Source: an optimization exercise on an open RTL-to-GDS flow (aim: small area and a short achievable clock period). Production flows keep margins and buffers that such runs may drop. At most, simulation tests tie the RTL to the original design; equivalence was not proved. Some runs may be left out. An edit can pass the tests and still lose a function that they never use. No functional check of the RTL was part of runs 2 to 9. Power figures rest on the tool's default switching activity, not on a simulated workload.

==> design.v <==
module vm16bit(a,b,z);
  input [15:0] a,b;
  output [31:0] z;
  wire [63:0] s;
  wire c1,c2,c3;
  wire [15:0] s1;
  wire [15:0]sp;
  vm8bit v1(a[7:0],b[7:0],s[15:0]);
  vm8bit v2(a[7:0],b[15:8],s[31:16]);
  vm8bit v3(a[15:8],b[7:0],s[47:32]);
  vm8bit v4(a[15:8],b[15:8],s[63:48]);
  rca16 a1(s[31:16], s[47:32], 1'b0, s1[15:0], c1);
  rca16 a2(s1[15:0], {8'd0,s[15:8]} ,1'b0, sp[15:0],c2);
  rca16 a3(s[63:48], {6'd0,(c1&c2),(c1^c2),sp[15:8]}, 1'b0, z[31:16],c3);
  assign z[7:0]=s[7:0];
  assign z[15:8]=sp[7:0];
endmodule
module vm8bit(a,b,z);
  input [7:0] a,b;
  output [15:0] z;
  wire [31:0] s;
  wire c1,c2,c3;
  wire [7:0] s1;
  wire [7:0]sp;
  vm4bit v1(a[3:0],b[3:0],s[7:0]);
  vm4bit v2(a[3:0],b[7:4],s[15:8]);
  vm4bit v3(a[7:4],b[3:0],s[23:16]);
  vm4bit v4(a[7:4],b[7:4],s[31:24]);
  rca8 a1(s[15:8], s[23:16], 1'b0, s1[7:0], c1);
  rca8 a2(s1[7:0], {1'b0,1'b0,1'b0,1'b0,s[7:4]} ,1'b0, sp[7:0],c2);
  rca8 a3(s[31:24], {2'b00,(c1&c2),(c1^c2),sp[7:4]}, 1'b0, z[15:8],c3);
  assign z[3:0]=s[3:0];
  assign z[7:4]=sp[3:0];
endmodule
module vm4bit(a,b,z);
  input [3:0] a,b;
  output [7:0] z;
  wire [15:0] s;
  wire c1,c2,c3;
  wire [3:0] s1;
  wire [3:0]sp;
  vm2bit v1(a[1:0],b[1:0],s[3:0]);
  vm2bit v2(a[1:0],b[3:2],s[7:4]);
  vm2bit v3(a[3:2],b[1:0],s[11:8]);
  vm2bit v4(a[3:2],b[3:2],s[15:12]);
  rca4 a1(s[11:8],s[7:4],1'b0,s1[3:0],c1);
  rca4 a2(s1[3:0],{1'b0,1'b0,s[3],s[2]},1'b0,sp[3:0],c2);
  rca4 a3(s[15:12],{(c1&c2),(c1^c2),sp[3:2]},1'b0,z[7:4],c3);
  assign z[1:0]=s[1:0];
  assign z[3:2]=sp[1:0];
endmodule
module vm2bit(a,b,z);
  input [1:0] a,b;
  output [3:0] z;
  reg p[1:0][1:0];
  wire [1:0] s,c;
  integer i,j;
  always @(a,b) begin
    for(i=0;i<2;i=i+1) 
      for(j=0;j<2;j=j+1)
        p[j][i] = a[j] & b[i];end 
  ha h1(p[0][1],p[1][0],s[0],c[0]);
  ha h2(c[0],p[1][1],s[1],c[1]);
  assign z[0]=p[0][0];
  assign z[1]=s[0];
  assign z[2]=s[1];
  assign z[3]=c[1];
endmodule 
module rca16(a,b,cin,s,cout);
  input [15:0] a,b;
  input cin;
  output [15:0] s;
  output cout;
  wire c1;
rca8 a1(a[7:0],b[7:0],cin,s[7:0],c1);
rca8 a2(a[15:8],b[15:8],c1,s[15:8],cout);
endmodule 
module rca8(a,b,cin,s,cout);
  input [7:0] a,b;
  input cin;
  output [7:0] s;
  output cout;
  wire c1;
  rca4 a1(a[3:0],b[3:0],cin,s[3:0],c1);
  rca4 a2(a[7:4],b[7:4],c1,s[7:4],cout);
endmodule 
module rca4(a,b,cin,s,cout);
  input [3:0] a,b;
  input cin;
  output [3:0] s;
  output cout;
  wire c1,c2,c3;
  fa f1(a[0],b[0],cin,s[0],c1);
  fa f2(a[1],b[1],c1,s[1],c2);
  fa f3(a[2],b[2],c2,s[2],c3);
  fa f4(a[3],b[3],c3,s[3],cout);
endmodule 
module fa(input a,b,cin,output sum,carry);
  assign sum = a ^ b ^ cin;
  assign carry = (a & b) | (b & cin) | (cin & a);
endmodule 
module ha(input a,b,output sum,carry);
  assign sum = a ^ b;
  assign carry = a & b;
endmodule
module pipo(input[31:0]rin,input clk,rst,output reg [31:0]rout);
always@(posedge clk )
 begin
  if(rst) rout<=31'd0;
  else rout<=rin;
 end
endmodule
module mac(input clk,rst,input [15:0] x,y,output [31:0]acc);
wire[31:0] w1,x1;
reg [15:0] in1,in2;
always@(posedge clk)
begin
in1<=x;in2<=y;
 if(rst)begin in1<=16'd0;in2<=16'd0;end
end
vm16bit v01(in1,in2,w1);
assign acc=w1+x1;
pipo p1(acc,clk,rst,x1);
endmodule
==> run.sh <==
#!/bin/bash
# synth_recipe.tcl (not shown) runs the flow's synth.tcl, then flattens the netlist and writes it again
# the make line also repeats each setting of config.mk as NAME=value (left out here)
make -C /OpenROAD-flow-scripts/flow DESIGN_CONFIG=/design/flow/config.mk WORK_HOME=/design/flow/orfs CLKGATE_MAP_FILE= SYNTH_SCRIPT=/design/flow/synth_recipe.tcl finish
==> config.mk <==
export PLATFORM = sky130hd
export DESIGN_NAME = mac
export DESIGN_NICKNAME = mac
export VERILOG_FILES = /design/flow/design.v
export SDC_FILE = /design/flow/constraint.sdc
export NUM_CORES = 4
export LEC_CHECK = 0
export CAP_MARGIN = 20
export CORE_MARGIN = 2
export CORE_UTILIZATION = 40
export SLEW_MARGIN = 20
==> constraint.sdc <==
create_clock -name core_clock -period 18.0 [get_ports {clk}]
set_input_delay 3.6000 -clock core_clock [delete_from_list [all_inputs] [get_ports {clk}]]
set_output_delay 3.6000 -clock core_clock [all_outputs]
set_load 0.01 [all_outputs]
Figure 1. PDN straps and rails (run 1).
(2 px per um) Pins as bars on the die edge. Tap cells in grey.
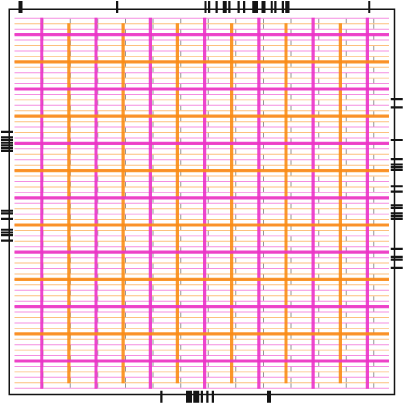
legend:
  magenta:
    net: VSS
  orange:
    net: VDD
met5 straps: 13
signal pins: 66
met1 rails: 69
Die W: 192 um
VDD IR-drop max: 0.000122 V
overall die height: 192 um

Figure 2. Cells coloured by class (run 1).
(2 px per um)
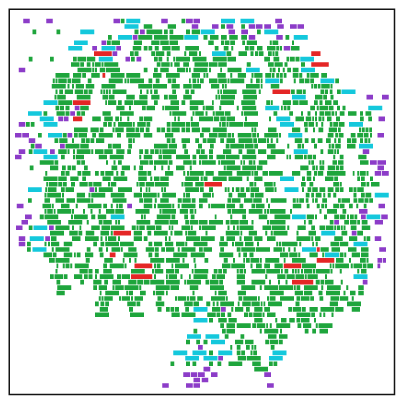
legend:
  cyan:
    class: flip-flops
    cells: 64
    share_of_their_area: 8.5%
  purple:
    class: other buffers and delay cells
    cells: 92
    share_of_their_area: 5.6%
  red:
    class: clock drivers and dummy loads
    cells: 16
    share_of_their_area: 2.2%
  green:
    class: all other logic
    cells: 1,405
    share_of_their_area: 84%
fraction of area in registers: 8.15%
fin util: 45.4%
CORE AREA: 34,600 um^2
Final Cell Area: 15,700 um^2
row cnt: 68

==> notes.md, run 1 <==
status=complete, no violations; Net Sw Frac=46.2%; htree depth=3; Comb pwr share=72.3%; Pins Over Slew Limit=0; final hold vios=0; Area contributors post-synth=ha_1 (27%), fa_1 (27%), and2_1 (11%); Post-synth EDFFs=0; Final Power=1.42 mW; Hold Path Depth=2; Setup WS pre-CTS=0.210 ns; sequential fraction of the synthesis area=9.08%; die footprint=36,800 um^2; uppermost routed layer=met4; Final Cycle Share=96.9%; CP Capture Type=output pin; gpl congestion=0.849; Non-clock buffers, area share=5.41%; HP Start=p1.rout[0]$_SDFF_PP0_; DP Wirelength=25.8 mm; FF-to-FF End=p1.rout[31]$_SDFF_PP0_; CP max stage cell=fa_1; clk buf depth=2; Synth Flop Type=dfxtp_1; nets@finish=2,102; CP required=14.40 ns; ant diodes=0; combinational family with the most area after synthesis=adder cells; CLK BUF=11; Met2 Wirelength=15.0 mm; # DRC=0; Worst R2R Path Depth=51; post-synthesis xor/xnor area fraction=3.60%; Startpoint Class=register; Tmin final=17.45 ns; top cell type's share of synthesized area=27.3%; reg2reg start=in2[0]$_SDFF_PP0_; cts bufs inserted=9; number of synthesized register bits=64; WHS=0.580 ns; GRT Overall Usage=18.2%; DR pass1 iterations=5; Met3 Wirelength=838 um; sequential share of power=13.3%; vias in the first global route=10,500; CP bufs+invs=10; delay-heaviest family, CP=adder cells; Reg area=1280 um^2; via count=9,815; PD cells=90.3 nW/um^2; CP Max Fanout=15; ratio of cells with drive above 1 in the final layout=4.76%
Figure 3. Clock distribution (run 1).
(3 px per um)
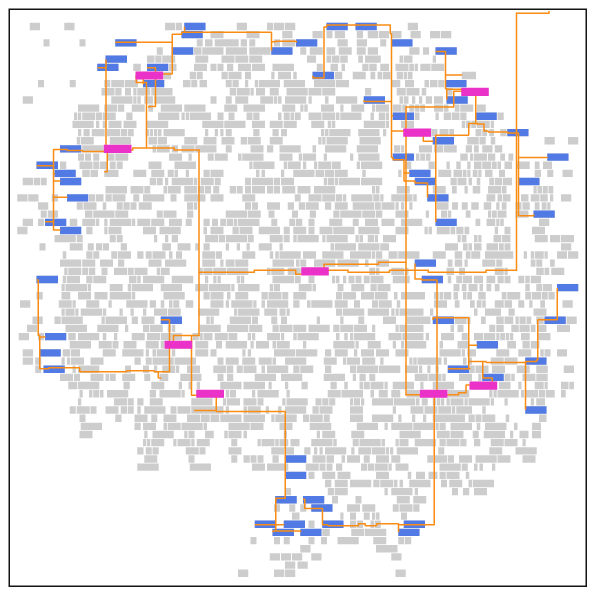
legend:
  blue:
    item: flip-flops
    count: 64
  magenta:
    item: cells driving clock nets
    count: 9
  orange:
    item: clock wires
    length: 1,550 um
routed clock nets: 10
flops lie: widely spread
clk pwr: 0.205 mW
worst clock skew: 0.00745 ns
clock power share: 14.4%
Worst-Skew Late Latency: 0.36 ns

-- run 1: worst min-delay path: cells and delay by family, from the launching register on --
kind / cells / cell delay [ns]
flops: 1 / 0.31
simple gates: 1 / 0.11
fa+ha+maj: 1 / 0.12
-- run 1: stage by stage --
| stage | util, % | instances | area [um^2] |
|---|---|---|---|
| floorplan | - | 1521 | 14100 |
| global placement | 44.2 | 2014 | 15300 |
| detailed placement | 44.2 | 2014 | 15300 |
| CTS | 45.2 | 2030 | 15700 |
| global route | 45.4 | 2032 | 15700 |
| finish | 45.4 | 2032 | 15700 |
-- run 1: power groups by stage --
stage,Combinational (mW),Clock (mW),Sequential (mW)
2_1_floorplan,0.636,0,0.184
3_3_place_gp,1.02,0,0.191
3_5_place_dp,1.02,0,0.192
4_1_cts,1.03,0.213,0.189
5_1_grt,1.15,0.216,0.192
6_report,1.03,0.205,0.189
-- run 1: registers in the layout, indices dropped and copies added, names as in the netlist --
name / flops
p1.rout: 32
in1: 16
in2: 16
-- run 1: routing by layer --
metal	track usage, %	up-vias
li1	-	4872
met1	24.3	4795
met2	31.4	125
met3	2.03	23
met4	4.35	0
met5	0	-
--- run 2 (changed files replaced; the others as in run 1) ---
==> design.v <==
module mac(input clk, input rst, input [15:0] x, input [15:0] y, output [31:0] acc);
reg r0_0;
reg r0_1;
reg r1_0;
reg r1_1;
reg r2_0;
reg r2_1;
reg r3_0;
reg r3_1;
reg r4_0;
reg r4_1;
reg r5_0;
reg r5_1;
reg r6_0;
reg r6_1;
reg r7_0;
reg r7_1;
reg r8_0;
reg r8_1;
reg r9_0;
reg r9_1;
reg r10_0;
reg r10_1;
reg r11_0;
reg r11_1;
reg r12_0;
reg r12_1;
reg r13_0;
reg r13_1;
reg r14_0;
reg r14_1;
reg r15_0;
reg r15_1;
reg r16_0;
reg r16_1;
reg r17_0;
reg r17_1;
reg r18_0;
reg r18_1;
reg r19_0;
reg r19_1;
reg r20_0;
reg r20_1;
reg r21_0;
reg r21_1;
reg r22_0;
reg r22_1;
reg r23_0;
reg r23_1;
reg r24_0;
reg r24_1;
reg r25_0;
reg r25_1;
reg r26_0;
reg r26_1;
reg r27_0;
reg r27_1;
reg r28_0;
reg r28_1;
reg r29_0;
reg r29_1;
reg r30_0;
reg r30_1;
reg r31_0;
wire p1;
wire p2;
wire p3;
wire p4;
wire p5;
wire p6;
wire p7;
wire p8;
wire p9;
wire p10;
wire p11;
wire p12;
wire p13;
wire p14;
wire p15;
wire p16;
wire p17;
wire p18;
wire p19;
wire p20;
wire p21;
wire p22;
wire p23;
wire p24;
wire p25;
wire p26;
wire p27;
wire p28;
wire p29;
wire p30;
wire p31;
wire p32;
wire p33;
wire p34;
wire p35;
wire p36;
wire p37;
wire p38;
wire p39;
wire p40;
wire p41;
wire p42;
wire p43;
wire p44;
wire p45;
wire p46;
wire p47;
wire p48;
wire p49;
wire p50;
wire p51;
wire p52;
wire p53;
wire p54;
wire p55;
wire p56;
wire p57;
wire p58;
wire p59;
wire p60;
wire p61;
wire p62;
wire p63;
wire p64;
wire p65;
wire p66;
wire p67;
wire p68;
wire p69;
wire p70;
wire p71;
wire p72;
wire p73;
wire p74;
wire p75;
wire p76;
wire p77;
wire p78;
wire p79;
wire p80;
wire p81;
wire p82;
wire p83;
wire p84;
wire p85;
wire p86;
wire p87;
wire p88;
wire p89;
wire p90;
wire p91;
wire p92;
wire p93;
wire p94;
wire p95;
wire p96;
wire p97;
wire p98;
wire p99;
wire p100;
wire p101;
wire p102;
wire p103;
wire p104;
wire p105;
wire p106;
wire p107;
wire p108;
wire p109;
wire p110;
wire p111;
wire p112;
wire p113;
wire p114;
wire p115;
wire p116;
wire p117;
wire p118;
wire p119;
wire p120;
wire p121;
wire p122;
wire p123;
wire p124;
wire p125;
wire p126;
wire p127;
wire p128;
wire p129;
wire p130;
wire p131;
wire p132;
wire p133;
wire p134;
wire p135;
wire p136;
wire p137;
wire p138;
wire p139;
wire p140;
wire p141;
wire p142;
wire p143;
wire p144;
wire p145;
wire p146;
wire p147;
wire p148;
wire p149;
wire p150;
wire p151;
wire p152;
wire p153;
wire p154;
wire p155;
wire p156;
wire p157;
wire p158;
wire p159;
wire p160;
wire p161;
wire p162;
wire p163;
wire p164;
wire p165;
wire p166;
wire p167;
wire p168;
wire p169;
wire p170;
wire p171;
wire p172;
wire p173;
wire p174;
wire p175;
wire p176;
wire p177;
wire p178;
wire p179;
wire p180;
wire p181;
wire p182;
wire p183;
wire p184;
wire p185;
wire p186;
wire p187;
wire p188;
wire p189;
wire p190;
wire p191;
wire p192;
wire p193;
wire p194;
wire p195;
wire p196;
wire p197;
wire p198;
wire p199;
wire p200;
wire p201;
wire p202;
wire p203;
wire p204;
wire p205;
wire p206;
wire p207;
wire p208;
wire p209;
wire p210;
wire p211;
wire p212;
wire p213;
wire p214;
wire p215;
wire p216;
wire p217;
wire p218;
wire p219;
wire p220;
wire p221;
wire p222;
wire p223;
wire p224;
wire p225;
wire p226;
wire p227;
wire p228;
wire p229;
wire p230;
wire p231;
wire p232;
wire p233;
wire p234;
wire p235;
wire p236;
wire p237;
wire p238;
wire p239;
wire p240;
wire p241;
wire p242;
wire p243;
wire p244;
wire p245;
wire p246;
wire p247;
wire p248;
wire p249;
wire p250;
wire p251;
wire p252;
wire p253;
wire p254;
wire p255;
wire p256;
wire s257;
wire c258;
wire s259;
wire c260;
wire s261;
wire c262;
wire s263;
wire c264;
wire s265;
wire c266;
wire s267;
wire c268;
wire s269;
wire c270;
wire s271;
wire c272;
wire s273;
wire c274;
wire s275;
wire c276;
wire s277;
wire c278;
wire s279;
wire c280;
wire s281;
wire c282;
wire s283;
wire c284;
wire s285;
wire c286;
wire s287;
wire c288;
wire s289;
wire c290;
wire s291;
wire c292;
wire s293;
wire c294;
wire s295;
wire c296;
wire s297;
wire c298;
wire s299;
wire c300;
wire s301;
wire c302;
wire s303;
wire c304;
wire s305;
wire c306;
wire s307;
wire c308;
wire s309;
wire c310;
wire s311;
wire c312;
wire s313;
wire c314;
wire s315;
wire c316;
wire s317;
wire c318;
wire s319;
wire c320;
wire s321;
wire c322;
wire s323;
wire c324;
wire s325;
wire c326;
wire s327;
wire c328;
wire s329;
wire c330;
wire s331;
wire c332;
wire s333;
wire c334;
wire s335;
wire c336;
wire s337;
wire c338;
wire s339;
wire c340;
wire s341;
wire c342;
wire s343;
wire c344;
wire s345;
wire c346;
wire s347;
wire c348;
wire s349;
wire c350;
wire s351;
wire c352;
wire s353;
wire c354;
wire s355;
wire c356;
wire s357;
wire c358;
wire s359;
wire c360;
wire s361;
wire c362;
wire s363;
wire c364;
wire s365;
wire c366;
wire s367;
wire c368;
wire s369;
wire c370;
wire s371;
wire c372;
wire s373;
wire c374;
wire s375;
wire c376;
wire s377;
wire c378;
wire s379;
wire c380;
wire s381;
wire c382;
wire s383;
wire c384;
wire s385;
wire c386;
wire s387;
wire c388;
wire s389;
wire c390;
wire s391;
wire c392;
wire s393;
wire c394;
wire s395;
wire c396;
wire s397;
wire c398;
wire s399;
wire c400;
wire s401;
wire c402;
wire s403;
wire c404;
wire s405;
wire c406;
wire s407;
wire c408;
wire s409;
wire c410;
wire s411;
wire c412;
wire s413;
wire c414;
wire s415;
wire c416;
wire s417;
wire c418;
wire s419;
wire c420;
wire s421;
wire c422;
wire s423;
wire c424;
wire s425;
wire c426;
wire s427;
wire c428;
wire s429;
wire c430;
wire s431;
wire c432;
wire s433;
wire c434;
wire s435;
wire c436;
wire s437;
wire c438;
wire s439;
wire c440;
wire s441;
wire c442;
wire s443;
wire c444;
wire s445;
wire c446;
wire s447;
wire c448;
wire s449;
wire c450;
wire s451;
wire c452;
wire s453;
wire c454;
wire s455;
wire c456;
wire s457;
wire c458;
wire s459;
wire c460;
wire s461;
wire c462;
wire s463;
wire c464;
wire s465;
wire c466;
wire s467;
wire c468;
wire s469;
wire c470;
wire s471;
wire c472;
wire s473;
wire c474;
wire s475;
wire c476;
wire s477;
wire c478;
wire s479;
wire c480;
wire s481;
wire c482;
wire s483;
wire c484;
wire s485;
wire c486;
wire s487;
wire c488;
wire s489;
wire c490;
wire s491;
wire c492;
wire s493;
wire c494;
wire s495;
wire c496;
wire s497;
wire c498;
wire s499;
wire c500;
wire s501;
wire c502;
wire s503;
wire c504;
wire s505;
wire c506;
wire s507;
wire c508;
wire s509;
wire c510;
wire s511;
wire c512;
wire s513;
wire c514;
wire s515;
wire c516;
wire s517;
wire c518;
wire s519;
wire c520;
wire s521;
wire c522;
wire s523;
wire c524;
wire s525;
wire c526;
wire s527;
wire c528;
wire s529;
wire c530;
wire s531;
wire c532;
wire s533;
wire c534;
wire s535;
wire c536;
wire s537;
wire c538;
wire s539;
wire c540;
wire s541;
wire c542;
wire s543;
wire c544;
wire s545;
wire c546;
wire s547;
wire c548;
wire s549;
wire c550;
wire s551;
wire c552;
wire s553;
wire c554;
wire s555;
wire c556;
wire s557;
wire c558;
wire s559;
wire c560;
wire s561;
wire c562;
wire s563;
wire c564;
wire s565;
wire c566;
wire s567;
wire c568;
wire s569;
wire c570;
wire s571;
wire c572;
wire s573;
wire c574;
wire s575;
wire c576;
wire s577;
wire c578;
wire s579;
wire c580;
wire s581;
wire c582;
wire s583;
wire c584;
wire s585;
wire c586;
wire s587;
wire c588;
wire s589;
wire c590;
wire s591;
wire c592;
wire s593;
wire c594;
wire s595;
wire c596;
wire s597;
wire c598;
wire s599;
wire c600;
wire s601;
wire c602;
wire s603;
wire c604;
wire s605;
wire c606;
wire s607;
wire c608;
wire s609;
wire c610;
wire s611;
wire c612;
wire s613;
wire c614;
wire s615;
wire c616;
wire s617;
wire c618;
wire s619;
wire c620;
wire s621;
wire c622;
wire s623;
wire c624;
wire s625;
wire c626;
wire s627;
wire c628;
wire s629;
wire c630;
wire s631;
wire c632;
wire s633;
wire c634;
wire s635;
wire c636;
wire s637;
wire c638;
wire s639;
wire c640;
wire s641;
wire c642;
wire s643;
wire c644;
wire s645;
wire c646;
wire s647;
wire c648;
wire s649;
wire c650;
wire s651;
wire c652;
wire s653;
wire c654;
wire s655;
wire c656;
wire s657;
wire c658;
wire s659;
wire c660;
wire s661;
wire c662;
wire s663;
wire c664;
wire s665;
wire c666;
wire s667;
wire c668;
wire s669;
wire c670;
wire s671;
wire c672;
wire s673;
wire c674;
wire s675;
wire c676;
wire s677;
wire c678;
wire s679;
wire c680;
wire s681;
wire c682;
wire s683;
wire c684;
wire s685;
wire c686;
wire s687;
wire c688;
wire s689;
wire c690;
wire s691;
wire c692;
wire s693;
wire c694;
wire s695;
wire c696;
wire s697;
wire c698;
wire s699;
wire c700;
wire s701;
wire c702;
wire s703;
wire c704;
wire s705;
wire c706;
wire s707;
wire c708;
wire s709;
wire c710;
wire s711;
wire c712;
wire s713;
wire c714;
wire s715;
wire c716;
wire s717;
wire c718;
wire s719;
wire c720;
wire s721;
wire c722;
wire s723;
wire c724;
wire s725;
wire c726;
wire s727;
wire c728;
wire s729;
wire c730;
wire s731;
wire c732;
wire s733;
wire c734;
wire s735;
wire c736;
wire s737;
wire c738;
wire s739;
wire c740;
wire s741;
wire c742;
wire s743;
wire c744;
wire s745;
wire c746;
wire s747;
wire c748;
wire s749;
wire c750;
wire s751;
wire c752;
wire s753;
wire c754;
wire s755;
wire c756;
wire s757;
wire c758;
wire s759;
wire c760;
wire s761;
wire c762;
wire s763;
wire c764;
wire s765;
wire c766;
wire s767;
wire c768;
wire s769;
wire c770;
wire s771;
wire c772;
wire s773;
wire c774;
wire s775;
wire c776;
wire s777;
wire c778;
wire s779;
wire c780;
wire s781;
wire c782;
wire s783;
wire c784;
wire s785;
wire c786;
wire s787;
wire c788;
wire s789;
wire c790;
wire s791;
wire c792;
wire s793;
wire c794;
wire s795;
wire c796;
wire s797;
wire c798;
wire x799;
wire x800;
assign p1 = ~(x[0] & y[0]);
assign p2 = ~(x[0] & y[1]);
assign p3 = ~(x[0] & y[2]);
assign p4 = ~(x[0] & y[3]);
assign p5 = ~(x[0] & y[4]);
assign p6 = ~(x[0] & y[5]);
assign p7 = ~(x[0] & y[6]);
assign p8 = ~(x[0] & y[7]);
assign p9 = ~(x[0] & y[8]);
assign p10 = ~(x[0] & y[9]);
assign p11 = ~(x[0] & y[10]);
assign p12 = ~(x[0] & y[11]);
assign p13 = ~(x[0] & y[12]);
assign p14 = ~(x[0] & y[13]);
assign p15 = ~(x[0] & y[14]);
assign p16 = ~(x[0] & y[15]);
assign p17 = ~(x[1] & y[0]);
assign p18 = ~(x[1] & y[1]);
assign p19 = ~(x[1] & y[2]);
assign p20 = ~(x[1] & y[3]);
assign p21 = ~(x[1] & y[4]);
assign p22 = ~(x[1] & y[5]);
assign p23 = ~(x[1] & y[6]);
assign p24 = ~(x[1] & y[7]);
assign p25 = ~(x[1] & y[8]);
assign p26 = ~(x[1] & y[9]);
assign p27 = ~(x[1] & y[10]);
assign p28 = ~(x[1] & y[11]);
assign p29 = ~(x[1] & y[12]);
assign p30 = ~(x[1] & y[13]);
assign p31 = ~(x[1] & y[14]);
assign p32 = ~(x[1] & y[15]);
assign p33 = ~(x[2] & y[0]);
assign p34 = ~(x[2] & y[1]);
assign p35 = ~(x[2] & y[2]);
assign p36 = ~(x[2] & y[3]);
assign p37 = ~(x[2] & y[4]);
assign p38 = ~(x[2] & y[5]);
assign p39 = ~(x[2] & y[6]);
assign p40 = ~(x[2] & y[7]);
assign p41 = ~(x[2] & y[8]);
assign p42 = ~(x[2] & y[9]);
assign p43 = ~(x[2] & y[10]);
assign p44 = ~(x[2] & y[11]);
assign p45 = ~(x[2] & y[12]);
assign p46 = ~(x[2] & y[13]);
assign p47 = ~(x[2] & y[14]);
assign p48 = ~(x[2] & y[15]);
assign p49 = ~(x[3] & y[0]);
assign p50 = ~(x[3] & y[1]);
assign p51 = ~(x[3] & y[2]);
assign p52 = ~(x[3] & y[3]);
assign p53 = ~(x[3] & y[4]);
assign p54 = ~(x[3] & y[5]);
assign p55 = ~(x[3] & y[6]);
assign p56 = ~(x[3] & y[7]);
assign p57 = ~(x[3] & y[8]);
assign p58 = ~(x[3] & y[9]);
assign p59 = ~(x[3] & y[10]);
assign p60 = ~(x[3] & y[11]);
assign p61 = ~(x[3] & y[12]);
assign p62 = ~(x[3] & y[13]);
assign p63 = ~(x[3] & y[14]);
assign p64 = ~(x[3] & y[15]);
assign p65 = ~(x[4] & y[0]);
assign p66 = ~(x[4] & y[1]);
assign p67 = ~(x[4] & y[2]);
assign p68 = ~(x[4] & y[3]);
assign p69 = ~(x[4] & y[4]);
assign p70 = ~(x[4] & y[5]);
assign p71 = ~(x[4] & y[6]);
assign p72 = ~(x[4] & y[7]);
assign p73 = ~(x[4] & y[8]);
assign p74 = ~(x[4] & y[9]);
assign p75 = ~(x[4] & y[10]);
assign p76 = ~(x[4] & y[11]);
assign p77 = ~(x[4] & y[12]);
assign p78 = ~(x[4] & y[13]);
assign p79 = ~(x[4] & y[14]);
assign p80 = ~(x[4] & y[15]);
assign p81 = ~(x[5] & y[0]);
assign p82 = ~(x[5] & y[1]);
assign p83 = ~(x[5] & y[2]);
assign p84 = ~(x[5] & y[3]);
assign p85 = ~(x[5] & y[4]);
assign p86 = ~(x[5] & y[5]);
assign p87 = ~(x[5] & y[6]);
assign p88 = ~(x[5] & y[7]);
assign p89 = ~(x[5] & y[8]);
assign p90 = ~(x[5] & y[9]);
assign p91 = ~(x[5] & y[10]);
assign p92 = ~(x[5] & y[11]);
assign p93 = ~(x[5] & y[12]);
assign p94 = ~(x[5] & y[13]);
assign p95 = ~(x[5] & y[14]);
assign p96 = ~(x[5] & y[15]);
assign p97 = ~(x[6] & y[0]);
assign p98 = ~(x[6] & y[1]);
assign p99 = ~(x[6] & y[2]);
assign p100 = ~(x[6] & y[3]);
assign p101 = ~(x[6] & y[4]);
assign p102 = ~(x[6] & y[5]);
assign p103 = ~(x[6] & y[6]);
assign p104 = ~(x[6] & y[7]);
assign p105 = ~(x[6] & y[8]);
assign p106 = ~(x[6] & y[9]);
assign p107 = ~(x[6] & y[10]);
assign p108 = ~(x[6] & y[11]);
assign p109 = ~(x[6] & y[12]);
assign p110 = ~(x[6] & y[13]);
assign p111 = ~(x[6] & y[14]);
assign p112 = ~(x[6] & y[15]);
assign p113 = ~(x[7] & y[0]);
assign p114 = ~(x[7] & y[1]);
assign p115 = ~(x[7] & y[2]);
assign p116 = ~(x[7] & y[3]);
assign p117 = ~(x[7] & y[4]);
assign p118 = ~(x[7] & y[5]);
assign p119 = ~(x[7] & y[6]);
assign p120 = ~(x[7] & y[7]);
assign p121 = ~(x[7] & y[8]);
assign p122 = ~(x[7] & y[9]);
assign p123 = ~(x[7] & y[10]);
assign p124 = ~(x[7] & y[11]);
assign p125 = ~(x[7] & y[12]);
assign p126 = ~(x[7] & y[13]);
assign p127 = ~(x[7] & y[14]);
assign p128 = ~(x[7] & y[15]);
assign p129 = ~(x[8] & y[0]);
assign p130 = ~(x[8] & y[1]);
assign p131 = ~(x[8] & y[2]);
assign p132 = ~(x[8] & y[3]);
assign p133 = ~(x[8] & y[4]);
assign p134 = ~(x[8] & y[5]);
assign p135 = ~(x[8] & y[6]);
assign p136 = ~(x[8] & y[7]);
assign p137 = ~(x[8] & y[8]);
assign p138 = ~(x[8] & y[9]);
assign p139 = ~(x[8] & y[10]);
assign p140 = ~(x[8] & y[11]);
assign p141 = ~(x[8] & y[12]);
assign p142 = ~(x[8] & y[13]);
assign p143 = ~(x[8] & y[14]);
assign p144 = ~(x[8] & y[15]);
assign p145 = ~(x[9] & y[0]);
assign p146 = ~(x[9] & y[1]);
assign p147 = ~(x[9] & y[2]);
assign p148 = ~(x[9] & y[3]);
assign p149 = ~(x[9] & y[4]);
assign p150 = ~(x[9] & y[5]);
assign p151 = ~(x[9] & y[6]);
assign p152 = ~(x[9] & y[7]);
assign p153 = ~(x[9] & y[8]);
assign p154 = ~(x[9] & y[9]);
assign p155 = ~(x[9] & y[10]);
assign p156 = ~(x[9] & y[11]);
assign p157 = ~(x[9] & y[12]);
assign p158 = ~(x[9] & y[13]);
assign p159 = ~(x[9] & y[14]);
assign p160 = ~(x[9] & y[15]);
assign p161 = ~(x[10] & y[0]);
assign p162 = ~(x[10] & y[1]);
assign p163 = ~(x[10] & y[2]);
assign p164 = ~(x[10] & y[3]);
assign p165 = ~(x[10] & y[4]);
assign p166 = ~(x[10] & y[5]);
assign p167 = ~(x[10] & y[6]);
assign p168 = ~(x[10] & y[7]);
assign p169 = ~(x[10] & y[8]);
assign p170 = ~(x[10] & y[9]);
assign p171 = ~(x[10] & y[10]);
assign p172 = ~(x[10] & y[11]);
assign p173 = ~(x[10] & y[12]);
assign p174 = ~(x[10] & y[13]);
assign p175 = ~(x[10] & y[14]);
assign p176 = ~(x[10] & y[15]);
assign p177 = ~(x[11] & y[0]);
assign p178 = ~(x[11] & y[1]);
assign p179 = ~(x[11] & y[2]);
assign p180 = ~(x[11] & y[3]);
assign p181 = ~(x[11] & y[4]);
assign p182 = ~(x[11] & y[5]);
assign p183 = ~(x[11] & y[6]);
assign p184 = ~(x[11] & y[7]);
assign p185 = ~(x[11] & y[8]);
assign p186 = ~(x[11] & y[9]);
assign p187 = ~(x[11] & y[10]);
assign p188 = ~(x[11] & y[11]);
assign p189 = ~(x[11] & y[12]);
assign p190 = ~(x[11] & y[13]);
assign p191 = ~(x[11] & y[14]);
assign p192 = ~(x[11] & y[15]);
assign p193 = ~(x[12] & y[0]);
assign p194 = ~(x[12] & y[1]);
assign p195 = ~(x[12] & y[2]);
assign p196 = ~(x[12] & y[3]);
assign p197 = ~(x[12] & y[4]);
assign p198 = ~(x[12] & y[5]);
assign p199 = ~(x[12] & y[6]);
assign p200 = ~(x[12] & y[7]);
assign p201 = ~(x[12] & y[8]);
assign p202 = ~(x[12] & y[9]);
assign p203 = ~(x[12] & y[10]);
assign p204 = ~(x[12] & y[11]);
assign p205 = ~(x[12] & y[12]);
assign p206 = ~(x[12] & y[13]);
assign p207 = ~(x[12] & y[14]);
assign p208 = ~(x[12] & y[15]);
assign p209 = ~(x[13] & y[0]);
assign p210 = ~(x[13] & y[1]);
assign p211 = ~(x[13] & y[2]);
assign p212 = ~(x[13] & y[3]);
assign p213 = ~(x[13] & y[4]);
assign p214 = ~(x[13] & y[5]);
assign p215 = ~(x[13] & y[6]);
assign p216 = ~(x[13] & y[7]);
assign p217 = ~(x[13] & y[8]);
assign p218 = ~(x[13] & y[9]);
assign p219 = ~(x[13] & y[10]);
assign p220 = ~(x[13] & y[11]);
assign p221 = ~(x[13] & y[12]);
assign p222 = ~(x[13] & y[13]);
assign p223 = ~(x[13] & y[14]);
assign p224 = ~(x[13] & y[15]);
assign p225 = ~(x[14] & y[0]);
assign p226 = ~(x[14] & y[1]);
assign p227 = ~(x[14] & y[2]);
assign p228 = ~(x[14] & y[3]);
assign p229 = ~(x[14] & y[4]);
assign p230 = ~(x[14] & y[5]);
assign p231 = ~(x[14] & y[6]);
assign p232 = ~(x[14] & y[7]);
assign p233 = ~(x[14] & y[8]);
assign p234 = ~(x[14] & y[9]);
assign p235 = ~(x[14] & y[10]);
assign p236 = ~(x[14] & y[11]);
assign p237 = ~(x[14] & y[12]);
assign p238 = ~(x[14] & y[13]);
assign p239 = ~(x[14] & y[14]);
assign p240 = ~(x[14] & y[15]);
assign p241 = ~(x[15] & y[0]);
assign p242 = ~(x[15] & y[1]);
assign p243 = ~(x[15] & y[2]);
assign p244 = ~(x[15] & y[3]);
assign p245 = ~(x[15] & y[4]);
assign p246 = ~(x[15] & y[5]);
assign p247 = ~(x[15] & y[6]);
assign p248 = ~(x[15] & y[7]);
assign p249 = ~(x[15] & y[8]);
assign p250 = ~(x[15] & y[9]);
assign p251 = ~(x[15] & y[10]);
assign p252 = ~(x[15] & y[11]);
assign p253 = ~(x[15] & y[12]);
assign p254 = ~(x[15] & y[13]);
assign p255 = ~(x[15] & y[14]);
assign p256 = ~(x[15] & y[15]);
han us257 (r0_0, r0_1, s257, c258);
fa us259 (r1_0, r1_1, c258, s259, c260);
han us261 (s259, p17, s261, c262);
fa us263 (r2_0, r2_1, c260, s263, c264);
fa us265 (s263, p18, p3, s265, c266);
han us267 (p33, c262, s267, c268);
fa us269 (r3_0, r3_1, c264, s269, c270);
fa us271 (s269, p19, p34, s271, c272);
fa us273 (p4, p49, c266, s273, c274);
han us275 (s271, c268, s275, c276);
fa us277 (r4_0, r4_1, c270, s277, c278);
fa us279 (s277, p20, p35, s279, c280);
fa us281 (p5, p50, p65, s281, c282);
fa us283 (c272, s279, s281, s283, c284);
han us285 (c276, c274, s285, c286);
fa us287 (r5_0, r5_1, c278, s287, c288);
fa us289 (s287, p21, p36, s289, c290);
fa us291 (p51, p6, p66, s291, c292);
fa us293 (p81, c280, c282, s293, c294);
fa us295 (s289, s291, c284, s295, c296);
han us297 (s293, c286, s297, c298);
fa us299 (r6_0, r6_1, c288, s299, c300);
fa us301 (s299, p22, p37, s301, c302);
fa us303 (p52, p67, p7, s303, c304);
fa us305 (p82, p97, c290, s305, c306);
fa us307 (c292, s301, s303, s307, c308);
fa us309 (c294, s305, s307, s309, c310);
han us311 (c296, c298, s311, c312);
fa us313 (r7_0, r7_1, c300, s313, c314);
fa us315 (s313, p113, p23, s315, c316);
fa us317 (p38, p53, p68, s317, c318);
fa us319 (p8, p83, p98, s319, c320);
fa us321 (c302, c304, s315, s321, c322);
fa us323 (s317, s319, c306, s323, c324);
fa us325 (c308, s321, s323, s325, c326);
han us327 (c310, c312, s327, c328);
fa us329 (r8_0, r8_1, c314, s329, c330);
fa us331 (s329, p114, p129, s331, c332);
fa us333 (p24, p39, p54, s333, c334);
fa us335 (p69, p84, p9, s335, c336);
fa us337 (p99, c316, c318, s337, c338);
fa us339 (c320, s331, s333, s339, c340);
fa us341 (s335, c322, s337, s341, c342);
fa us343 (s339, c324, s341, s343, c344);
han us345 (c326, s343, s345, c346);
fa us347 (r9_0, r9_1, c330, s347, c348);
fa us349 (p10, p100, p115, s349, c350);
fa us351 (p130, p145, p25, s351, c352);
fa us353 (p40, p55, p70, s353, c354);
fa us355 (p85, s347, c332, s355, c356);
fa us357 (c334, c336, s349, s357, c358);
fa us359 (s351, s353, c338, s359, c360);
fa us361 (c340, s355, s357, s361, c362);
fa us363 (c342, s359, s361, s363, c364);
han us365 (c344, s363, s365, c366);
fa us367 (r10_0, r10_1, p101, s367, c368);
fa us369 (p11, p116, p131, s369, c370);
fa us371 (p146, p161, p26, s371, c372);
fa us373 (p41, p56, p71, s373, c374);
fa us375 (p86, c348, c350, s375, c376);
fa us377 (c352, c354, s367, s377, c378);
fa us379 (s369, s371, s373, s379, c380);
fa us381 (c356, c358, s375, s381, c382);
fa us383 (s377, s379, c360, s383, c384);
fa us385 (c362, s381, s383, s385, c386);
han us387 (c364, c366, s387, c388);
fa us389 (r11_0, r11_1, p102, s389, c390);
fa us391 (p117, p12, p132, s391, c392);
fa us393 (p147, p162, p177, s393, c394);
fa us395 (p27, p42, p57, s395, c396);
fa us397 (p72, p87, c368, s397, c398);
fa us399 (c370, c372, c374, s399, c400);
fa us401 (s389, s391, s393, s401, c402);
fa us403 (s395, c376, c378, s403, c404);
fa us405 (c380, s397, s399, s405, c406);
fa us407 (s401, c382, s403, s407, c408);
fa us409 (s405, c384, s407, s409, c410);
han us411 (c386, s409, s411, c412);
fa us413 (r12_0, r12_1, p103, s413, c414);
fa us415 (p118, p13, p133, s415, c416);
fa us417 (p148, p163, p178, s417, c418);
fa us419 (p193, p28, p43, s419, c420);
fa us421 (p58, p73, p88, s421, c422);
fa us423 (c390, c392, c394, s423, c424);
fa us425 (c396, s413, s415, s425, c426);
fa us427 (s417, s419, s421, s427, c428);
fa us429 (c398, c400, c402, s429, c430);
fa us431 (s423, s425, s427, s431, c432);
fa us433 (c404, c406, s429, s433, c434);
fa us435 (s431, c408, s433, s435, c436);
han us437 (c410, s435, s437, c438);
fa us439 (r13_0, r13_1, p104, s439, c440);
fa us441 (p119, p134, p14, s441, c442);
fa us443 (p149, p164, p179, s443, c444);
fa us445 (p194, p209, p29, s445, c446);
fa us447 (p44, p59, p74, s447, c448);
fa us449 (p89, c414, c416, s449, c450);
fa us451 (c418, c420, c422, s451, c452);
fa us453 (s439, s441, s443, s453, c454);
fa us455 (s445, s447, c424, s455, c456);
fa us457 (c426, c428, s449, s457, c458);
fa us459 (s451, s453, c430, s459, c460);
fa us461 (s455, c432, s457, s461, c462);
fa us463 (c434, s459, s461, s463, c464);
han us465 (c436, s463, s465, c466);
fa us467 (r14_0, r14_1, p105, s467, c468);
fa us469 (p120, p135, p15, s469, c470);
fa us471 (p150, p165, p180, s471, c472);
fa us473 (p195, p210, p225, s473, c474);
fa us475 (p30, p45, p60, s475, c476);
fa us477 (p75, p90, c440, s477, c478);
fa us479 (c442, c444, c446, s479, c480);
fa us481 (c448, s467, s469, s481, c482);
fa us483 (s471, s473, s475, s483, c484);
fa us485 (c450, c452, c454, s485, c486);
fa us487 (s477, s479, s481, s487, c488);
fa us489 (s483, c456, c458, s489, c490);
fa us491 (s485, s487, c460, s491, c492);
fa us493 (c462, s489, s491, s493, c494);
han us495 (c464, c466, s495, c496);
fa us497 (r15_0, r15_1, p106, s497, c498);
fa us499 (p121, p136, p151, s499, c500);
fa us501 (p16, p166, p181, s501, c502);
fa us503 (p196, p211, p226, s503, c504);
fa us505 (p241, p31, p46, s505, c506);
fa us507 (p61, p76, p91, s507, c508);
fa us509 (c468, c470, c472, s509, c510);
fa us511 (c474, c476, s497, s511, c512);
fa us513 (s499, s501, s503, s513, c514);
fa us515 (s505, s507, c478, s515, c516);
fa us517 (c480, c482, c484, s517, c518);
fa us519 (s509, s511, s513, s519, c520);
fa us521 (c486, s515, c488, s521, c522);
fa us523 (s517, s519, c490, s523, c524);
fa us525 (s521, c492, s523, s525, c526);
han us527 (c494, s525, s527, c528);
fa us529 (r16_0, r16_1, p107, s529, c530);
fa us531 (p122, p137, p152, s531, c532);
fa us533 (p167, p182, p197, s533, c534);
fa us535 (p212, p227, p242, s535, c536);
fa us537 (p32, p47, p62, s537, c538);
fa us539 (p77, p92, c498, s539, c540);
fa us541 (c500, c502, c504, s541, c542);
fa us543 (c506, c508, s529, s543, c544);
fa us545 (s531, s533, s535, s545, c546);
fa us547 (s537, c510, c512, s547, c548);
fa us549 (c514, s539, s541, s549, c550);
fa us551 (s543, s545, c516, s551, c552);
fa us553 (c518, c520, s547, s553, c554);
fa us555 (s549, s551, c522, s555, c556);
fa us557 (s553, c524, s555, s557, c558);
han us559 (c526, s557, s559, c560);
fa us561 (r17_0, r17_1, p108, s561, c562);
fa us563 (p123, p138, p153, s563, c564);
fa us565 (p168, p183, p198, s565, c566);
fa us567 (p213, p228, p243, s567, c568);
fa us569 (p48, p63, p78, s569, c570);
fa us571 (p93, c530, c532, s571, c572);
fa us573 (c534, c536, c538, s573, c574);
fa us575 (s561, s563, s565, s575, c576);
fa us577 (s567, s569, c540, s577, c578);
fa us579 (c542, c544, c546, s579, c580);
fa us581 (s571, s573, s575, s581, c582);
fa us583 (c548, c550, s577, s583, c584);
fa us585 (s579, s581, c552, s585, c586);
fa us587 (c554, s583, s585, s587, c588);
fa us589 (c556, s587, c558, s589, c590);
fa us591 (r18_0, r18_1, p109, s591, c592);
fa us593 (p124, p139, p154, s593, c594);
fa us595 (p169, p184, p199, s595, c596);
fa us597 (p214, p229, p244, s597, c598);
fa us599 (p64, p79, p94, s599, c600);
fa us601 (c562, c564, c566, s601, c602);
fa us603 (c568, c570, s591, s603, c604);
fa us605 (s593, s595, s597, s605, c606);
fa us607 (s599, c572, c574, s607, c608);
fa us609 (c576, s601, s603, s609, c610);
fa us611 (s605, c578, c580, s611, c612);
fa us613 (s607, c582, s609, s613, c614);
fa us615 (c584, s611, s613, s615, c616);
fa us617 (c586, s615, c588, s617, c618);
fa us619 (r19_0, r19_1, p110, s619, c620);
fa us621 (p125, p140, p155, s621, c622);
fa us623 (p170, p185, p200, s623, c624);
fa us625 (p215, p230, p245, s625, c626);
fa us627 (p80, p95, c592, s627, c628);
fa us629 (c594, c596, c598, s629, c630);
fa us631 (c600, s619, s621, s631, c632);
fa us633 (s623, s625, c602, s633, c634);
fa us635 (c604, c606, s627, s635, c636);
fa us637 (s629, s631, c608, s637, c638);
fa us639 (s633, c610, s635, s639, c640);
fa us641 (c612, s637, c614, s641, c642);
fa us643 (s639, c616, s641, s643, c644);
fa us645 (r20_0, r20_1, p111, s645, c646);
fa us647 (p126, p141, p156, s647, c648);
fa us649 (p171, p186, p201, s649, c650);
fa us651 (p216, p231, p246, s651, c652);
fa us653 (p96, c620, c622, s653, c654);
fa us655 (c624, c626, s645, s655, c656);
fa us657 (s647, s649, s651, s657, c658);
fa us659 (c628, c630, c632, s659, c660);
fa us661 (s653, s655, s657, s661, c662);
fa us663 (c634, c636, s659, s663, c664);
fa us665 (s661, c638, c640, s665, c666);
fa us667 (s663, c642, s665, s667, c668);
fa us669 (r21_0, r21_1, p112, s669, c670);
fa us671 (p127, p142, p157, s671, c672);
fa us673 (p172, p187, p202, s673, c674);
fa us675 (p217, p232, p247, s675, c676);
fa us677 (c646, c648, c650, s677, c678);
fa us679 (c652, s669, s671, s679, c680);
fa us681 (s673, s675, c654, s681, c682);
fa us683 (c656, c658, s677, s683, c684);
fa us685 (s679, c660, s681, s685, c686);
fa us687 (c662, s683, c664, s687, c688);
fa us689 (s685, c666, s687, s689, c690);
fa us691 (r22_0, r22_1, p128, s691, c692);
fa us693 (p143, p158, p173, s693, c694);
fa us695 (p188, p203, p218, s695, c696);
fa us697 (p233, p248, c670, s697, c698);
fa us699 (c672, c674, c676, s699, c700);
fa us701 (s691, s693, s695, s701, c702);
fa us703 (c678, c680, s697, s703, c704);
fa us705 (s699, s701, c682, s705, c706);
fa us707 (c684, s703, c686, s707, c708);
fa us709 (s705, c688, s707, s709, c710);
fa us711 (r23_0, r23_1, p144, s711, c712);
fa us713 (p159, p174, p189, s713, c714);
fa us715 (p204, p219, p234, s715, c716);
fa us717 (p249, c692, c694, s717, c718);
fa us719 (c696, s711, s713, s719, c720);
fa us721 (s715, c698, c700, s721, c722);
fa us723 (c702, s717, s719, s723, c724);
fa us725 (c704, s721, s723, s725, c726);
fa us727 (c706, s725, c708, s727, c728);
fa us729 (r24_0, r24_1, p160, s729, c730);
fa us731 (p175, p190, p205, s731, c732);
fa us733 (p220, p235, p250, s733, c734);
fa us735 (c712, c714, c716, s735, c736);
fa us737 (s729, s731, s733, s737, c738);
fa us739 (c718, c720, s735, s739, c740);
fa us741 (s737, c722, c724, s741, c742);
fa us743 (s739, c726, s741, s743, c744);
fa us745 (r25_0, r25_1, p176, s745, c746);
fa us747 (p191, p206, p221, s747, c748);
fa us749 (p236, p251, c730, s749, c750);
fa us751 (c732, c734, s745, s751, c752);
fa us753 (s747, c736, c738, s753, c754);
fa us755 (s749, s751, c740, s755, c756);
fa us757 (s753, c742, s755, s757, c758);
fa us759 (r26_0, r26_1, p192, s759, c760);
fa us761 (p207, p222, p237, s761, c762);
fa us763 (p252, c746, c748, s763, c764);
fa us765 (s759, s761, c750, s765, c766);
fa us767 (c752, s763, c754, s767, c768);
fa us769 (s765, c756, s767, s769, c770);
fa us771 (r27_0, r27_1, p208, s771, c772);
fa us773 (p223, p238, p253, s773, c774);
fa us775 (c760, c762, s771, s775, c776);
fa us777 (s773, c764, s775, s777, c778);
fa us779 (c766, s777, c768, s779, c780);
fa us781 (r28_0, r28_1, p224, s781, c782);
fa us783 (p239, p254, c772, s783, c784);
fa us785 (c774, s781, c776, s785, c786);
fa us787 (s783, c778, s785, s787, c788);
fa us789 (r29_0, r29_1, p240, s789, c790);
fa us791 (p255, c782, s789, s791, c792);
fa us793 (c784, s791, c786, s793, c794);
fa us795 (r30_0, r30_1, p256, s795, c796);
fa us797 (c790, s795, c792, s797, c798);
assign x799 = ~(r31_0 ^ c796);
assign x800 = ~(x799 ^ c798);
always @(posedge clk) begin
  r0_0 <= rst | s257;
  r0_1 <= rst | p1;
  r1_0 <= rst | p2;
  r1_1 <= rst | s261;
  r2_0 <= rst | s265;
  r2_1 <= rst | s267;
  r3_0 <= rst | s275;
  r3_1 <= rst | s273;
  r4_0 <= rst | s283;
  r4_1 <= rst | s285;
  r5_0 <= rst | s295;
  r5_1 <= rst | s297;
  r6_0 <= rst | s309;
  r6_1 <= rst | s311;
  r7_0 <= rst | s325;
  r7_1 <= rst | s327;
  r8_0 <= rst | c328;
  r8_1 <= rst | s345;
  r9_0 <= rst | c346;
  r9_1 <= rst | s365;
  r10_0 <= rst | s385;
  r10_1 <= rst | s387;
  r11_0 <= rst | c388;
  r11_1 <= rst | s411;
  r12_0 <= rst | c412;
  r12_1 <= rst | s437;
  r13_0 <= rst | c438;
  r13_1 <= rst | s465;
  r14_0 <= rst | s493;
  r14_1 <= rst | s495;
  r15_0 <= rst | c496;
  r15_1 <= rst | s527;
  r16_0 <= rst | c528;
  r16_1 <= rst | s559;
  r17_0 <= rst | c560;
  r17_1 <= rst | s589;
  r18_0 <= rst | s617;
  r18_1 <= rst | c590;
  r19_0 <= rst | s643;
  r19_1 <= rst | c618;
  r20_0 <= rst | c644;
  r20_1 <= rst | s667;
  r21_0 <= rst | c668;
  r21_1 <= rst | s689;
  r22_0 <= rst | c690;
  r22_1 <= rst | s709;
  r23_0 <= rst | c710;
  r23_1 <= rst | s727;
  r24_0 <= rst | s743;
  r24_1 <= rst | c728;
  r25_0 <= rst | c744;
  r25_1 <= rst | s757;
  r26_0 <= rst | c758;
  r26_1 <= rst | s769;
  r27_0 <= rst | c770;
  r27_1 <= rst | s779;
  r28_0 <= rst | s787;
  r28_1 <= rst | c780;
  r29_0 <= rst | c788;
  r29_1 <= rst | s793;
  r30_0 <= rst | s797;
  r30_1 <= rst | c794;
  r31_0 <= rst | x800;
end
wire [31:0] sa = {r31_0, r30_0, r29_0, r28_0, r27_0, r26_0, r25_0, r24_0, r23_0, r22_0, r21_0, r20_0, r19_0, r18_0, r17_0, r16_0, r15_0, r14_0, r13_0, r12_0, r11_0, r10_0, r9_0, r8_0, r7_0, r6_0, r5_0, r4_0, r3_0, r2_0, r1_0, r0_0};
wire [31:0] sb = {1'b1, r30_1, r29_1, r28_1, r27_1, r26_1, r25_1, r24_1, r23_1, r22_1, r21_1, r20_1, r19_1, r18_1, r17_1, r16_1, r15_1, r14_1, r13_1, r12_1, r11_1, r10_1, r9_1, r8_1, r7_1, r6_1, r5_1, r4_1, r3_1, r2_1, r1_1, r0_1};
assign acc = ~(sa + sb + 32'd1);
endmodule
module fa(input a, input b, input c, output s, output co);
assign s = a ^ b ^ c;
assign co = (a & b) | (a & c) | (b & c);
endmodule
module ha(input a, input b, output s, output co);
assign s = a ^ b;
assign co = a & b;
endmodule
module han(input a, input b, output s, output co);
assign s = ~(a ^ b);
assign co = a | b;
endmodule
==> config.mk <==
export PLATFORM = sky130hd
export DESIGN_NAME = mac
export DESIGN_NICKNAME = mac
export VERILOG_FILES = /design/flow/design.v
export SDC_FILE = /design/flow/constraint.sdc
export NUM_CORES = 4
export LEC_CHECK = 0
export CAP_MARGIN = 20
export CORE_MARGIN = 2
export CORE_UTILIZATION = 40
export SLEW_MARGIN = 20
export SYNTH_HIERARCHICAL = 1
export SYNTH_MINIMUM_KEEP_SIZE = 0
Figure 4. Clock distribution (run 2).
(3 px per um)
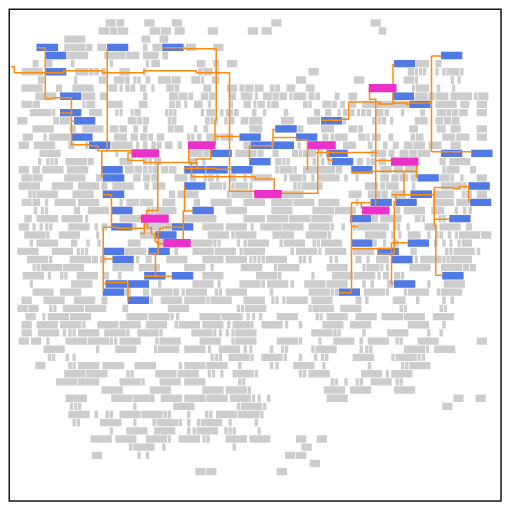
legend:
  magenta:
    item: cells driving clock nets
    count: 9
  orange:
    item: clock wires
    length: 1,080 um
  blue:
    item: flip-flops
    count: 63
routed clock nets: 10
clock power share: 9.8%
Worst-Skew Late Latency: 0.34 ns

Figure 5. Wiring by layer (run 2).
(3 px per um)
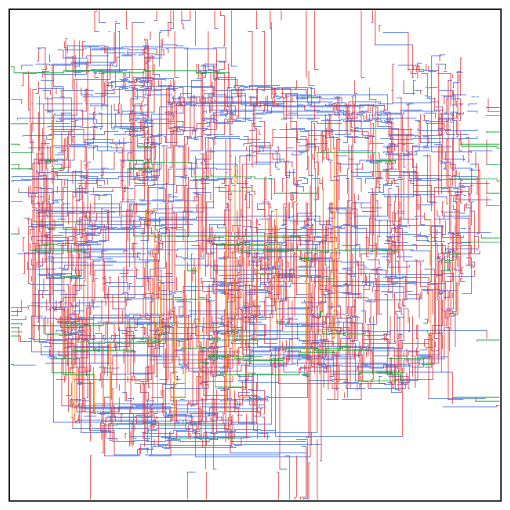
legend:
  blue:
    layer: met1
    wire_length: 10,500 um
  green:
    layer: met3
    wire_length: 1,510 um
  red:
    layer: met2
    wire_length: 14,100 um
  orange:
    layer: met4
    wire_length: 1,070 um
drt wl/cell: 19.8 um
via count: 7,290
GRT Overall Usage: 22.4%

==> notes.md, run 2 <==
status=complete, no violations; post-synthesis xor/xnor area fraction=2.41%; DP Wirelength=21.2 mm; fin util=45.5%; clk pwr=0.223 mW; Startpoint Class=input pin; Worst R2R Path Depth=23; # DRC=0; Post-synth EDFFs=0; Synth Flop Type=dfxtp_1; VDD IR-drop max=0.000104 V; ant diodes=0; CP required=18.22 ns; Met3 Wirelength=1.51 mm; Comb pwr share=79.3%; DR pass1 iterations=4; CP Capture Type=register; Die W=163 um; worst clock skew=0.0108 ns; number of synthesized register bits=63; CP bufs+invs=1; Tmin final=8.07 ns; FF-to-FF End=r14_1$_DFF_P_; row cnt=58; nets@finish=1,379; top cell type's share of synthesized area=50.2%; final hold vios=0; CP Max Fanout=16; clk buf depth=2; Hold Path Depth=2; Pins Over Slew Limit=0; CP max stage cell=clkdlybuf4s50_1; delay-heaviest family, CP=adder cells; vias in the first global route=8,379; sequential power=0.247 mW; Met2 Wirelength=14.1 mm
Figure 6. Clock tree branches (run 2).
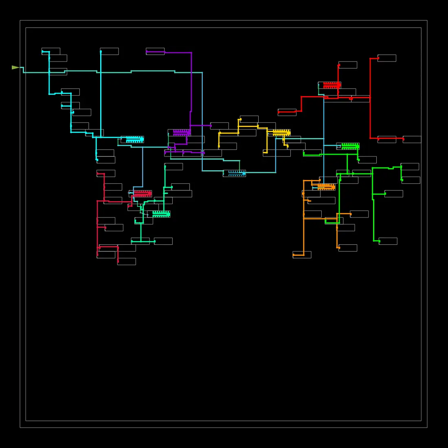
htree depth: 3
Clock Sinks: 63
CTS root buf: clkbuf_16
num sequential: 63
cts bufs inserted: 9

## run 2: cell types whose count changed in the layout (fill, tap and decap cells not counted), moves of 12 or more
cell	change
nand2_1	+249
fa_1	+73
or2_2	+60
xnor2_1	-28
nor3_1	-12
nor2b_1	-53
and2_1	-259
ha_1	-257
buf_4	-20
inv_1	-234
## run 2: area by class of cell
class                      count  area, um^2  share of cell area (%)
multi-input combinational    813        8330                    73.1
sequential                    63        1260                    11.1
timing repair buffer          72         703                    6.17
tap                          330         413                    3.62
inverter                      82         308                    2.70
clock buffer                  11         253                    2.22
clock inverter                 5         128                    1.12
## run 2: through the flow
step | worst slack, ns | hold slack [ns] | instance area (um^2) | total power [mW]
after global routing | 9.74 | 0.550 | 11400 | 2.56
final | 9.93 | 0.525 | 11400 | 2.27
after CTS | 9.94 | 0.531 | 11400 | 2.31
after floorplan | 10.42 | 0.490 | 10200 | 1.50
after detailed placement | 9.59 | 0.514 | 11000 | 2.07
after global placement | 9.63 | 0.507 | 11000 | 2.06
## run 2: metal layers
metal / track usage, % / vias to the layer above
met3: 4.04 / 68
met5: 0 / -
li1: - / 3187
met1: 26.8 / 3766
met2: 39.9 / 269
met4: 9.05 / 0
## Run 3: what changed since run 2
--- a/config.mk
+++ b/config.mk
@@ -11,3 +11 @@
 export SLEW_MARGIN = 20
-export SYNTH_HIERARCHICAL = 1
-export SYNTH_MINIMUM_KEEP_SIZE = 0
==> notes.md, run 3 <==
inverter count=275; num sequential=63; Reg area=1260 um^2; ratio of cells with drive above 1 in the final layout=4.75%; vias in the first global route=8,708; area grow syn2layout=12.0%; placed cells=1,603; CP Max Fanout=16; met1 wire length=14.0 mm; DR pass1 iterations=5; Worst-Skew Late Latency=0.34 ns; number of synthesized register bits=63; drt wl/cell=18.4 um; Final Power=2.24 mW; Clock Sinks=63; Post-synth EDFFs=0; gpl congestion=0.854; Final Cell Area=12,500 um^2; die footprint=29,400 um^2; CP Capture Type=register; CTS root buf=clkbuf_16; CLK BUF=10; uppermost routed layer=met4; multi-input combinational area share=69.8%; Worst R2R Path Depth=21; ant diodes=0; setup TNS=0 ns; cts bufs inserted=9; tap cells=378; Synth Flop Type=dfxtp_1; Non-clock buffers, area share=5.43%; Setup WS pre-CTS=9.59 ns; htree depth=3; reg2reg start=r0_0$_DFF_P_; HP Start=r0_1$_DFF_P_; Met3 Wirelength=1.44 mm; Startpoint Class=input pin; placed inst area=12,200 um^2; Area contributors post-synth=fa_1 (45%), dfxtp_1 (11%), and2_1 (11%); final setup margin=9.92 ns; Mapped Cells=1,198; PD cells=178 nW/um^2; # DRC=0; WHS=0.575 ns; GRT Overall Usage=22.2%; multi-input gate area in the final layout=8750 um^2; final cell count without fillers=1,619; top cell type's share of synthesized area=45.4%; status=complete, no violations; Tmin final=8.08 ns; Signal buffers=69; final hold vios=0; #MultiIn Comb=818; DP Wirelength=22.8 mm; Met2 Wirelength=14.0 mm; Hold Path Depth=3; sequential fraction of the synthesis area=11.3%; via count=7,781; clock network area share=2.76%; 1st-iter DRT viols=390
==> run 3: final timing paths <==
kind | endpoint
max | r17_1$_DFF_P_
min | r0_0$_DFF_P_
max reg2reg | r10_1$_DFF_P_
min reg2reg | r0_0$_DFF_P_
==> run 3: power by group <==
part | internal [mW] | switching, mW | total (mW)
clock network | 0.139 | 0.0690 | 0.207
logic | 0.843 | 0.954 | 1.80
registers | 0.201 | 0.0319 | 0.233
==> run 3: routing by layer <==
| layer | vias up | track usage [%] |
|---|---|---|
| li1 | 3571 | - |
| met4 | 0 | 5.20 |
| met5 | - | 0 |
| met1 | 3987 | 31.6 |
| met2 | 192 | 36.3 |
| met3 | 31 | 2.76 |
==> run 3: logic make-up after synthesis <==
| logic type | Yosys count | synth area share, % |
|---|---|---|
| flops | 63 | 11.3 |
| xor+xnor | 29 | 2.27 |
| buf+inv | 317 | 10.6 |
| compound gates | 93 | 5.37 |
| simple gates | 393 | 19.6 |
| fa+ha+maj | 301 | 50.6 |
| mux | 2 | 0.190 |
==> run 3: critical path: cells and delay by family <==
kind / cells / cell delay, ns
adders and majority gates: 7 / 3.00
buffers and inverters: 2 / 0.98
and+or+nand+nor: 2 / 0.71
Figure 7. Clock distribution (run 3).
(3 px per um)
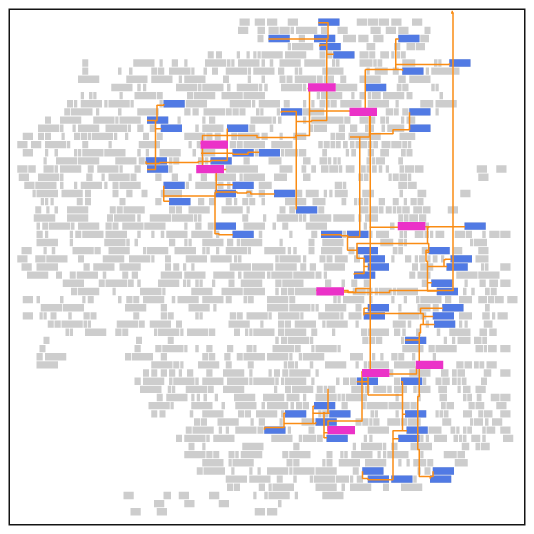
clk pwr: 0.207 mW
clock power share: 9.3%
worst clock skew: 0.00925 ns

Figure 8. Cells coloured by class (run 3).
(2 px per um)
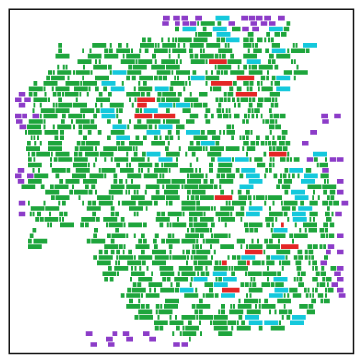
legend:
  green:
    class: all other logic
    cells: 1,093
    share_of_their_area: 81%
  purple:
    class: other buffers and delay cells
    cells: 69
    share_of_their_area: 5.6%
  cyan:
    class: flip-flops
    cells: 63
    share_of_their_area: 10%
  red:
    class: clock drivers and dummy loads
    cells: 16
    share_of_their_area: 2.9%
row cnt: 61
fraction of area in registers: 10.1%
CORE AREA: 27,700 um^2
fin util: 45.3%

Figure 9. PDN straps and rails (run 3).
(3 px per um) Pins as bars on the die edge. Tap cells in grey.
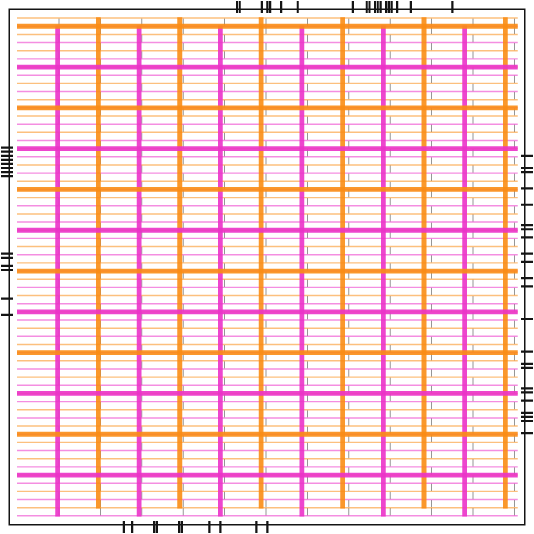
legend:
  orange:
    net: VDD
  magenta:
    net: VSS
met1 rails: 62
rows: 61
Die W: 171 um
VDD IR-drop max: 0.0000714 V

Figure 10. Wiring by layer (run 3).
(3 px per um)
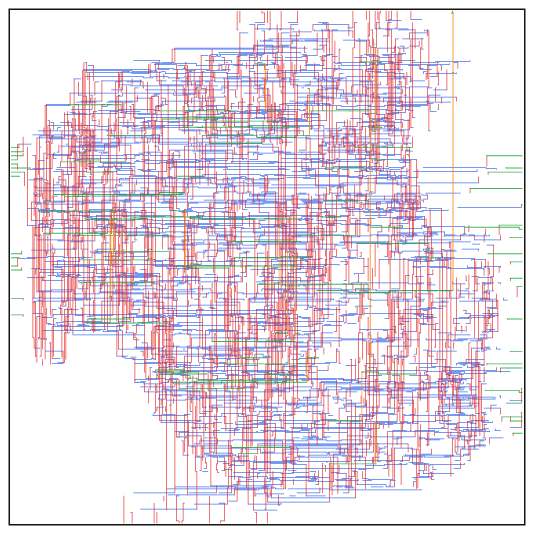

## Run 4: what changed since run 3
==> flow/run.sh (new file) <==
#!/bin/bash
# Standard ORFS layout with timing repair aimed below the clock period,
# port buffers of a small cell, and a clock tree without dummy loads.
set -euo pipefail
cat >> config.mk <<'EOC'
export SETUP_SLACK_MARGIN = 10
export BUFFER_PORTS_ARGS = -buffer_cell sky130_fd_sc_hd__buf_2
export CTS_ARGS = -sink_clustering_enable -repair_clock_nets -dont_use_dummy_load
EOC
bash standard.sh > standard.log 2>&1
==> standard.sh (new file) <==
#!/bin/bash
# synth_recipe.tcl (not shown) runs the flow's synth.tcl, then flattens the netlist and writes it again
# the make line also repeats each setting of config.mk as NAME=value (left out here)
make -C /OpenROAD-flow-scripts/flow DESIGN_CONFIG=/design/flow/config.mk WORK_HOME=/design/flow/orfs CLKGATE_MAP_FILE= SYNTH_SCRIPT=/design/flow/synth_recipe.tcl "${@:-finish}"
--- a/config.mk
+++ b/config.mk
@@ -11 +11,6 @@
 export SLEW_MARGIN = 20
+export SYNTH_HIERARCHICAL = 1
+export SYNTH_MINIMUM_KEEP_SIZE = 0
+export SETUP_SLACK_MARGIN = 10
+export BUFFER_PORTS_ARGS = -buffer_cell sky130_fd_sc_hd__buf_2
+export CTS_ARGS = -sink_clustering_enable -repair_clock_nets -dont_use_dummy_load
removed: run.sh
Figure 11. Wiring by layer (run 4).
(3 px per um)
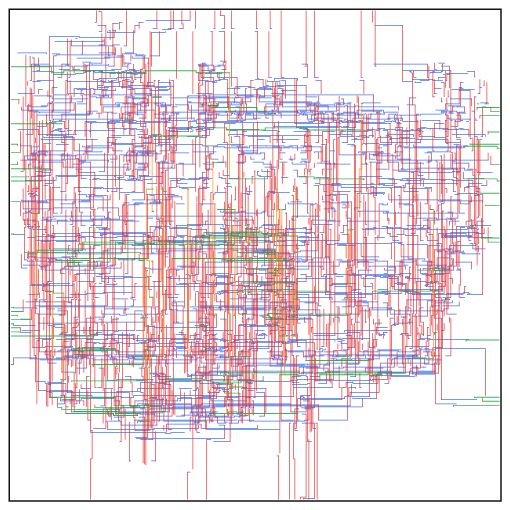
drt wl/cell: 19.7 um
via count: 7,215

Figure 12. Cells coloured by class (run 4).
(2 px per um)
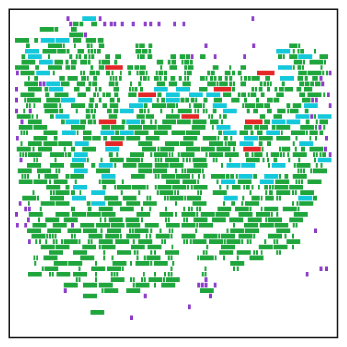
legend:
  green:
    class: all other logic
    cells: 895
    share_of_their_area: 83%
  cyan:
    class: flip-flops
    cells: 63
    share_of_their_area: 12%
  red:
    class: cells driving clock nets
    cells: 9
    share_of_their_area: 2.2%
  purple:
    class: other buffers and delay cells
    cells: 65
    share_of_their_area: 3.1%
Final Cell Area: 10,900 um^2
fin util: 43.4%
fraction of area in registers: 11.6%
row cnt: 58

Figure 13. Clock tree branches (run 4).
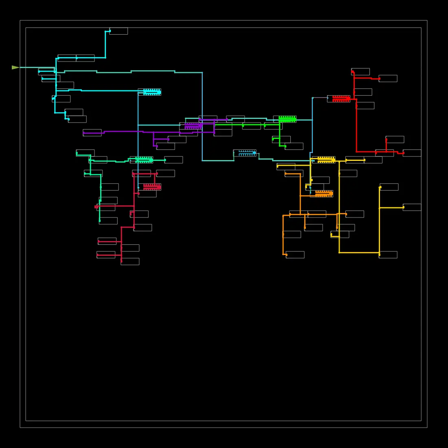

==> notes.md, run 4 <==
Final Power=2.10 mW; vias in the first global route=8,295; nets@finish=1,372; ant diodes=0; Setup WS pre-CTS=10.39 ns; Worst-Skew Late Latency=0.34 ns; Pwr top=combinational cells; reg2reg start=r0_0$_DFF_P_; 1st-iter DRT viols=365; htree depth=3; met2 usage=40.3%; Worst R2R Path Depth=23; internal power=1.10 mW; CP bufs+invs=1; sequential share of power=11.7%; overall die height=163 um; VDD IR-drop max=0.000126 V; Comb pwr share=81.4%; CORE AREA=25,000 um^2; placed inst area=10,600 um^2; placed cells=1,353; CP Capture Type=register; status=complete, no violations; combinational power=1.71 mW; HP Start=r31_0$_DFF_P_; ratio of cells with drive above 1 in the final layout=14.4%; WHS=0.522 ns; GRT Overall Usage=22.0%; PD cells=194 nW/um^2
==> run 4: metal layers <==
metal | up-vias | part of all wire (%)
li1 | 3170 | -
met4 | 0 | 3.4
met3 | 59 | 5.3
met5 | - | 0
met2 | 238 | 53
met1 | 3748 | 39
==> run 4: how the worst max path moves through the flow <==
| stage | end | slack [ns] | cells past startpoint |
|---|---|---|---|
| 3_5_place_dp | r17_1$_DFF_P_ | 10.39 | 10 |
| 2_1_floorplan | r17_1$_DFF_P_ | 10.42 | 11 |
| 5_1_grt | r14_1$_DFF_P_ | 10.54 | 14 |
| 4_1_cts | r17_1$_DFF_P_ | 10.73 | 10 |
| 3_3_place_gp | r16_1$_DFF_P_ | 10.40 | 12 |
| 6_report | r17_1$_DFF_P_ | 10.70 | 10 |
==> run 4: logic make-up after synthesis <==
family,Yosys count,synth area share (%)
xor+xnor,28,2.41
fa+ha+maj,304,56.3
buf+inv,153,5.65
flops,63,12.4
simple gates,378,16.2
compound gates,103,7.04
==> run 4: area by class of cell <==
cell class	instances	area (um^2)	area share (%)
repair buffers	65	325	3.00
flip-flops and latches	63	1260	11.6
inverters	82	308	2.83
well taps	330	413	3.80
clock buffers	9	225	2.07
multi-input cells	813	8330	76.7
## Run 5: what changed since run 4
--- a/flow/run.sh
+++ b/flow/run.sh
@@ -5,3 +5,3 @@
 cat >> config.mk <<'EOC'
-export SETUP_SLACK_MARGIN = 10
+export SETUP_SLACK_MARGIN = 11
 export BUFFER_PORTS_ARGS = -buffer_cell sky130_fd_sc_hd__buf_2
--- a/config.mk
+++ b/config.mk
@@ -13,3 +13,3 @@
 export SYNTH_MINIMUM_KEEP_SIZE = 0
-export SETUP_SLACK_MARGIN = 10
+export SETUP_SLACK_MARGIN = 11
 export BUFFER_PORTS_ARGS = -buffer_cell sky130_fd_sc_hd__buf_2
Figure 14. Clock tree branches (run 5).
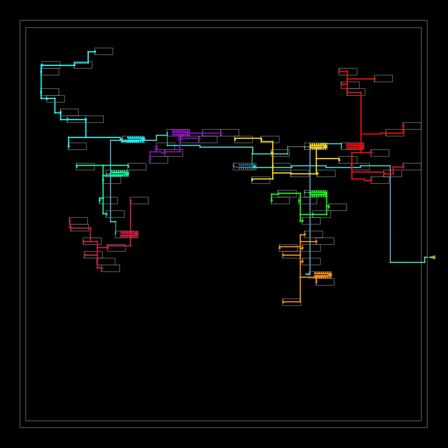

Figure 15. PDN straps and rails (run 5).
(3 px per um) Pins as bars on the die edge. Tap cells in grey.
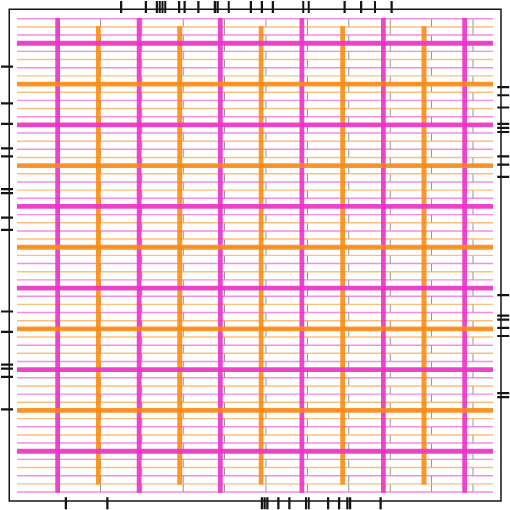
legend:
  orange:
    net: VDD
  magenta:
    net: VSS
met1 rails: 59
met4 straps: 11
tap cells: 330
rows: 58
CORE AREA: 25,000 um^2
Die W: 163 um

==> notes.md, run 5 <==
Area contributors post-synth=fa_1 (50%), dfxtp_1 (12%), nand2_1 (10%); Clock Sinks=63; WHS=0.534 ns; reg2reg start=r0_0$_DFF_P_; ant diodes=0; ratio of cells with drive above 1 in the final layout=19.0%; CTS root buf=clkbuf_16; Hold EP=r31_0$_DFF_P_; multi-input gate area in the final layout=8470 um^2; 1st-iter DRT viols=370; Worst R2R Path Depth=20; M3 GR Usage=2.92%; Met3 Wirelength=1.27 mm; post-synthesis simple-gate area fraction=16.2%; combinational family with the most area after synthesis=adder cells; top cell type's share of synthesized area=50.2%; clk buf depth=2; CP Max Fanout=16; gpl congestion=0.846; uppermost routed layer=met4; internal power=1.13 mW; met2 usage=40.1%; DP Wirelength=21.2 mm; sequential share of power=11.8%; multi-input combinational area share=75.4%; tap cells=330; sequential power=0.252 mW; CLK BUF=9; final setup margin=11.06 ns; delay-heaviest family, CP=adder cells; inverter count=82; Non-clock buffers, area share=4.98%; Comb pwr share=81.6%; Pins Over Slew Limit=0; clock network area share=2.00%; sequential fraction of the synthesis area=12.4%; Hold Path Depth=2; HP Start=r31_0$_DFF_P_; placed cells=1,353; NetSw=1.01 mW; drt wl/cell=20.1 um; vias in the first global route=8,149; Worst-Skew Late Latency=0.34 ns; CP max stage cell=fa_1; num sequential=63; setup TNS=0 ns; Final Power=2.15 mW; area grow syn2layout=10.6%; GRT Max-Usage Layer=met2; row cnt=58; placed inst area=10,800 um^2; # DRC=0; DR pass1 iterations=4; via count=7,211; fraction of area in registers=11.2%; status=complete, no violations
Figure 16. Clock distribution (run 5).
(3 px per um)
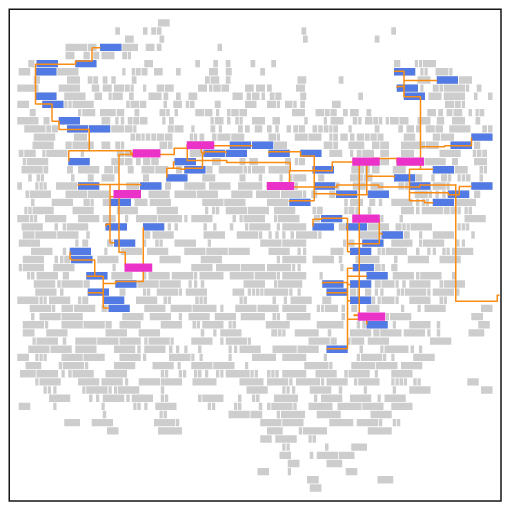
legend:
  blue:
    item: flip-flops
    count: 63
  magenta:
    item: cells driving clock nets
    count: 9
  orange:
    item: clock wires
    length: 941 um
routed clock nets: 10
clk pwr: 0.142 mW
worst clock skew: 0.0168 ns

[run 5: how the worst max path moves through the flow]
stage	startpoint	end	cells past startpoint
global placement	y[4]	r16_1$_DFF_P_	12
global route	x[8]	r14_1$_DFF_P_	14
detailed placement	y[4]	r17_1$_DFF_P_	10
finish	y[7]	r17_1$_DFF_P_	10
CTS	x[0]	r17_1$_DFF_P_	10
floorplan	y[14]	r17_1$_DFF_P_	11
[run 5: cell families (layout without fill, tap and decap cells)]
family	Yosys count	count (layout)
fa+ha+maj	304	304
flops	63	63
compound gates	103	103
xor+xnor	28	28
buf+inv	153	156
simple gates	378	378
[run 5: what timing repair did]
| item | 4_1_cts | 5_1_grt |
|---|---|---|
| hold endpoints to repair | 0 | 0 |
| buffers inserted | 0 | 0 |
| pin swaps | 0 | 2 |
| gates resized for setup | 38 | 44 |
| setup endpoints to repair | 11 | 12 |
[run 5: modules after synthesis (local to each module, per instance)]
| module | flip-flops and latches | cell area [um^2] | cells |
|---|---|---|---|
| fa | 0 | 20.0 | 1 |
| han | 0 | 27.5 | 5 |
| mac | 63 | 4610 | 690 |
==> run 6: too many edits to list; what changed since run 5 <==
design.v: 1474 -> 1570 lines; modules unchanged: 1
  mac: edited, 1462 -> 1464 lines
  addn: new, 6 lines
  pgen: new, 4 lines
  pfx: new, 92 lines
  removed: ha, han
==> module addn as of run 6 <==
module addn(input [25:0] a, input [25:0] b, input ci, output [25:0] s);
wire [25:0] g, p, c;
pgen u_pg (a, b, g, p);
pfx u_pfx (g, p, ci, c);
assign s = ~(p ^ c);
endmodule
==> module pfx as of run 6 <==
module pfx(input [25:0] g, input [25:0] p, input ci, output [25:0] c);
wire gc0 = g[0] | (p[0] & ci);
wire G1 = g[1] | (p[1] & gc0);
wire G2 = g[3] | (p[3] & g[2]);
wire P2 = p[3] & p[2];
wire G3 = g[5] | (p[5] & g[4]);
wire P3 = p[5] & p[4];
wire G4 = g[7] | (p[7] & g[6]);
wire P4 = p[7] & p[6];
wire G5 = g[9] | (p[9] & g[8]);
wire P5 = p[9] & p[8];
wire G6 = g[11] | (p[11] & g[10]);
wire P6 = p[11] & p[10];
wire G7 = g[13] | (p[13] & g[12]);
wire P7 = p[13] & p[12];
wire G8 = g[15] | (p[15] & g[14]);
wire P8 = p[15] & p[14];
wire G9 = g[17] | (p[17] & g[16]);
wire P9 = p[17] & p[16];
wire G10 = g[19] | (p[19] & g[18]);
wire P10 = p[19] & p[18];
wire G11 = g[21] | (p[21] & g[20]);
wire P11 = p[21] & p[20];
wire G12 = g[23] | (p[23] & g[22]);
wire P12 = p[23] & p[22];
wire G13 = g[25] | (p[25] & g[24]);
wire P13 = p[25] & p[24];
wire G14 = G2 | (P2 & G1);
wire G15 = G4 | (P4 & G3);
wire P15 = P4 & P3;
wire G16 = G6 | (P6 & G5);
wire P16 = P6 & P5;
wire G17 = G8 | (P8 & G7);
wire P17 = P8 & P7;
wire G18 = G10 | (P10 & G9);
wire P18 = P10 & P9;
wire G19 = G12 | (P12 & G11);
wire P19 = P12 & P11;
wire G20 = G15 | (P15 & G14);
wire G21 = G17 | (P17 & G16);
wire P21 = P17 & P16;
wire G22 = G19 | (P19 & G18);
wire P22 = P19 & P18;
wire G23 = G21 | (P21 & G20);
wire G24 = G22 | (P22 & G23);
wire G25 = G16 | (P16 & G20);
wire G26 = G18 | (P18 & G23);
wire G27 = G3 | (P3 & G14);
wire G28 = G5 | (P5 & G20);
wire G29 = G7 | (P7 & G25);
wire G30 = G9 | (P9 & G23);
wire G31 = G11 | (P11 & G26);
wire G32 = G13 | (P13 & G24);
wire G33 = g[2] | (p[2] & G1);
wire G34 = g[4] | (p[4] & G14);
wire G35 = g[6] | (p[6] & G27);
wire G36 = g[8] | (p[8] & G20);
wire G37 = g[10] | (p[10] & G28);
wire G38 = g[12] | (p[12] & G25);
wire G39 = g[14] | (p[14] & G29);
wire G40 = g[16] | (p[16] & G23);
wire G41 = g[18] | (p[18] & G30);
wire G42 = g[20] | (p[20] & G26);
wire G43 = g[22] | (p[22] & G31);
wire G44 = g[24] | (p[24] & G24);
assign c[0] = ci;
assign c[1] = gc0;
assign c[2] = G1;
assign c[3] = G33;
assign c[4] = G14;
assign c[5] = G34;
assign c[6] = G27;
assign c[7] = G35;
assign c[8] = G20;
assign c[9] = G36;
assign c[10] = G28;
assign c[11] = G37;
assign c[12] = G25;
assign c[13] = G38;
assign c[14] = G29;
assign c[15] = G39;
assign c[16] = G23;
assign c[17] = G40;
assign c[18] = G30;
assign c[19] = G41;
assign c[20] = G26;
assign c[21] = G42;
assign c[22] = G31;
assign c[23] = G43;
assign c[24] = G24;
assign c[25] = G44;
endmodule
==> module pgen as of run 6 <==
module pgen(input [25:0] a, input [25:0] b, output [25:0] g, output [25:0] p);
assign g = a & b;
assign p = a ^ b;
endmodule
==> flow/run.sh (replaced) <==
#!/bin/bash
# Layout: the standard ORFS flow (standard.sh, standard synthesis), with
#  - timing repair aimed at a setup slack of SETUP_MARGIN ns, so the resizer
#    works on the real critical paths even though the clock period is loose,
#  - port buffers of a small cell (every port still gets its own buffer),
#  - a clock tree without dummy balancing loads.
# Each tool's output goes to standard.log here and ORFS's own logs in orfs/logs.
set -euo pipefail
M=$(cat flow/margin)
cat >> config.mk <<EOC
export SETUP_SLACK_MARGIN = $M
export BUFFER_PORTS_ARGS = -buffer_cell sky130_fd_sc_hd__buf_2
export CTS_ARGS = -sink_clustering_enable -repair_clock_nets -dont_use_dummy_load
EOC
bash standard.sh > standard.log 2>&1
==> flow/margin (new file) <==
11
Figure 17. Cells coloured by class (run 6).
(2 px per um)
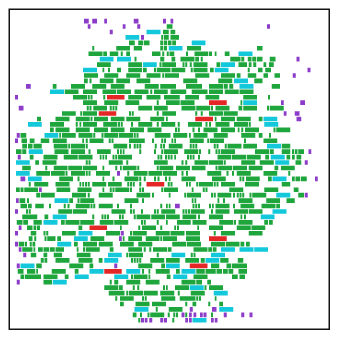
row cnt: 56
fraction of area in registers: 11.5%

Figure 18. PDN straps and rails (run 6).
(3 px per um) Pins as bars on the die edge. Tap cells in grey.
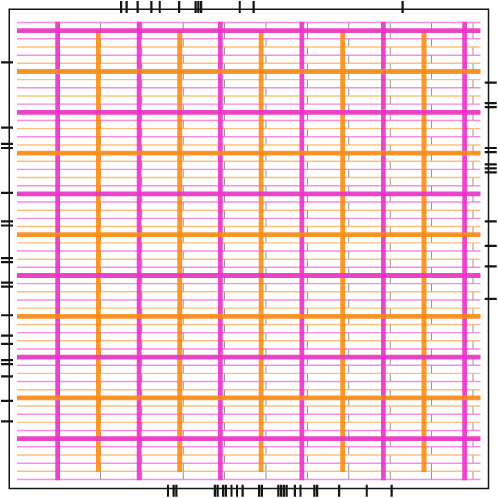
legend:
  magenta:
    net: VSS
  orange:
    net: VDD
rows: 56
met5 straps: 11
CORE AREA: 23,500 um^2
overall die height: 159 um
VDD IR-drop max: 0.000104 V

==> notes.md, run 6 <==
ratio of cells with drive above 1 in the final layout=14.7%; 1st-iter DRT viols=344; Final Cycle Share=38.3%; drt wl/cell=19.4 um; CP Capture Type=register; Crit path depth=9; gpl congestion=0.812; final cell count without fillers=1,192; post-synthesis xor/xnor area fraction=2.60%; Die W=159 um; Hold Path Depth=2; fin util=43.1%; Worst R2R Path Depth=7; Post-synth EDFFs=0; fraction of synthesized area in multiplexers=0%; reg2reg start=r11_0$_DFF_P_; ant diodes=0; multi-input gate area in the final layout=7970 um^2; Pins Over Slew Limit=0; Synth Area in Compound Gates=3.31%; post-CTS sizing=0; Synth Flop Type=dfxtp_1; CP Max Fanout=16; Worst-Skew Late Latency=0.34 ns; cts bufs inserted=9; CTS root buf=clkbuf_16; Worst Setup EP=r20_1$_DFF_P_; Tmin final=6.90 ns; HP Start=r31_0$_DFF_P_; top cell type's share of synthesized area=56.7%; FF-to-FF End=r12_1$_DFF_P_; sequential fraction of the synthesis area=12.0%; number of synthesized register bits=58; Mapped Cells=876; vias in the first global route=6,740; Startpoint Class=input pin; post-synthesis simple-gate area fraction=15.7%; clk buf depth=2; Area contributors post-synth=fa_1 (57%), dfxtp_1 (12%), nand2_1 (10%); Setup WS pre-CTS=10.65 ns; via count=6,088; Final Power=1.95 mW; die footprint=25,300 um^2; status=complete, no violations; CP bufs+invs=1; DP Wirelength=18.4 mm; final hold vios=0; CP required=18.22 ns; combinational family with the most area after synthesis=adder cells; Final Cell Area=10,100 um^2; placed cells=1,183; Hold EP=r31_0$_DFF_P_; CP max stage cell=fa_1; final setup margin=11.10 ns; area grow syn2layout=5.18%; GRT Overall Usage=19.8%
Figure 19. Clock distribution (run 6).
(4 px per um)
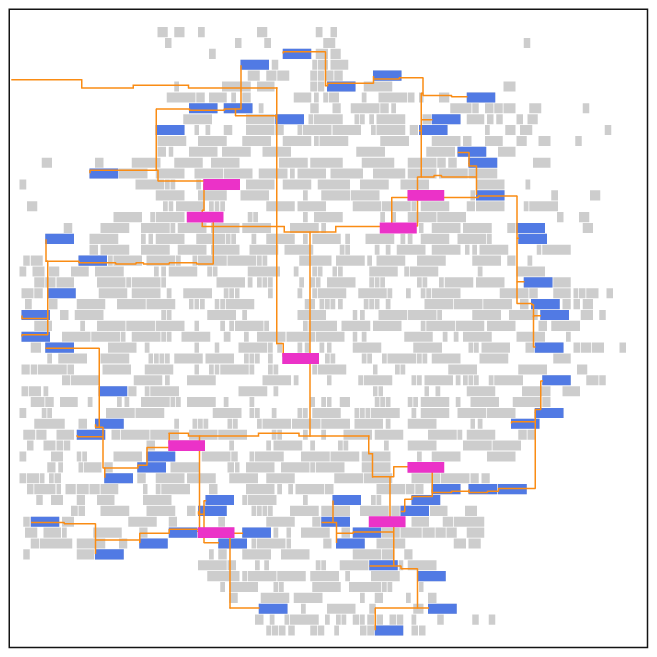
legend:
  orange:
    item: clock wires
    length: 1,130 um
  blue:
    item: flip-flops
    count: 58
  magenta:
    item: cells driving clock nets
    count: 9
routed clock nets: 10
flops lie: widely spread
worst clock skew: 0.0148 ns
clock power share: 7.4%
clk pwr: 0.145 mW

==> run 6: layout make-up <==
type	count	area share [%]
clock buffer	9	2.22
tap	319	3.94
sequential	58	11.5
timing repair buffer	65	3.48
inverter	8	0.296
multi-input combinational	733	78.6
==> run 6: modules after synthesis, one instance, submodules excluded <==
module  area (um^2)  times used  flip-flops and latches  cells
pgen            325           1                       0     26
mac            2910           1                      58    450
pfx             708           1                       0    101
fa             20.0         273                       0      1
addn            228           1                       0     26
==> run 6: where the power goes <==
part / internal, mW / leakage [nW] / total [mW] / switching (mW)
Clock: 0.0873 / 0.111 / 0.145 / 0.0579
Combinational: 0.776 / 3.03 / 1.56 / 0.787
Sequential: 0.195 / 0.483 / 0.243 / 0.0473
Total: 1.06 / 3.63 / 1.95 / 0.892
==> run 6: layer usage <==
layer  part of all wire, %  GRT usage [%]  routed length [um]
met1                    44           27.9               10200
met4                   2.5           5.95                 572
met5                 0.047              0                  11
met2                    48           31.7               11200
met3                   5.1           3.41                1190
==> run 6: worst register-to-register path, delay by kind of cell (launching register included) <==
| kind | cells | cell delay (ns) |
|---|---|---|
| adders and majority gates | 6 | 2.97 |
| DFF | 1 | 0.33 |
| and+or+nand+nor | 1 | 0.20 |
Figure 20. Wiring by layer (run 6).
(3 px per um)
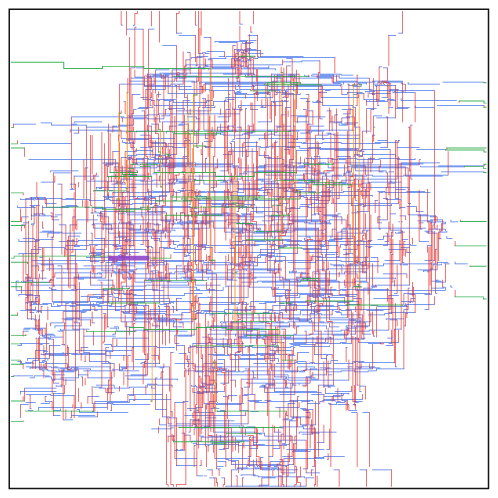

## Run 7: what changed since run 6
--- a/design.v
+++ b/design.v
@@ -1465,102 +1465,3 @@
 module addn(input [25:0] a, input [25:0] b, input ci, output [25:0] s);
-wire [25:0] g, p, c;
-pgen u_pg (a, b, g, p);
-pfx u_pfx (g, p, ci, c);
-assign s = ~(p ^ c);
-endmodule
-module pgen(input [25:0] a, input [25:0] b, output [25:0] g, output [25:0] p);
-assign g = a & b;
-assign p = a ^ b;
-endmodule
-module pfx(input [25:0] g, input [25:0] p, input ci, output [25:0] c);
-wire gc0 = g[0] | (p[0] & ci);
-wire G1 = g[1] | (p[1] & gc0);
-wire G2 = g[3] | (p[3] & g[2]);
-wire P2 = p[3] & p[2];
-wire G3 = g[5] | (p[5] & g[4]);
-wire P3 = p[5] & p[4];
-wire G4 = g[7] | (p[7] & g[6]);
-wire P4 = p[7] & p[6];
-wire G5 = g[9] | (p[9] & g[8]);
-wire P5 = p[9] & p[8];
-wire G6 = g[11] | (p[11] & g[10]);
-wire P6 = p[11] & p[10];
-wire G7 = g[13] | (p[13] & g[12]);
-wire P7 = p[13] & p[12];
-wire G8 = g[15] | (p[15] & g[14]);
-wire P8 = p[15] & p[14];
-wire G9 = g[17] | (p[17] & g[16]);
-wire P9 = p[17] & p[16];
-wire G10 = g[19] | (p[19] & g[18]);
-wire P10 = p[19] & p[18];
-wire G11 = g[21] | (p[21] & g[20]);
-wire P11 = p[21] & p[20];
-wire G12 = g[23] | (p[23] & g[22]);
-wire P12 = p[23] & p[22];
-wire G13 = g[25] | (p[25] & g[24]);
-wire P13 = p[25] & p[24];
-wire G14 = G2 | (P2 & G1);
-wire G15 = G4 | (P4 & G3);
-wire P15 = P4 & P3;
-wire G16 = G6 | (P6 & G5);
-wire P16 = P6 & P5;
-wire G17 = G8 | (P8 & G7);
-wire P17 = P8 & P7;
-wire G18 = G10 | (P10 & G9);
-wire P18 = P10 & P9;
-wire G19 = G12 | (P12 & G11);
-wire P19 = P12 & P11;
-wire G20 = G15 | (P15 & G14);
-wire G21 = G17 | (P17 & G16);
-wire P21 = P17 & P16;
-wire G22 = G19 | (P19 & G18);
-wire P22 = P19 & P18;
-wire G23 = G21 | (P21 & G20);
-wire G24 = G22 | (P22 & G23);
-wire G25 = G16 | (P16 & G20);
-wire G26 = G18 | (P18 & G23);
-wire G27 = G3 | (P3 & G14);
-wire G28 = G5 | (P5 & G20);
-wire G29 = G7 | (P7 & G25);
-wire G30 = G9 | (P9 & G23);
-wire G31 = G11 | (P11 & G26);
-wire G32 = G13 | (P13 & G24);
-wire G33 = g[2] | (p[2] & G1);
-wire G34 = g[4] | (p[4] & G14);
-wire G35 = g[6] | (p[6] & G27);
-wire G36 = g[8] | (p[8] & G20);
-wire G37 = g[10] | (p[10] & G28);
-wire G38 = g[12] | (p[12] & G25);
-wire G39 = g[14] | (p[14] & G29);
-wire G40 = g[16] | (p[16] & G23);
-wire G41 = g[18] | (p[18] & G30);
-wire G42 = g[20] | (p[20] & G26);
-wire G43 = g[22] | (p[22] & G31);
-wire G44 = g[24] | (p[24] & G24);
-assign c[0] = ci;
-assign c[1] = gc0;
-assign c[2] = G1;
-assign c[3] = G33;
-assign c[4] = G14;
-assign c[5] = G34;
-assign c[6] = G27;
-assign c[7] = G35;
-assign c[8] = G20;
-assign c[9] = G36;
-assign c[10] = G28;
-assign c[11] = G37;
-assign c[12] = G25;
-assign c[13] = G38;
-assign c[14] = G29;
-assign c[15] = G39;
-assign c[16] = G23;
-assign c[17] = G40;
-assign c[18] = G30;
-assign c[19] = G41;
-assign c[20] = G26;
-assign c[21] = G42;
-assign c[22] = G31;
-assign c[23] = G43;
-assign c[24] = G24;
-assign c[25] = G44;
+assign s = ~(a + b + ci);
 endmodule
Figure 21. Wiring by layer (run 7).
(3 px per um)
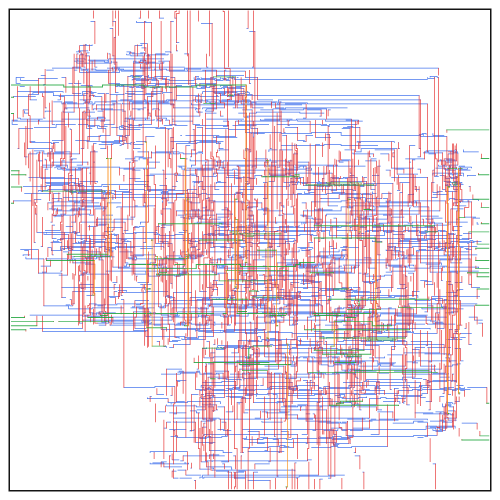
drt wl/cell: 19.9 um
GRT Overall Usage: 21.1%
via count: 6,519
final wirelength: 24.9 mm

Figure 22. Cells coloured by class (run 7).
(2 px per um)
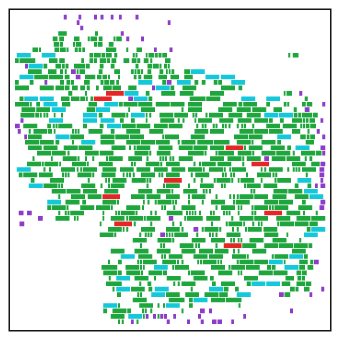
legend:
  cyan:
    class: flip-flops
    cells: 58
    share_of_their_area: 12%
  green:
    class: all other logic
    cells: 791
    share_of_their_area: 82%
  purple:
    class: other buffers and delay cells
    cells: 71
    share_of_their_area: 4.2%
  red:
    class: cells driving clock nets
    cells: 9
    share_of_their_area: 2.2%
row cnt: 57
fraction of area in registers: 11.1%
Final Cell Area: 10,500 um^2
CORE AREA: 24,100 um^2
fin util: 43.5%

==> notes.md, run 7 <==
Final Power=2.01 mW; ant diodes=0; delay-heaviest family, CP=adder cells; Comb pwr share=80.6%; top cell category=multi-input combinational cells; Met3 Wirelength=1.17 mm; Hold Path Depth=2; clk pwr=0.145 mW; Reg area=1160 um^2; sequential fraction of the synthesis area=11.9%; status=complete, no violations; met2 usage=35.7%; combinational power=1.62 mW; Tmin final=6.92 ns; setup TNS=0 ns; Non-clock buffers, area share=4.01%; met1 GRT Util=28.0%; Mapped Cells=908; htree depth=3; VDD IR-drop max=0.0000948 V; met1 wire length=10.5 mm; overall die height=160 um; GRT Max-Usage Layer=met2; CP required=18.22 ns; clk buf depth=2; CP max stage cell=fa_1; number of synthesized register bits=58; sequential share of power=12.2%; DR pass1 iterations=5; vias in the first global route=7,388; placed inst area=10,100 um^2; Worst R2R Path Depth=7; Area contributors post-synth=fa_1 (57%), dfxtp_1 (12%), nand2_1 (10%); multi-input gate area in the final layout=8240 um^2; CTS root buf=clkbuf_16; # DRC=0; Worst-Skew Late Latency=0.34 ns; top cell type's share of synthesized area=56.6%; CP Capture Type=register; Die W=160 um; inverter count=10; worst clock skew=0.0146 ns; 1st-iter DRT viols=417; WHS=0.650 ns; Synth Flop Type=dfxtp_1; Pwr top=combinational cells; final hold vios=0; M3 GR Usage=3.09%; PD cells=192 nW/um^2; Crit path depth=9; clock power share=7.2%; DP Wirelength=19.4 mm; CP Max Fanout=16; CP bufs+invs=1
Figure 23. Clock tree branches (run 7).
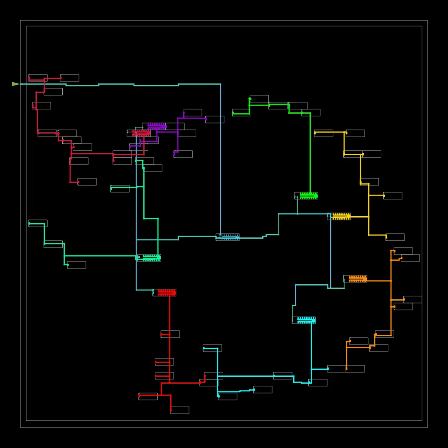
num sequential: 58
Clock Sinks: 58

## run 7: kinds of logic after synthesis
| family | synth area share (%) |
|---|---|
| buffers and inverters | 4.62 |
| xor gates and xnor gates | 2.12 |
| other | 0.0385 |
| DFF | 11.9 |
| muxes | 0.103 |
| and+or+nand+nor | 16.5 |
| adders and majority gates | 59.7 |
| AOI/OAI and AO/OA | 4.99 |
## run 7: path summary, 6_finish.rpt
check	endpoint	startpoint	slack, ns
worst max register to register	r19_1$_DFF_P_	r17_1$_DFF_P_	14.39
worst min-delay path	r0_0$_DFF_P_	r0_0$_DFF_P_	0.65
worst max-delay path	r17_1$_DFF_P_	x[14]	11.08
worst min register to register	r0_0$_DFF_P_	r0_0$_DFF_P_	0.65
## run 7: per-stage QoR
| stage | instances | setup WS, ns |
|---|---|---|
| 2_1_floorplan | 927 | 10.99 |
| 3_3_place_gp | 1238 | 10.72 |
| 3_5_place_dp | 1238 | 10.66 |
| 4_1_cts | 1250 | 11.00 |
| 5_1_grt | 1253 | 11.00 |
| 6_report | 1253 | 11.08 |
## run 7: timing repair
action,in CTS,in global routing
resized for setup,3,22
setup endpoints to repair,4,13
setup buffers,3,3
pin swaps,2,4
## Run 8: what changed since run 7
--- a/design.v
+++ b/design.v
@@ -1465,3 +1465,128 @@
 module addn(input [25:0] a, input [25:0] b, input ci, output [25:0] s);
-assign s = ~(a + b + ci);
+wire [25:0] g, p, c;
+pgen u_pg (a, b, g, p);
+pfx u_pfx (g, p, ci, c);
+assign s = ~(p ^ c);
+endmodule
+module pgen(input [25:0] a, input [25:0] b, output [25:0] g, output [25:0] p);
+assign g = a & b;
+assign p = a ^ b;
+endmodule
+module pfx(input [25:0] g, input [25:0] p, input ci, output [25:0] c);
+wire gc0 = g[0] | (p[0] & ci);
+wire G1 = g[1] | (p[1] & gc0);
+wire G2 = g[3] | (p[3] & g[2]);
+wire P2 = p[3] & p[2];
+wire G3 = g[5] | (p[5] & g[4]);
+wire P3 = p[5] & p[4];
+wire G4 = g[7] | (p[7] & g[6]);
+wire P4 = p[7] & p[6];
+wire G5 = g[9] | (p[9] & g[8]);
+wire P5 = p[9] & p[8];
+wire G6 = g[11] | (p[11] & g[10]);
+wire P6 = p[11] & p[10];
+wire G7 = g[13] | (p[13] & g[12]);
+wire P7 = p[13] & p[12];
+wire G8 = g[15] | (p[15] & g[14]);
+wire P8 = p[15] & p[14];
+wire G9 = g[17] | (p[17] & g[16]);
+wire P9 = p[17] & p[16];
+wire G10 = g[19] | (p[19] & g[18]);
+wire P10 = p[19] & p[18];
+wire G11 = g[21] | (p[21] & g[20]);
+wire P11 = p[21] & p[20];
+wire G12 = g[23] | (p[23] & g[22]);
+wire P12 = p[23] & p[22];
+wire G13 = g[25] | (p[25] & g[24]);
+wire P13 = p[25] & p[24];
+wire G14 = g[2] | (p[2] & G1);
+wire G15 = G2 | (P2 & G1);
+wire G16 = g[6] | (p[6] & G3);
+wire P16 = p[6] & P3;
+wire G17 = G4 | (P4 & G3);
+wire P17 = P4 & P3;
+wire G18 = g[10] | (p[10] & G5);
+wire P18 = p[10] & P5;
+wire G19 = G6 | (P6 & G5);
+wire P19 = P6 & P5;
+wire G20 = g[14] | (p[14] & G7);
+wire P20 = p[14] & P7;
+wire G21 = G8 | (P8 & G7);
+wire P21 = P8 & P7;
+wire G22 = g[18] | (p[18] & G9);
+wire P22 = p[18] & P9;
+wire G23 = G10 | (P10 & G9);
+wire P23 = P10 & P9;
+wire G24 = g[22] | (p[22] & G11);
+wire P24 = p[22] & P11;
+wire G25 = G12 | (P12 & G11);
+wire P25 = P12 & P11;
+wire G26 = g[4] | (p[4] & G15);
+wire G27 = G3 | (P3 & G15);
+wire G28 = G16 | (P16 & G15);
+wire G29 = G17 | (P17 & G15);
+wire G30 = g[12] | (p[12] & G19);
+wire P30 = p[12] & P19;
+wire G31 = G7 | (P7 & G19);
+wire P31 = P7 & P19;
+wire G32 = G20 | (P20 & G19);
+wire P32 = P20 & P19;
+wire G33 = G21 | (P21 & G19);
+wire P33 = P21 & P19;
+wire G34 = g[20] | (p[20] & G23);
+wire P34 = p[20] & P23;
+wire G35 = G11 | (P11 & G23);
+wire P35 = P11 & P23;
+wire G36 = G24 | (P24 & G23);
+wire P36 = P24 & P23;
+wire G37 = G25 | (P25 & G23);
+wire P37 = P25 & P23;
+wire G38 = g[8] | (p[8] & G29);
+wire G39 = G5 | (P5 & G29);
+wire G40 = G18 | (P18 & G29);
+wire G41 = G19 | (P19 & G29);
+wire G42 = G30 | (P30 & G29);
+wire G43 = G31 | (P31 & G29);
+wire G44 = G32 | (P32 & G29);
+wire G45 = G33 | (P33 & G29);
+wire G46 = g[24] | (p[24] & G37);
+wire P46 = p[24] & P37;
+wire G47 = G13 | (P13 & G37);
+wire P47 = P13 & P37;
+wire G48 = g[16] | (p[16] & G45);
+wire G49 = G9 | (P9 & G45);
+wire G50 = G22 | (P22 & G45);
+wire G51 = G23 | (P23 & G45);
+wire G52 = G34 | (P34 & G45);
+wire G53 = G35 | (P35 & G45);
+wire G54 = G36 | (P36 & G45);
+wire G55 = G37 | (P37 & G45);
+wire G56 = G46 | (P46 & G45);
+wire G57 = G47 | (P47 & G45);
+assign c[0] = ci;
+assign c[1] = gc0;
+assign c[2] = G1;
+assign c[3] = G14;
+assign c[4] = G15;
+assign c[5] = G26;
+assign c[6] = G27;
+assign c[7] = G28;
+assign c[8] = G29;
+assign c[9] = G38;
+assign c[10] = G39;
+assign c[11] = G40;
+assign c[12] = G41;
+assign c[13] = G42;
+assign c[14] = G43;
+assign c[15] = G44;
+assign c[16] = G45;
+assign c[17] = G48;
+assign c[18] = G49;
+assign c[19] = G50;
+assign c[20] = G51;
+assign c[21] = G52;
+assign c[22] = G53;
+assign c[23] = G54;
+assign c[24] = G55;
+assign c[25] = G56;
 endmodule
Figure 24. Clock distribution (run 8).
(4 px per um)
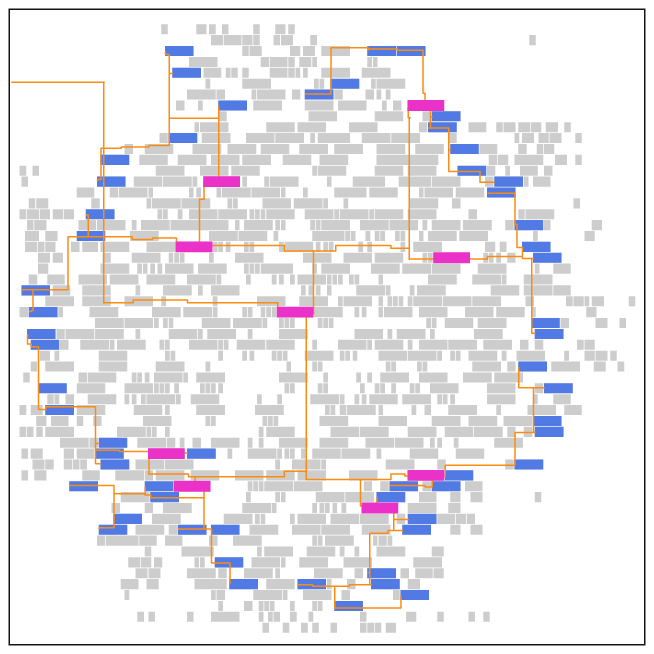
legend:
  blue:
    item: flip-flops
    count: 58
  magenta:
    item: cells driving clock nets
    count: 9
  orange:
    item: clock wires
    length: 1,030 um
flops lie: widely spread
routed clock nets: 10
clk pwr: 0.142 mW
worst clock skew: 0.0107 ns

Figure 25. Wiring by layer (run 8).
(3 px per um)
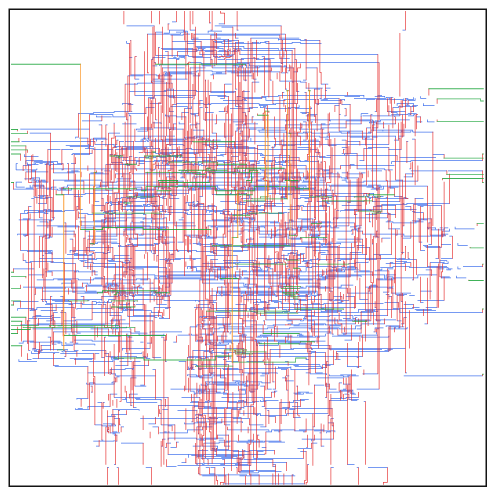
legend:
  green:
    layer: met3
    wire_length: 1,110 um
  blue:
    layer: met1
    wire_length: 10,400 um
  orange:
    layer: met4
    wire_length: 365 um
  red:
    layer: met2
    wire_length: 11,300 um
GRT Overall Usage: 20.7%
via count: 6,073
drt wl/cell: 19.6 um
final wirelength: 23.2 mm

Figure 26. Cells coloured by class (run 8).
(2 px per um)
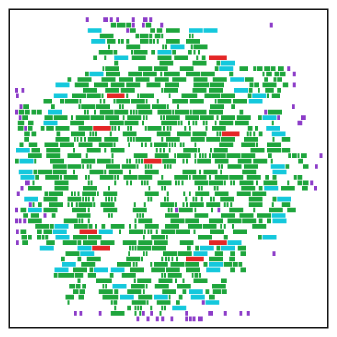
legend:
  purple:
    class: other buffers and delay cells
    cells: 65
    share_of_their_area: 3.6%
  cyan:
    class: flip-flops
    cells: 58
    share_of_their_area: 12%
  red:
    class: cells driving clock nets
    cells: 9
    share_of_their_area: 2.3%
  green:
    class: all other logic
    cells: 730
    share_of_their_area: 82%
fin util: 42.8%
row cnt: 56

==> notes.md, run 8 <==
status=complete, no violations; Worst R2R Path Depth=7; Clock Sinks=58; Tmin final=6.94 ns; vias in the first global route=6,799; combinational power=1.53 mW; sequential share of power=12.5%; setup TNS=0 ns; Pins Over Slew Limit=0; clock power share=7.4%; Synth Flop Type=dfxtp_1; sequential fraction of the synthesis area=12.2%; final setup margin=11.06 ns; final cell count without fillers=1,181; post-CTS sizing=0; Setup WS pre-CTS=10.69 ns; FF-to-FF End=r13_1$_DFF_P_; fraction of synthesized area in multiplexers=0%; CP Max Fanout=4; DR pass1 iterations=6; combinational family with the most area after synthesis=adder cells; CP required=14.40 ns; M3 GR Usage=3.29%; Mapped Cells=865; # DRC=0; nets@finish=1,197; die footprint=25,100 um^2; met2 usage=33.5%; CTS root buf=clkbuf_16; Post-Synth Adder-Cell Area=60.6%; ratio of cells with drive above 1 in the final layout=14.4%; sequential power=0.240 mW; Area contributors post-synth=fa_1 (57%), dfxtp_1 (12%), nand2_1 (10%); number of synthesized register bits=58; FF-to-FF setup slack=14.38 ns; DP Wirelength=18.5 mm; HP Start=r31_0$_DFF_P_; gpl congestion=0.832; CP bufs+invs=1; Hold EP=r31_0$_DFF_P_; CORE AREA=23,500 um^2; top cell type's share of synthesized area=57.2%; internal power=1.05 mW; cts bufs inserted=9; Post-synth EDFFs=0; Worst-Skew Late Latency=0.34 ns; delay-heaviest family, CP=compound AO/OA/AOI/OAI gates; WHS=0.648 ns
run 8: per-stage QoR:
stage	power (mW)	utilization, %	instance area (um^2)
2_1_floorplan	1.46	-	9770
3_5_place_dp	1.80	41.7	9790
3_3_place_gp	1.78	41.7	9790
4_1_cts	1.96	42.7	10000
6_report	1.92	42.8	10000
5_1_grt	2.20	42.8	10000
run 8: layout make-up:
cell class | instances | area [um^2]
Clock buffer | 9 | 225
Fill cell | 2269 | 13400
Inverter | 8 | 30.0
Multi-Input combinational cell | 722 | 7880
Sequential cell | 58 | 1160
Tap cell | 319 | 399
Timing Repair Buffer | 65 | 343
run 8: worst max-delay path by stage:
stage / cells after the start / endpoint / slack, ns / start
finish: 9 / acc[31] / 11.06 / r18_0$_DFF_P_
detailed placement: 9 / r18_1$_DFF_P_ / 10.69 / y[6]
CTS: 9 / r18_1$_DFF_P_ / 11.06 / y[6]
floorplan: 10 / r17_1$_DFF_P_ / 10.99 / x[11]
global placement: 9 / r17_1$_DFF_P_ / 10.75 / y[6]
global route: 9 / r20_1$_DFF_P_ / 11.00 / y[10]
run 8: layer usage:
layer	vias up	routed length, um
li1	2576	-
met1	3278	10400
met2	195	11300
met3	24	1110
met4	0	365
met5	-	0
## Run 9: what changed since run 8
==> flow/margin (replaced) <==
11.5
--- a/config.mk
+++ b/config.mk
@@ -13,3 +13,3 @@
 export SYNTH_MINIMUM_KEEP_SIZE = 0
-export SETUP_SLACK_MARGIN = 11
+export SETUP_SLACK_MARGIN = 11.5
 export BUFFER_PORTS_ARGS = -buffer_cell sky130_fd_sc_hd__buf_2
Figure 27. Clock distribution (run 9).
(4 px per um)
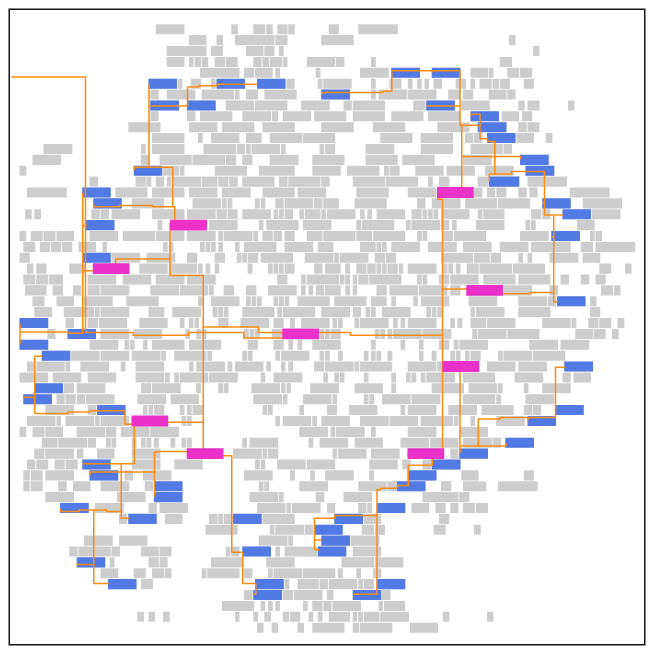
worst clock skew: 0.0149 ns
Worst-Skew Late Latency: 0.35 ns
clock power share: 6.9%

Figure 28. Clock tree branches (run 9).
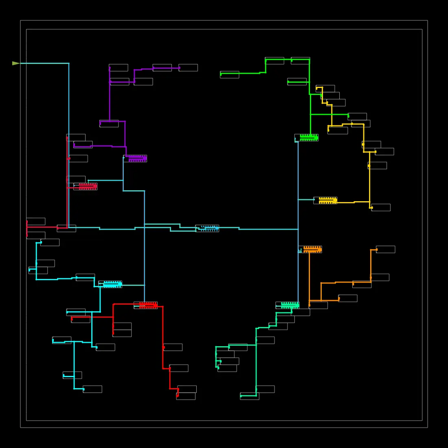

==> notes.md, run 9 <==
Setup WS pre-CTS=10.68 ns; area grow syn2layout=20.7%; Comb pwr share=81.6%; gpl congestion=0.814; number of synthesized register bits=58; met1 GRT Util=30.1%; placed inst area=9950 um^2; GRT Overall Usage=22.0%; Setup Buffers After CTS=44; final hold vios=0; CP Max Fanout=8; sequential power=0.243 mW; VDD IR-drop max=0.000117 V; # DRC=0; status=complete, no violations; CP bufs+invs=1; PD cells=183 nW/um^2; Die W=159 um; CP Capture Type=register; placed cells=1,172; Startpoint Class=input pin; sequential fraction of the synthesis area=12.2%; ant diodes=0; met2 usage=36.1%; htree depth=3; uppermost routed layer=met4; post-CTS sizing=157; vias in the first global route=7,262; Mapped Cells=865; DR pass1 iterations=5; delay-heaviest family, CP=adder cells; nets@finish=1,266; combinational power=1.72 mW; Reg area=1160 um^2; Post-synth EDFFs=0; Met2 Wirelength=12.7 mm; die footprint=25,100 um^2; Synth Flop Type=dfxtp_1; overall die height=159 um
Figure 29. Cells coloured by class (run 9).
(2 px per um)
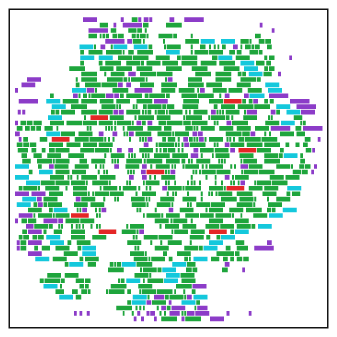
fin util: 49.1%
Final Cell Area: 11,500 um^2
fraction of area in registers: 10.1%

run 9: area by class of cell:
type	instances	area share, %
Tap cell	319	3.46
Clock buffer	9	1.95
Multi-Input combinational cell	722	71.9
Timing Repair Buffer	134	12.3
Inverter	8	0.261
Sequential cell	58	10.1
run 9: worst paths after layout:
| check | start | to | slack (ns) | cells past startpoint |
|---|---|---|---|---|
| worst max-delay path | x[11] | r18_1$_DFF_P_ | 11.31 | 9 |
| worst min-delay path | r31_0$_DFF_P_ | r31_0$_DFF_P_ | 0.64 | 2 |
| worst max register to register | r17_1$_DFF_P_ | r18_1$_DFF_P_ | 14.39 | 7 |
| worst min register to register | r31_0$_DFF_P_ | r31_0$_DFF_P_ | 0.64 | 2 |
run 9: logic make-up after synthesis:
| group | count (synthesis) | synth area share [%] |
|---|---|---|
| AO/OA/AOI/OAI | 46 | 3.42 |
| adder cells (fa/ha/maj) | 299 | 60.6 |
| other | 1 | 0.0393 |
| flip-flops | 58 | 12.2 |
| AND/OR/NAND/NOR | 330 | 14.8 |
| XOR/XNOR | 27 | 2.62 |
| buffers and inverters | 104 | 6.30 |
==> run 10: too many edits to list; what changed since run 9 <==
design.v: 1596 -> 1655 lines; modules unchanged: 3
  mac: edited, 1464 -> 1523 lines
  addn: edited, 6 -> 6 lines
==> module addn as of run 10 <==
module addn(input [25:0] a, input [25:0] b, input ci, output [25:0] s);
wire [25:0] g, p, c;
pgen u_pg (a, b, g, p);
pfx u_pfx (g, p, ci, c);
assign s = p ^ c;
endmodule
--- a/flow/run.sh
+++ b/flow/run.sh
@@ -8,8 +8,9 @@
 set -euo pipefail
 M=$(cat flow/margin)
+CTS_EXTRA=$(cat flow/cts 2>/dev/null || true)
 cat >> config.mk <<EOC
 export SETUP_SLACK_MARGIN = $M
 export BUFFER_PORTS_ARGS = -buffer_cell sky130_fd_sc_hd__buf_2
-export CTS_ARGS = -sink_clustering_enable -repair_clock_nets -dont_use_dummy_load
+export CTS_ARGS = -sink_clustering_enable -repair_clock_nets -dont_use_dummy_load $CTS_EXTRA
 EOC
 bash standard.sh > standard.log 2>&1
==> flow/cts (new file) <==
-buf_list sky130_fd_sc_hd__clkbuf_4 -root_buf sky130_fd_sc_hd__clkbuf_4 -sink_clustering_size 30
==> flow/margin (replaced) <==
11
--- a/config.mk
+++ b/config.mk
@@ -12,5 +12,5 @@
 export SYNTH_HIERARCHICAL = 1
 export SYNTH_MINIMUM_KEEP_SIZE = 0
-export SETUP_SLACK_MARGIN = 11.5
+export SETUP_SLACK_MARGIN = 11
 export BUFFER_PORTS_ARGS = -buffer_cell sky130_fd_sc_hd__buf_2
-export CTS_ARGS = -sink_clustering_enable -repair_clock_nets -dont_use_dummy_load
+export CTS_ARGS = -sink_clustering_enable -repair_clock_nets -dont_use_dummy_load -buf_list sky130_fd_sc_hd__clkbuf_4 -root_buf sky130_fd_sc_hd__clkbuf_4 -sink_clustering_size 30
==> notes.md, run 10 <==
multi-input gate area in the final layout=7720 um^2; Clock Sinks=58; ant diodes=1; cts bufs inserted=9; WHS=0.633 ns; Worst R2R Path Depth=8; Pwr top=combinational cells; final cell count without fillers=1,233; Non-clock buffers, area share=3.31%; Area contributors post-synth=fa_1 (57%), dfxtp_1 (12%), nand2_1 (10%); inverter count=59; Net Sw Frac=48.8%; FF-to-FF setup slack=14.46 ns; CP Capture Type=register; Signal buffers=65; clock power share=4.2%; reg2reg start=r11_0$_DFF_P_; Post-synth EDFFs=0; HP Start=r31_0$_DFF_P_; fraction of area in registers=11.7%; Met3 Wirelength=1.06 mm; Hold EP=r31_0$_DFF_P_; clock network area share=0.682%; GRT Max-Usage Layer=met2; vias in the first global route=7,075; Pins Over Slew Limit=0; #MultiIn Comb=722; gpl congestion=0.857; clk pwr=0.0715 mW; num sequential=58; M3 GR Usage=3.23%; Mapped Cells=923; ratio of cells with drive above 1 in the final layout=8.76%; fin util=42.1%; multi-input combinational area share=78.0%; # DRC=0; internal power=0.862 mW; CP Max Fanout=16; area grow syn2layout=2.81%; nets@finish=1,248; status=complete, no violations; Final Power=1.68 mW; worst clock skew=0.0284 ns; die footprint=25,300 um^2; Final Cell Area=9900 um^2; final wirelength=23.0 mm; Tmin final=6.73 ns; Layout fillers=2,334; Worst-Skew Late Latency=0.46 ns; placed inst area=9820 um^2; Startpoint Class=input pin; Met2 Wirelength=11.2 mm; placed cells=1,223; DR pass1 iterations=5; setup TNS=0 ns
[run 10: cell count changes after synthesis, moves of 9 or more]
cell,change
nor2_1,+58
inv_1,+51
or2_2,-37
xnor2_1,-26
xor2_1,+26
or2_1,-20
buf_2,+12
clkbuf_1,-12
clkbuf_2,+9
[run 10: logic make-up after synthesis]
| group | Yosys count | share of synthesized area [%] |
|---|---|---|
| AND/OR/NAND/NOR | 330 | 13.2 |
| adder cells (fa/ha/maj) | 299 | 60.1 |
| buffers and inverters | 161 | 8.59 |
| flip-flops | 58 | 12.1 |
| AO/OA/AOI/OAI | 46 | 3.39 |
| XOR/XNOR | 27 | 2.60 |
| other | 2 | 0.0780 |
[run 10: Yosys stat by module (local to each module, per instance)]
module | copies in the design | flip-flops and latches | cells | cell area, um^2
pfx | 1 | 0 | 90 | 619
addn | 1 | 0 | 26 | 228
pgen | 1 | 0 | 26 | 325
fa | 273 | 0 | 1 | 20.0
mac | 1 | 58 | 508 | 2990
[run 10: worst max-delay path, stage by stage]
cell     delay, ns
buf_2         0.35
nand2_1       0.14
fa_1          0.52
fa_1          0.60
fa_1          0.45
fa_1          0.39
fa_1          0.45
fa_1          0.49
nor2_1        0.04
Figure 30. PDN straps and rails (run 10).
(3 px per um) Pins as bars on the die edge. Tap cells in grey.
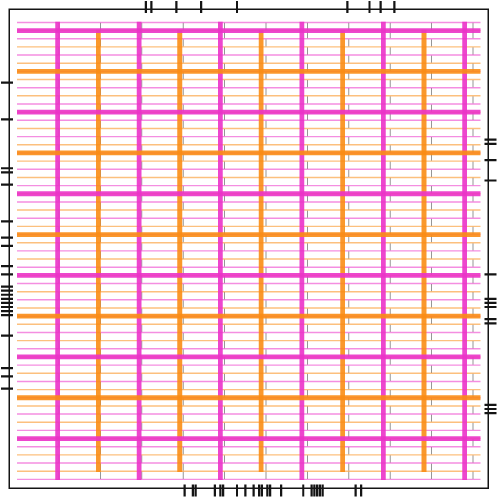
Die W: 159 um
overall die height: 159 um
VDD IR-drop max: 0.0000991 V
CORE AREA: 23,500 um^2

Figure 31. Wiring by layer (run 10).
(3 px per um)
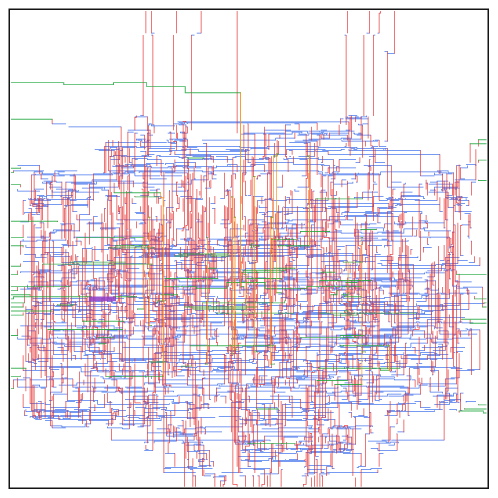
legend:
  purple:
    layer: met5
    wire_length: 7.40 um
  green:
    layer: met3
    wire_length: 1,060 um
  blue:
    layer: met1
    wire_length: 10,100 um
  orange:
    layer: met4
    wire_length: 635 um
  red:
    layer: met2
    wire_length: 11,200 um
GRT Overall Usage: 19.8%
via count: 6,172
drt wl/cell: 18.6 um

Figure 32. Clock tree branches (run 10).
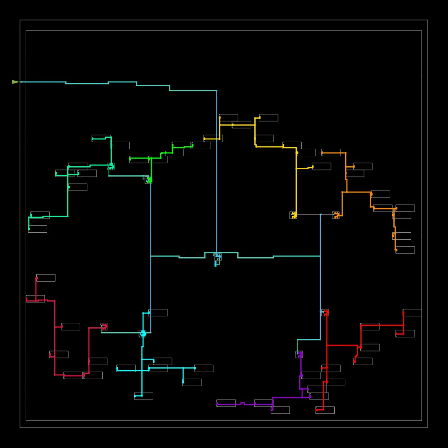
CTS root buf: clkbuf_4

## Run 11: what changed since run 10
==> flow/cts (replaced) <==
-buf_list sky130_fd_sc_hd__clkbuf_8 -root_buf sky130_fd_sc_hd__clkbuf_16 -sink_clustering_size 30
--- a/config.mk
+++ b/config.mk
@@ -9,3 +9,3 @@
 export CORE_MARGIN = 2
-export CORE_UTILIZATION = 40
+export CORE_UTILIZATION = 60
 export SLEW_MARGIN = 20
@@ -15,2 +15,2 @@
 export BUFFER_PORTS_ARGS = -buffer_cell sky130_fd_sc_hd__buf_2
-export CTS_ARGS = -sink_clustering_enable -repair_clock_nets -dont_use_dummy_load -buf_list sky130_fd_sc_hd__clkbuf_4 -root_buf sky130_fd_sc_hd__clkbuf_4 -sink_clustering_size 30
+export CTS_ARGS = -sink_clustering_enable -repair_clock_nets -dont_use_dummy_load -buf_list sky130_fd_sc_hd__clkbuf_8 -root_buf sky130_fd_sc_hd__clkbuf_16 -sink_clustering_size 30
Figure 33. Cells coloured by class (run 11).
(3 px per um)
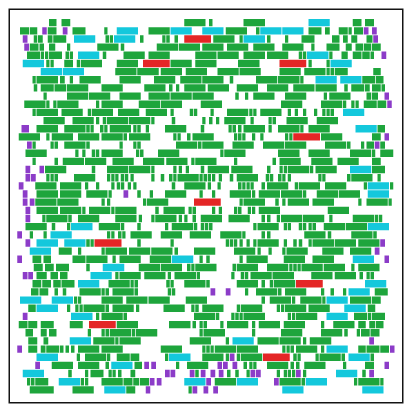
legend:
  red:
    class: cells driving clock nets
    cells: 9
    share_of_their_area: 2.3%
  purple:
    class: other buffers and delay cells
    cells: 65
    share_of_their_area: 3.4%
  green:
    class: all other logic
    cells: 781
    share_of_their_area: 82%
  cyan:
    class: flip-flops
    cells: 58
    share_of_their_area: 12%
CORE AREA: 15,800 um^2
fin util: 63.0%

Figure 34. PDN straps and rails (run 11).
(4 px per um) Pins as bars on the die edge. Tap cells in grey.
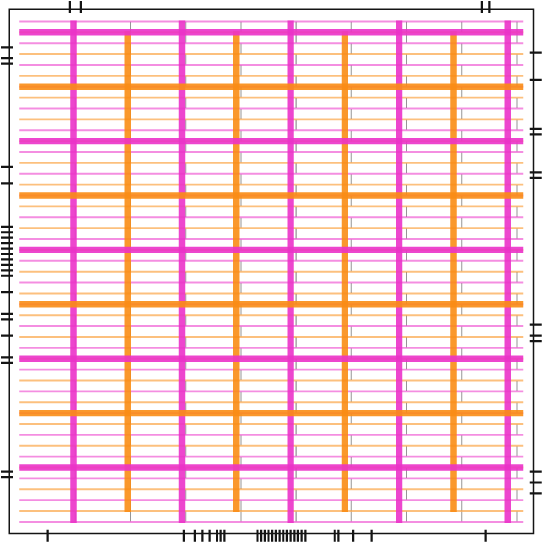
legend:
  orange:
    net: VDD
  magenta:
    net: VSS
signal pins: 66
rows: 46
met4 straps: 9
tap cells: 216
met5 straps: 9
VDD IR-drop max: 0.000115 V
Die W: 131 um
overall die height: 131 um

Figure 35. Clock distribution (run 11).
(4 px per um)
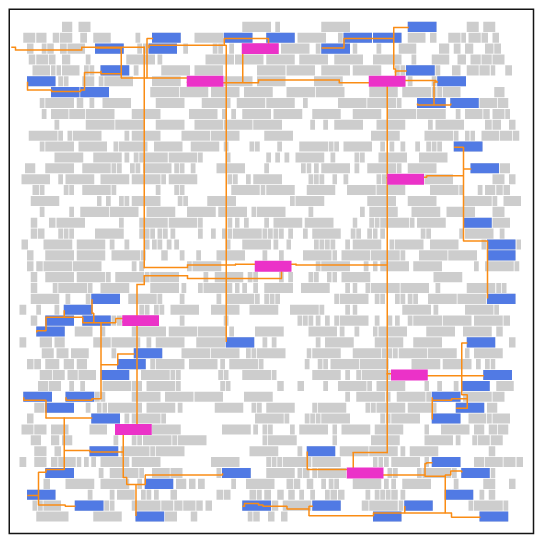
legend:
  magenta:
    item: cells driving clock nets
    count: 9
  orange:
    item: clock wires
    length: 1,100 um
  blue:
    item: flip-flops
    count: 58
routed clock nets: 10
flops lie: widely spread
worst clock skew: 0.0172 ns
clock power share: 8.2%

==> notes.md, run 11 <==
Clock Sinks=58; nets@finish=1,248; Pins Over Slew Limit=0; final hold vios=0; number of synthesized register bits=58; cts bufs inserted=9; crit-path cells=buf_2 -> nand2_1 -> fa_1 -> fa_1 -> fa_1 -> fa_1 -> fa_1 -> fa_1 -> nor2_1; Net Sw Frac=47.7%; Worst-Skew Late Latency=0.35 ns; sequential power=0.226 mW; GRT Max-Usage Layer=met2; Worst Setup EP=r17_1$_DFF_P_; top cell type's share of synthesized area=56.7%; uppermost routed layer=met4; status=complete, no violations; Crit path depth=9; DR pass1 iterations=4; NetSw=0.853 mW; Pwr top=combinational cells; biggest cell delay along the critical path=0.60 ns; area grow syn2layout=3.08%; post-CTS sizing=1; row cnt=46; 1st-iter DRT viols=365; die footprint=17,100 um^2; vias in the first global route=7,208; clock network area share=2.27%; Synth Flop Type=dfxtp_1; Worst R2R Path Depth=8; #MultiIn Comb=722; PD cells=180 nW/um^2; setup TNS=0 ns; crit path from=y[9]; placed inst area=9690 um^2; Met2 Wirelength=11.4 mm; gpl congestion=0.849; htree depth=3; ant diodes=0; multi-input gate area in the final layout=7720 um^2; Startpoint Class=input pin; top cell category=multi-input combinational cells; Final Cell Area=9930 um^2; met1 wire length=9.87 mm; M3 GR Usage=5.66%; HP Start=r31_0$_DFF_P_; sequential share of power=12.7%; CP Max Fanout=16; inverter count=59; Signal buffers=65; multi-input combinational area share=77.8%; drt wl/cell=20.9 um
==> run 11: cell counts after synthesis <==
Identical to the previous run, type by type.
==> run 11: logic make-up after synthesis <==
group | Yosys count | synth area share (%)
DFF | 58 | 12.1
buffers and inverters | 161 | 8.59
adders and majority gates | 299 | 60.1
and+or+nand+nor | 330 | 13.2
AOI/OAI and AO/OA | 46 | 3.39
xor gates and xnor gates | 27 | 2.60
other | 2 | 0.0780
==> run 11: stage by stage <==
stage | std cells | power [mW] | hold slack (ns) | setup WS [ns]
3_3_place_gp | 1120 | 1.61 | 0.608 | 10.83
5_1_grt | 1129 | 2.03 | 0.679 | 11.03
6_report | 1129 | 1.79 | 0.625 | 11.11
4_1_cts | 1129 | 1.81 | 0.633 | 11.10
3_5_place_dp | 1120 | 1.65 | 0.623 | 10.77
2_1_floorplan | 941 | 1.31 | 0.598 | 11.04
==> run 11: worst min-delay path: cells and delay by family, from the launching register on <==
| kind | cells | cell delay [ns] |
|---|---|---|
| and+or+nand+nor | 1 | 0.04 |
| xor gates and xnor gates | 1 | 0.20 |
| DFF | 1 | 0.35 |
## Run 12: what changed since run 11
--- a/config.mk
+++ b/config.mk
@@ -9,3 +9,3 @@
 export CORE_MARGIN = 2
-export CORE_UTILIZATION = 60
+export CORE_UTILIZATION = 40
 export SLEW_MARGIN = 20
Figure 36. Wiring by layer (run 12).
(3 px per um)
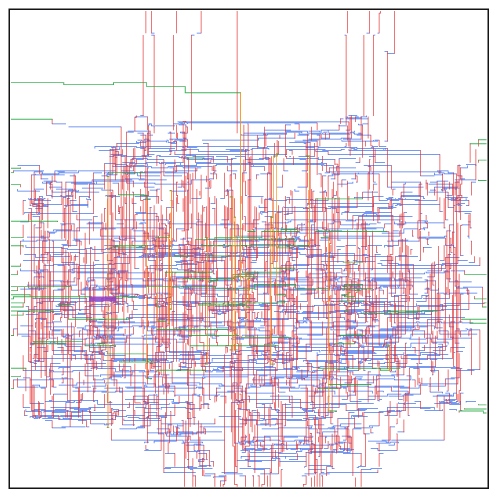
GRT Overall Usage: 19.8%
drt wl/cell: 18.7 um
via count: 6,189
final wirelength: 23.0 mm

Figure 37. Cells coloured by class (run 12).
(2 px per um)
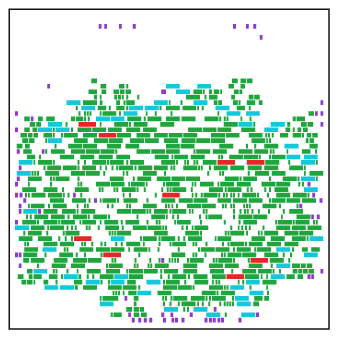
CORE AREA: 23,500 um^2
fin util: 42.7%

==> notes.md, run 12 <==
CTS root buf=clkbuf_16; row cnt=56; DR pass1 iterations=5; fraction of area in registers=11.6%; met1 GRT Util=26.7%; setup TNS=0 ns; Final Cycle Share=38.0%; die footprint=25,300 um^2; ant diodes=0; PD cells=174 nW/um^2; Layout fillers=2,312; uppermost routed layer=met5; multi-input combinational area share=76.8%; status=complete, no violations; WHS=0.627 ns; Tmin final=6.84 ns; Pins Over Slew Limit=0; gpl congestion=0.857; clock network area share=2.24%; Reg area=1160 um^2; clk buf depth=2; area grow syn2layout=4.35%; top cell type's share of synthesized area=56.7%; nets@finish=1,248; final setup margin=11.16 ns
Figure 38. Clock distribution (run 12).
(4 px per um)
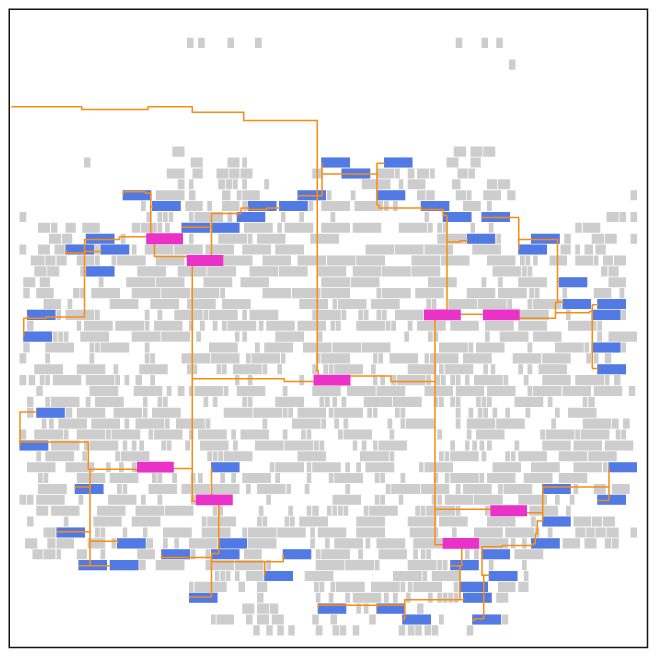
legend:
  orange:
    item: clock wires
    length: 1,050 um
  blue:
    item: flip-flops
    count: 58
  magenta:
    item: cells driving clock nets
    count: 9
flops lie: widely spread
worst clock skew: 0.0136 ns
clk pwr: 0.144 mW
Worst-Skew Late Latency: 0.34 ns

-- run 12: cell counts after synthesis --
No cell type changed its count.
-- run 12: critical path: stages --
cell and delay, ns:
buf_2 0.34, nand2_1 0.14, fa_1 0.53, fa_1 0.59, fa_1 0.45, fa_1 0.40
fa_1 0.45, fa_1 0.49, nor2_1 0.04
-- run 12: kinds of logic (layout without fill, tap and decap cells) --
family / count (synthesis) / in the layout / synth area share, %
flip-flops: 58 / 58 / 12.1
AO/OA/AOI/OAI: 46 / 46 / 3.39
AND/OR/NAND/NOR: 330 / 330 / 13.2
XOR/XNOR: 27 / 27 / 2.60
buffers and inverters: 161 / 133 / 8.59
other: 2 / 20 / 0.0780
adder cells (fa/ha/maj): 299 / 299 / 60.1
-- run 12: final timing paths --
check	slack, ns	start	to
worst min register to register	0.63	r31_0$_DFF_P_	r31_0$_DFF_P_
worst min-delay path	0.63	r31_0$_DFF_P_	r31_0$_DFF_P_
worst max register to register	14.47	r11_0$_DFF_P_	r13_1$_DFF_P_
worst max-delay path	11.16	y[9]	r17_1$_DFF_P_
-- run 12: where the power goes --
part           internal, mW  leakage (nW)  switching [mW]
Clock                0.0872         0.111          0.0564
Combinational         0.642          3.42           0.743
Sequential            0.195         0.482          0.0287

-- static timing again, ports no longer ideal --
How much do the figures lean on ideal ports? The routed layouts below were timed once more, with nothing changed but the port constraints.
Step 1 sets driving cells, clkbuf_16 on the clock port and buf_2 on the other inputs (assumed; they add their load-dependent delay and slew).
Step 2 also shifts input and output timing later by t, the mid clock arrival at the registers, as if the neighbouring blocks saw the same clock.
a / b / c = ideal / step 1 / step 2; a / b = the first two.
| run | t, ns | setup WS [ns] | pins driven straight from the clock port |
|---|---|---|---|
| run 1 | 0.410 | 0.552 / 0.503 / 0.913 | 1 |
| run 2 | 0.376 | 9.929 / 9.944 / 9.568 | 1 |
| run 3 | 0.384 | 9.921 / 9.944 / 9.560 | 1 |
| run 4 | 0.370 | 10.704 / 10.715 / 10.344 | 1 |
| run 5 | 0.369 | 11.062 / 11.047 / 10.677 | 1 |
| run 6 | 0.382 | 11.097 / 11.105 / 10.723 | 1 |
| run 7 | 0.386 | 11.080 / 11.107 / 10.721 | 1 |
| run 8 | 0.382 | 11.058 / 11.015 / 10.686 | 1 |
| run 9 | 0.385 | 11.309 / 11.194 / 10.810 | 1 |
| run 10 | 0.483 | 11.271 / 11.232 / 10.806 | 1 |
| run 11 | 0.385 | 11.114 / 11.103 / 10.718 | 1 |
| run 12 | 0.377 | 11.157 / 11.135 / 10.803 | 1 |
After both steps setup and hold are still met in every run listed. For run 9, which loses most, drivers alone change the setup slack by -0.115 ns; drivers and shift together by -0.499 ns.
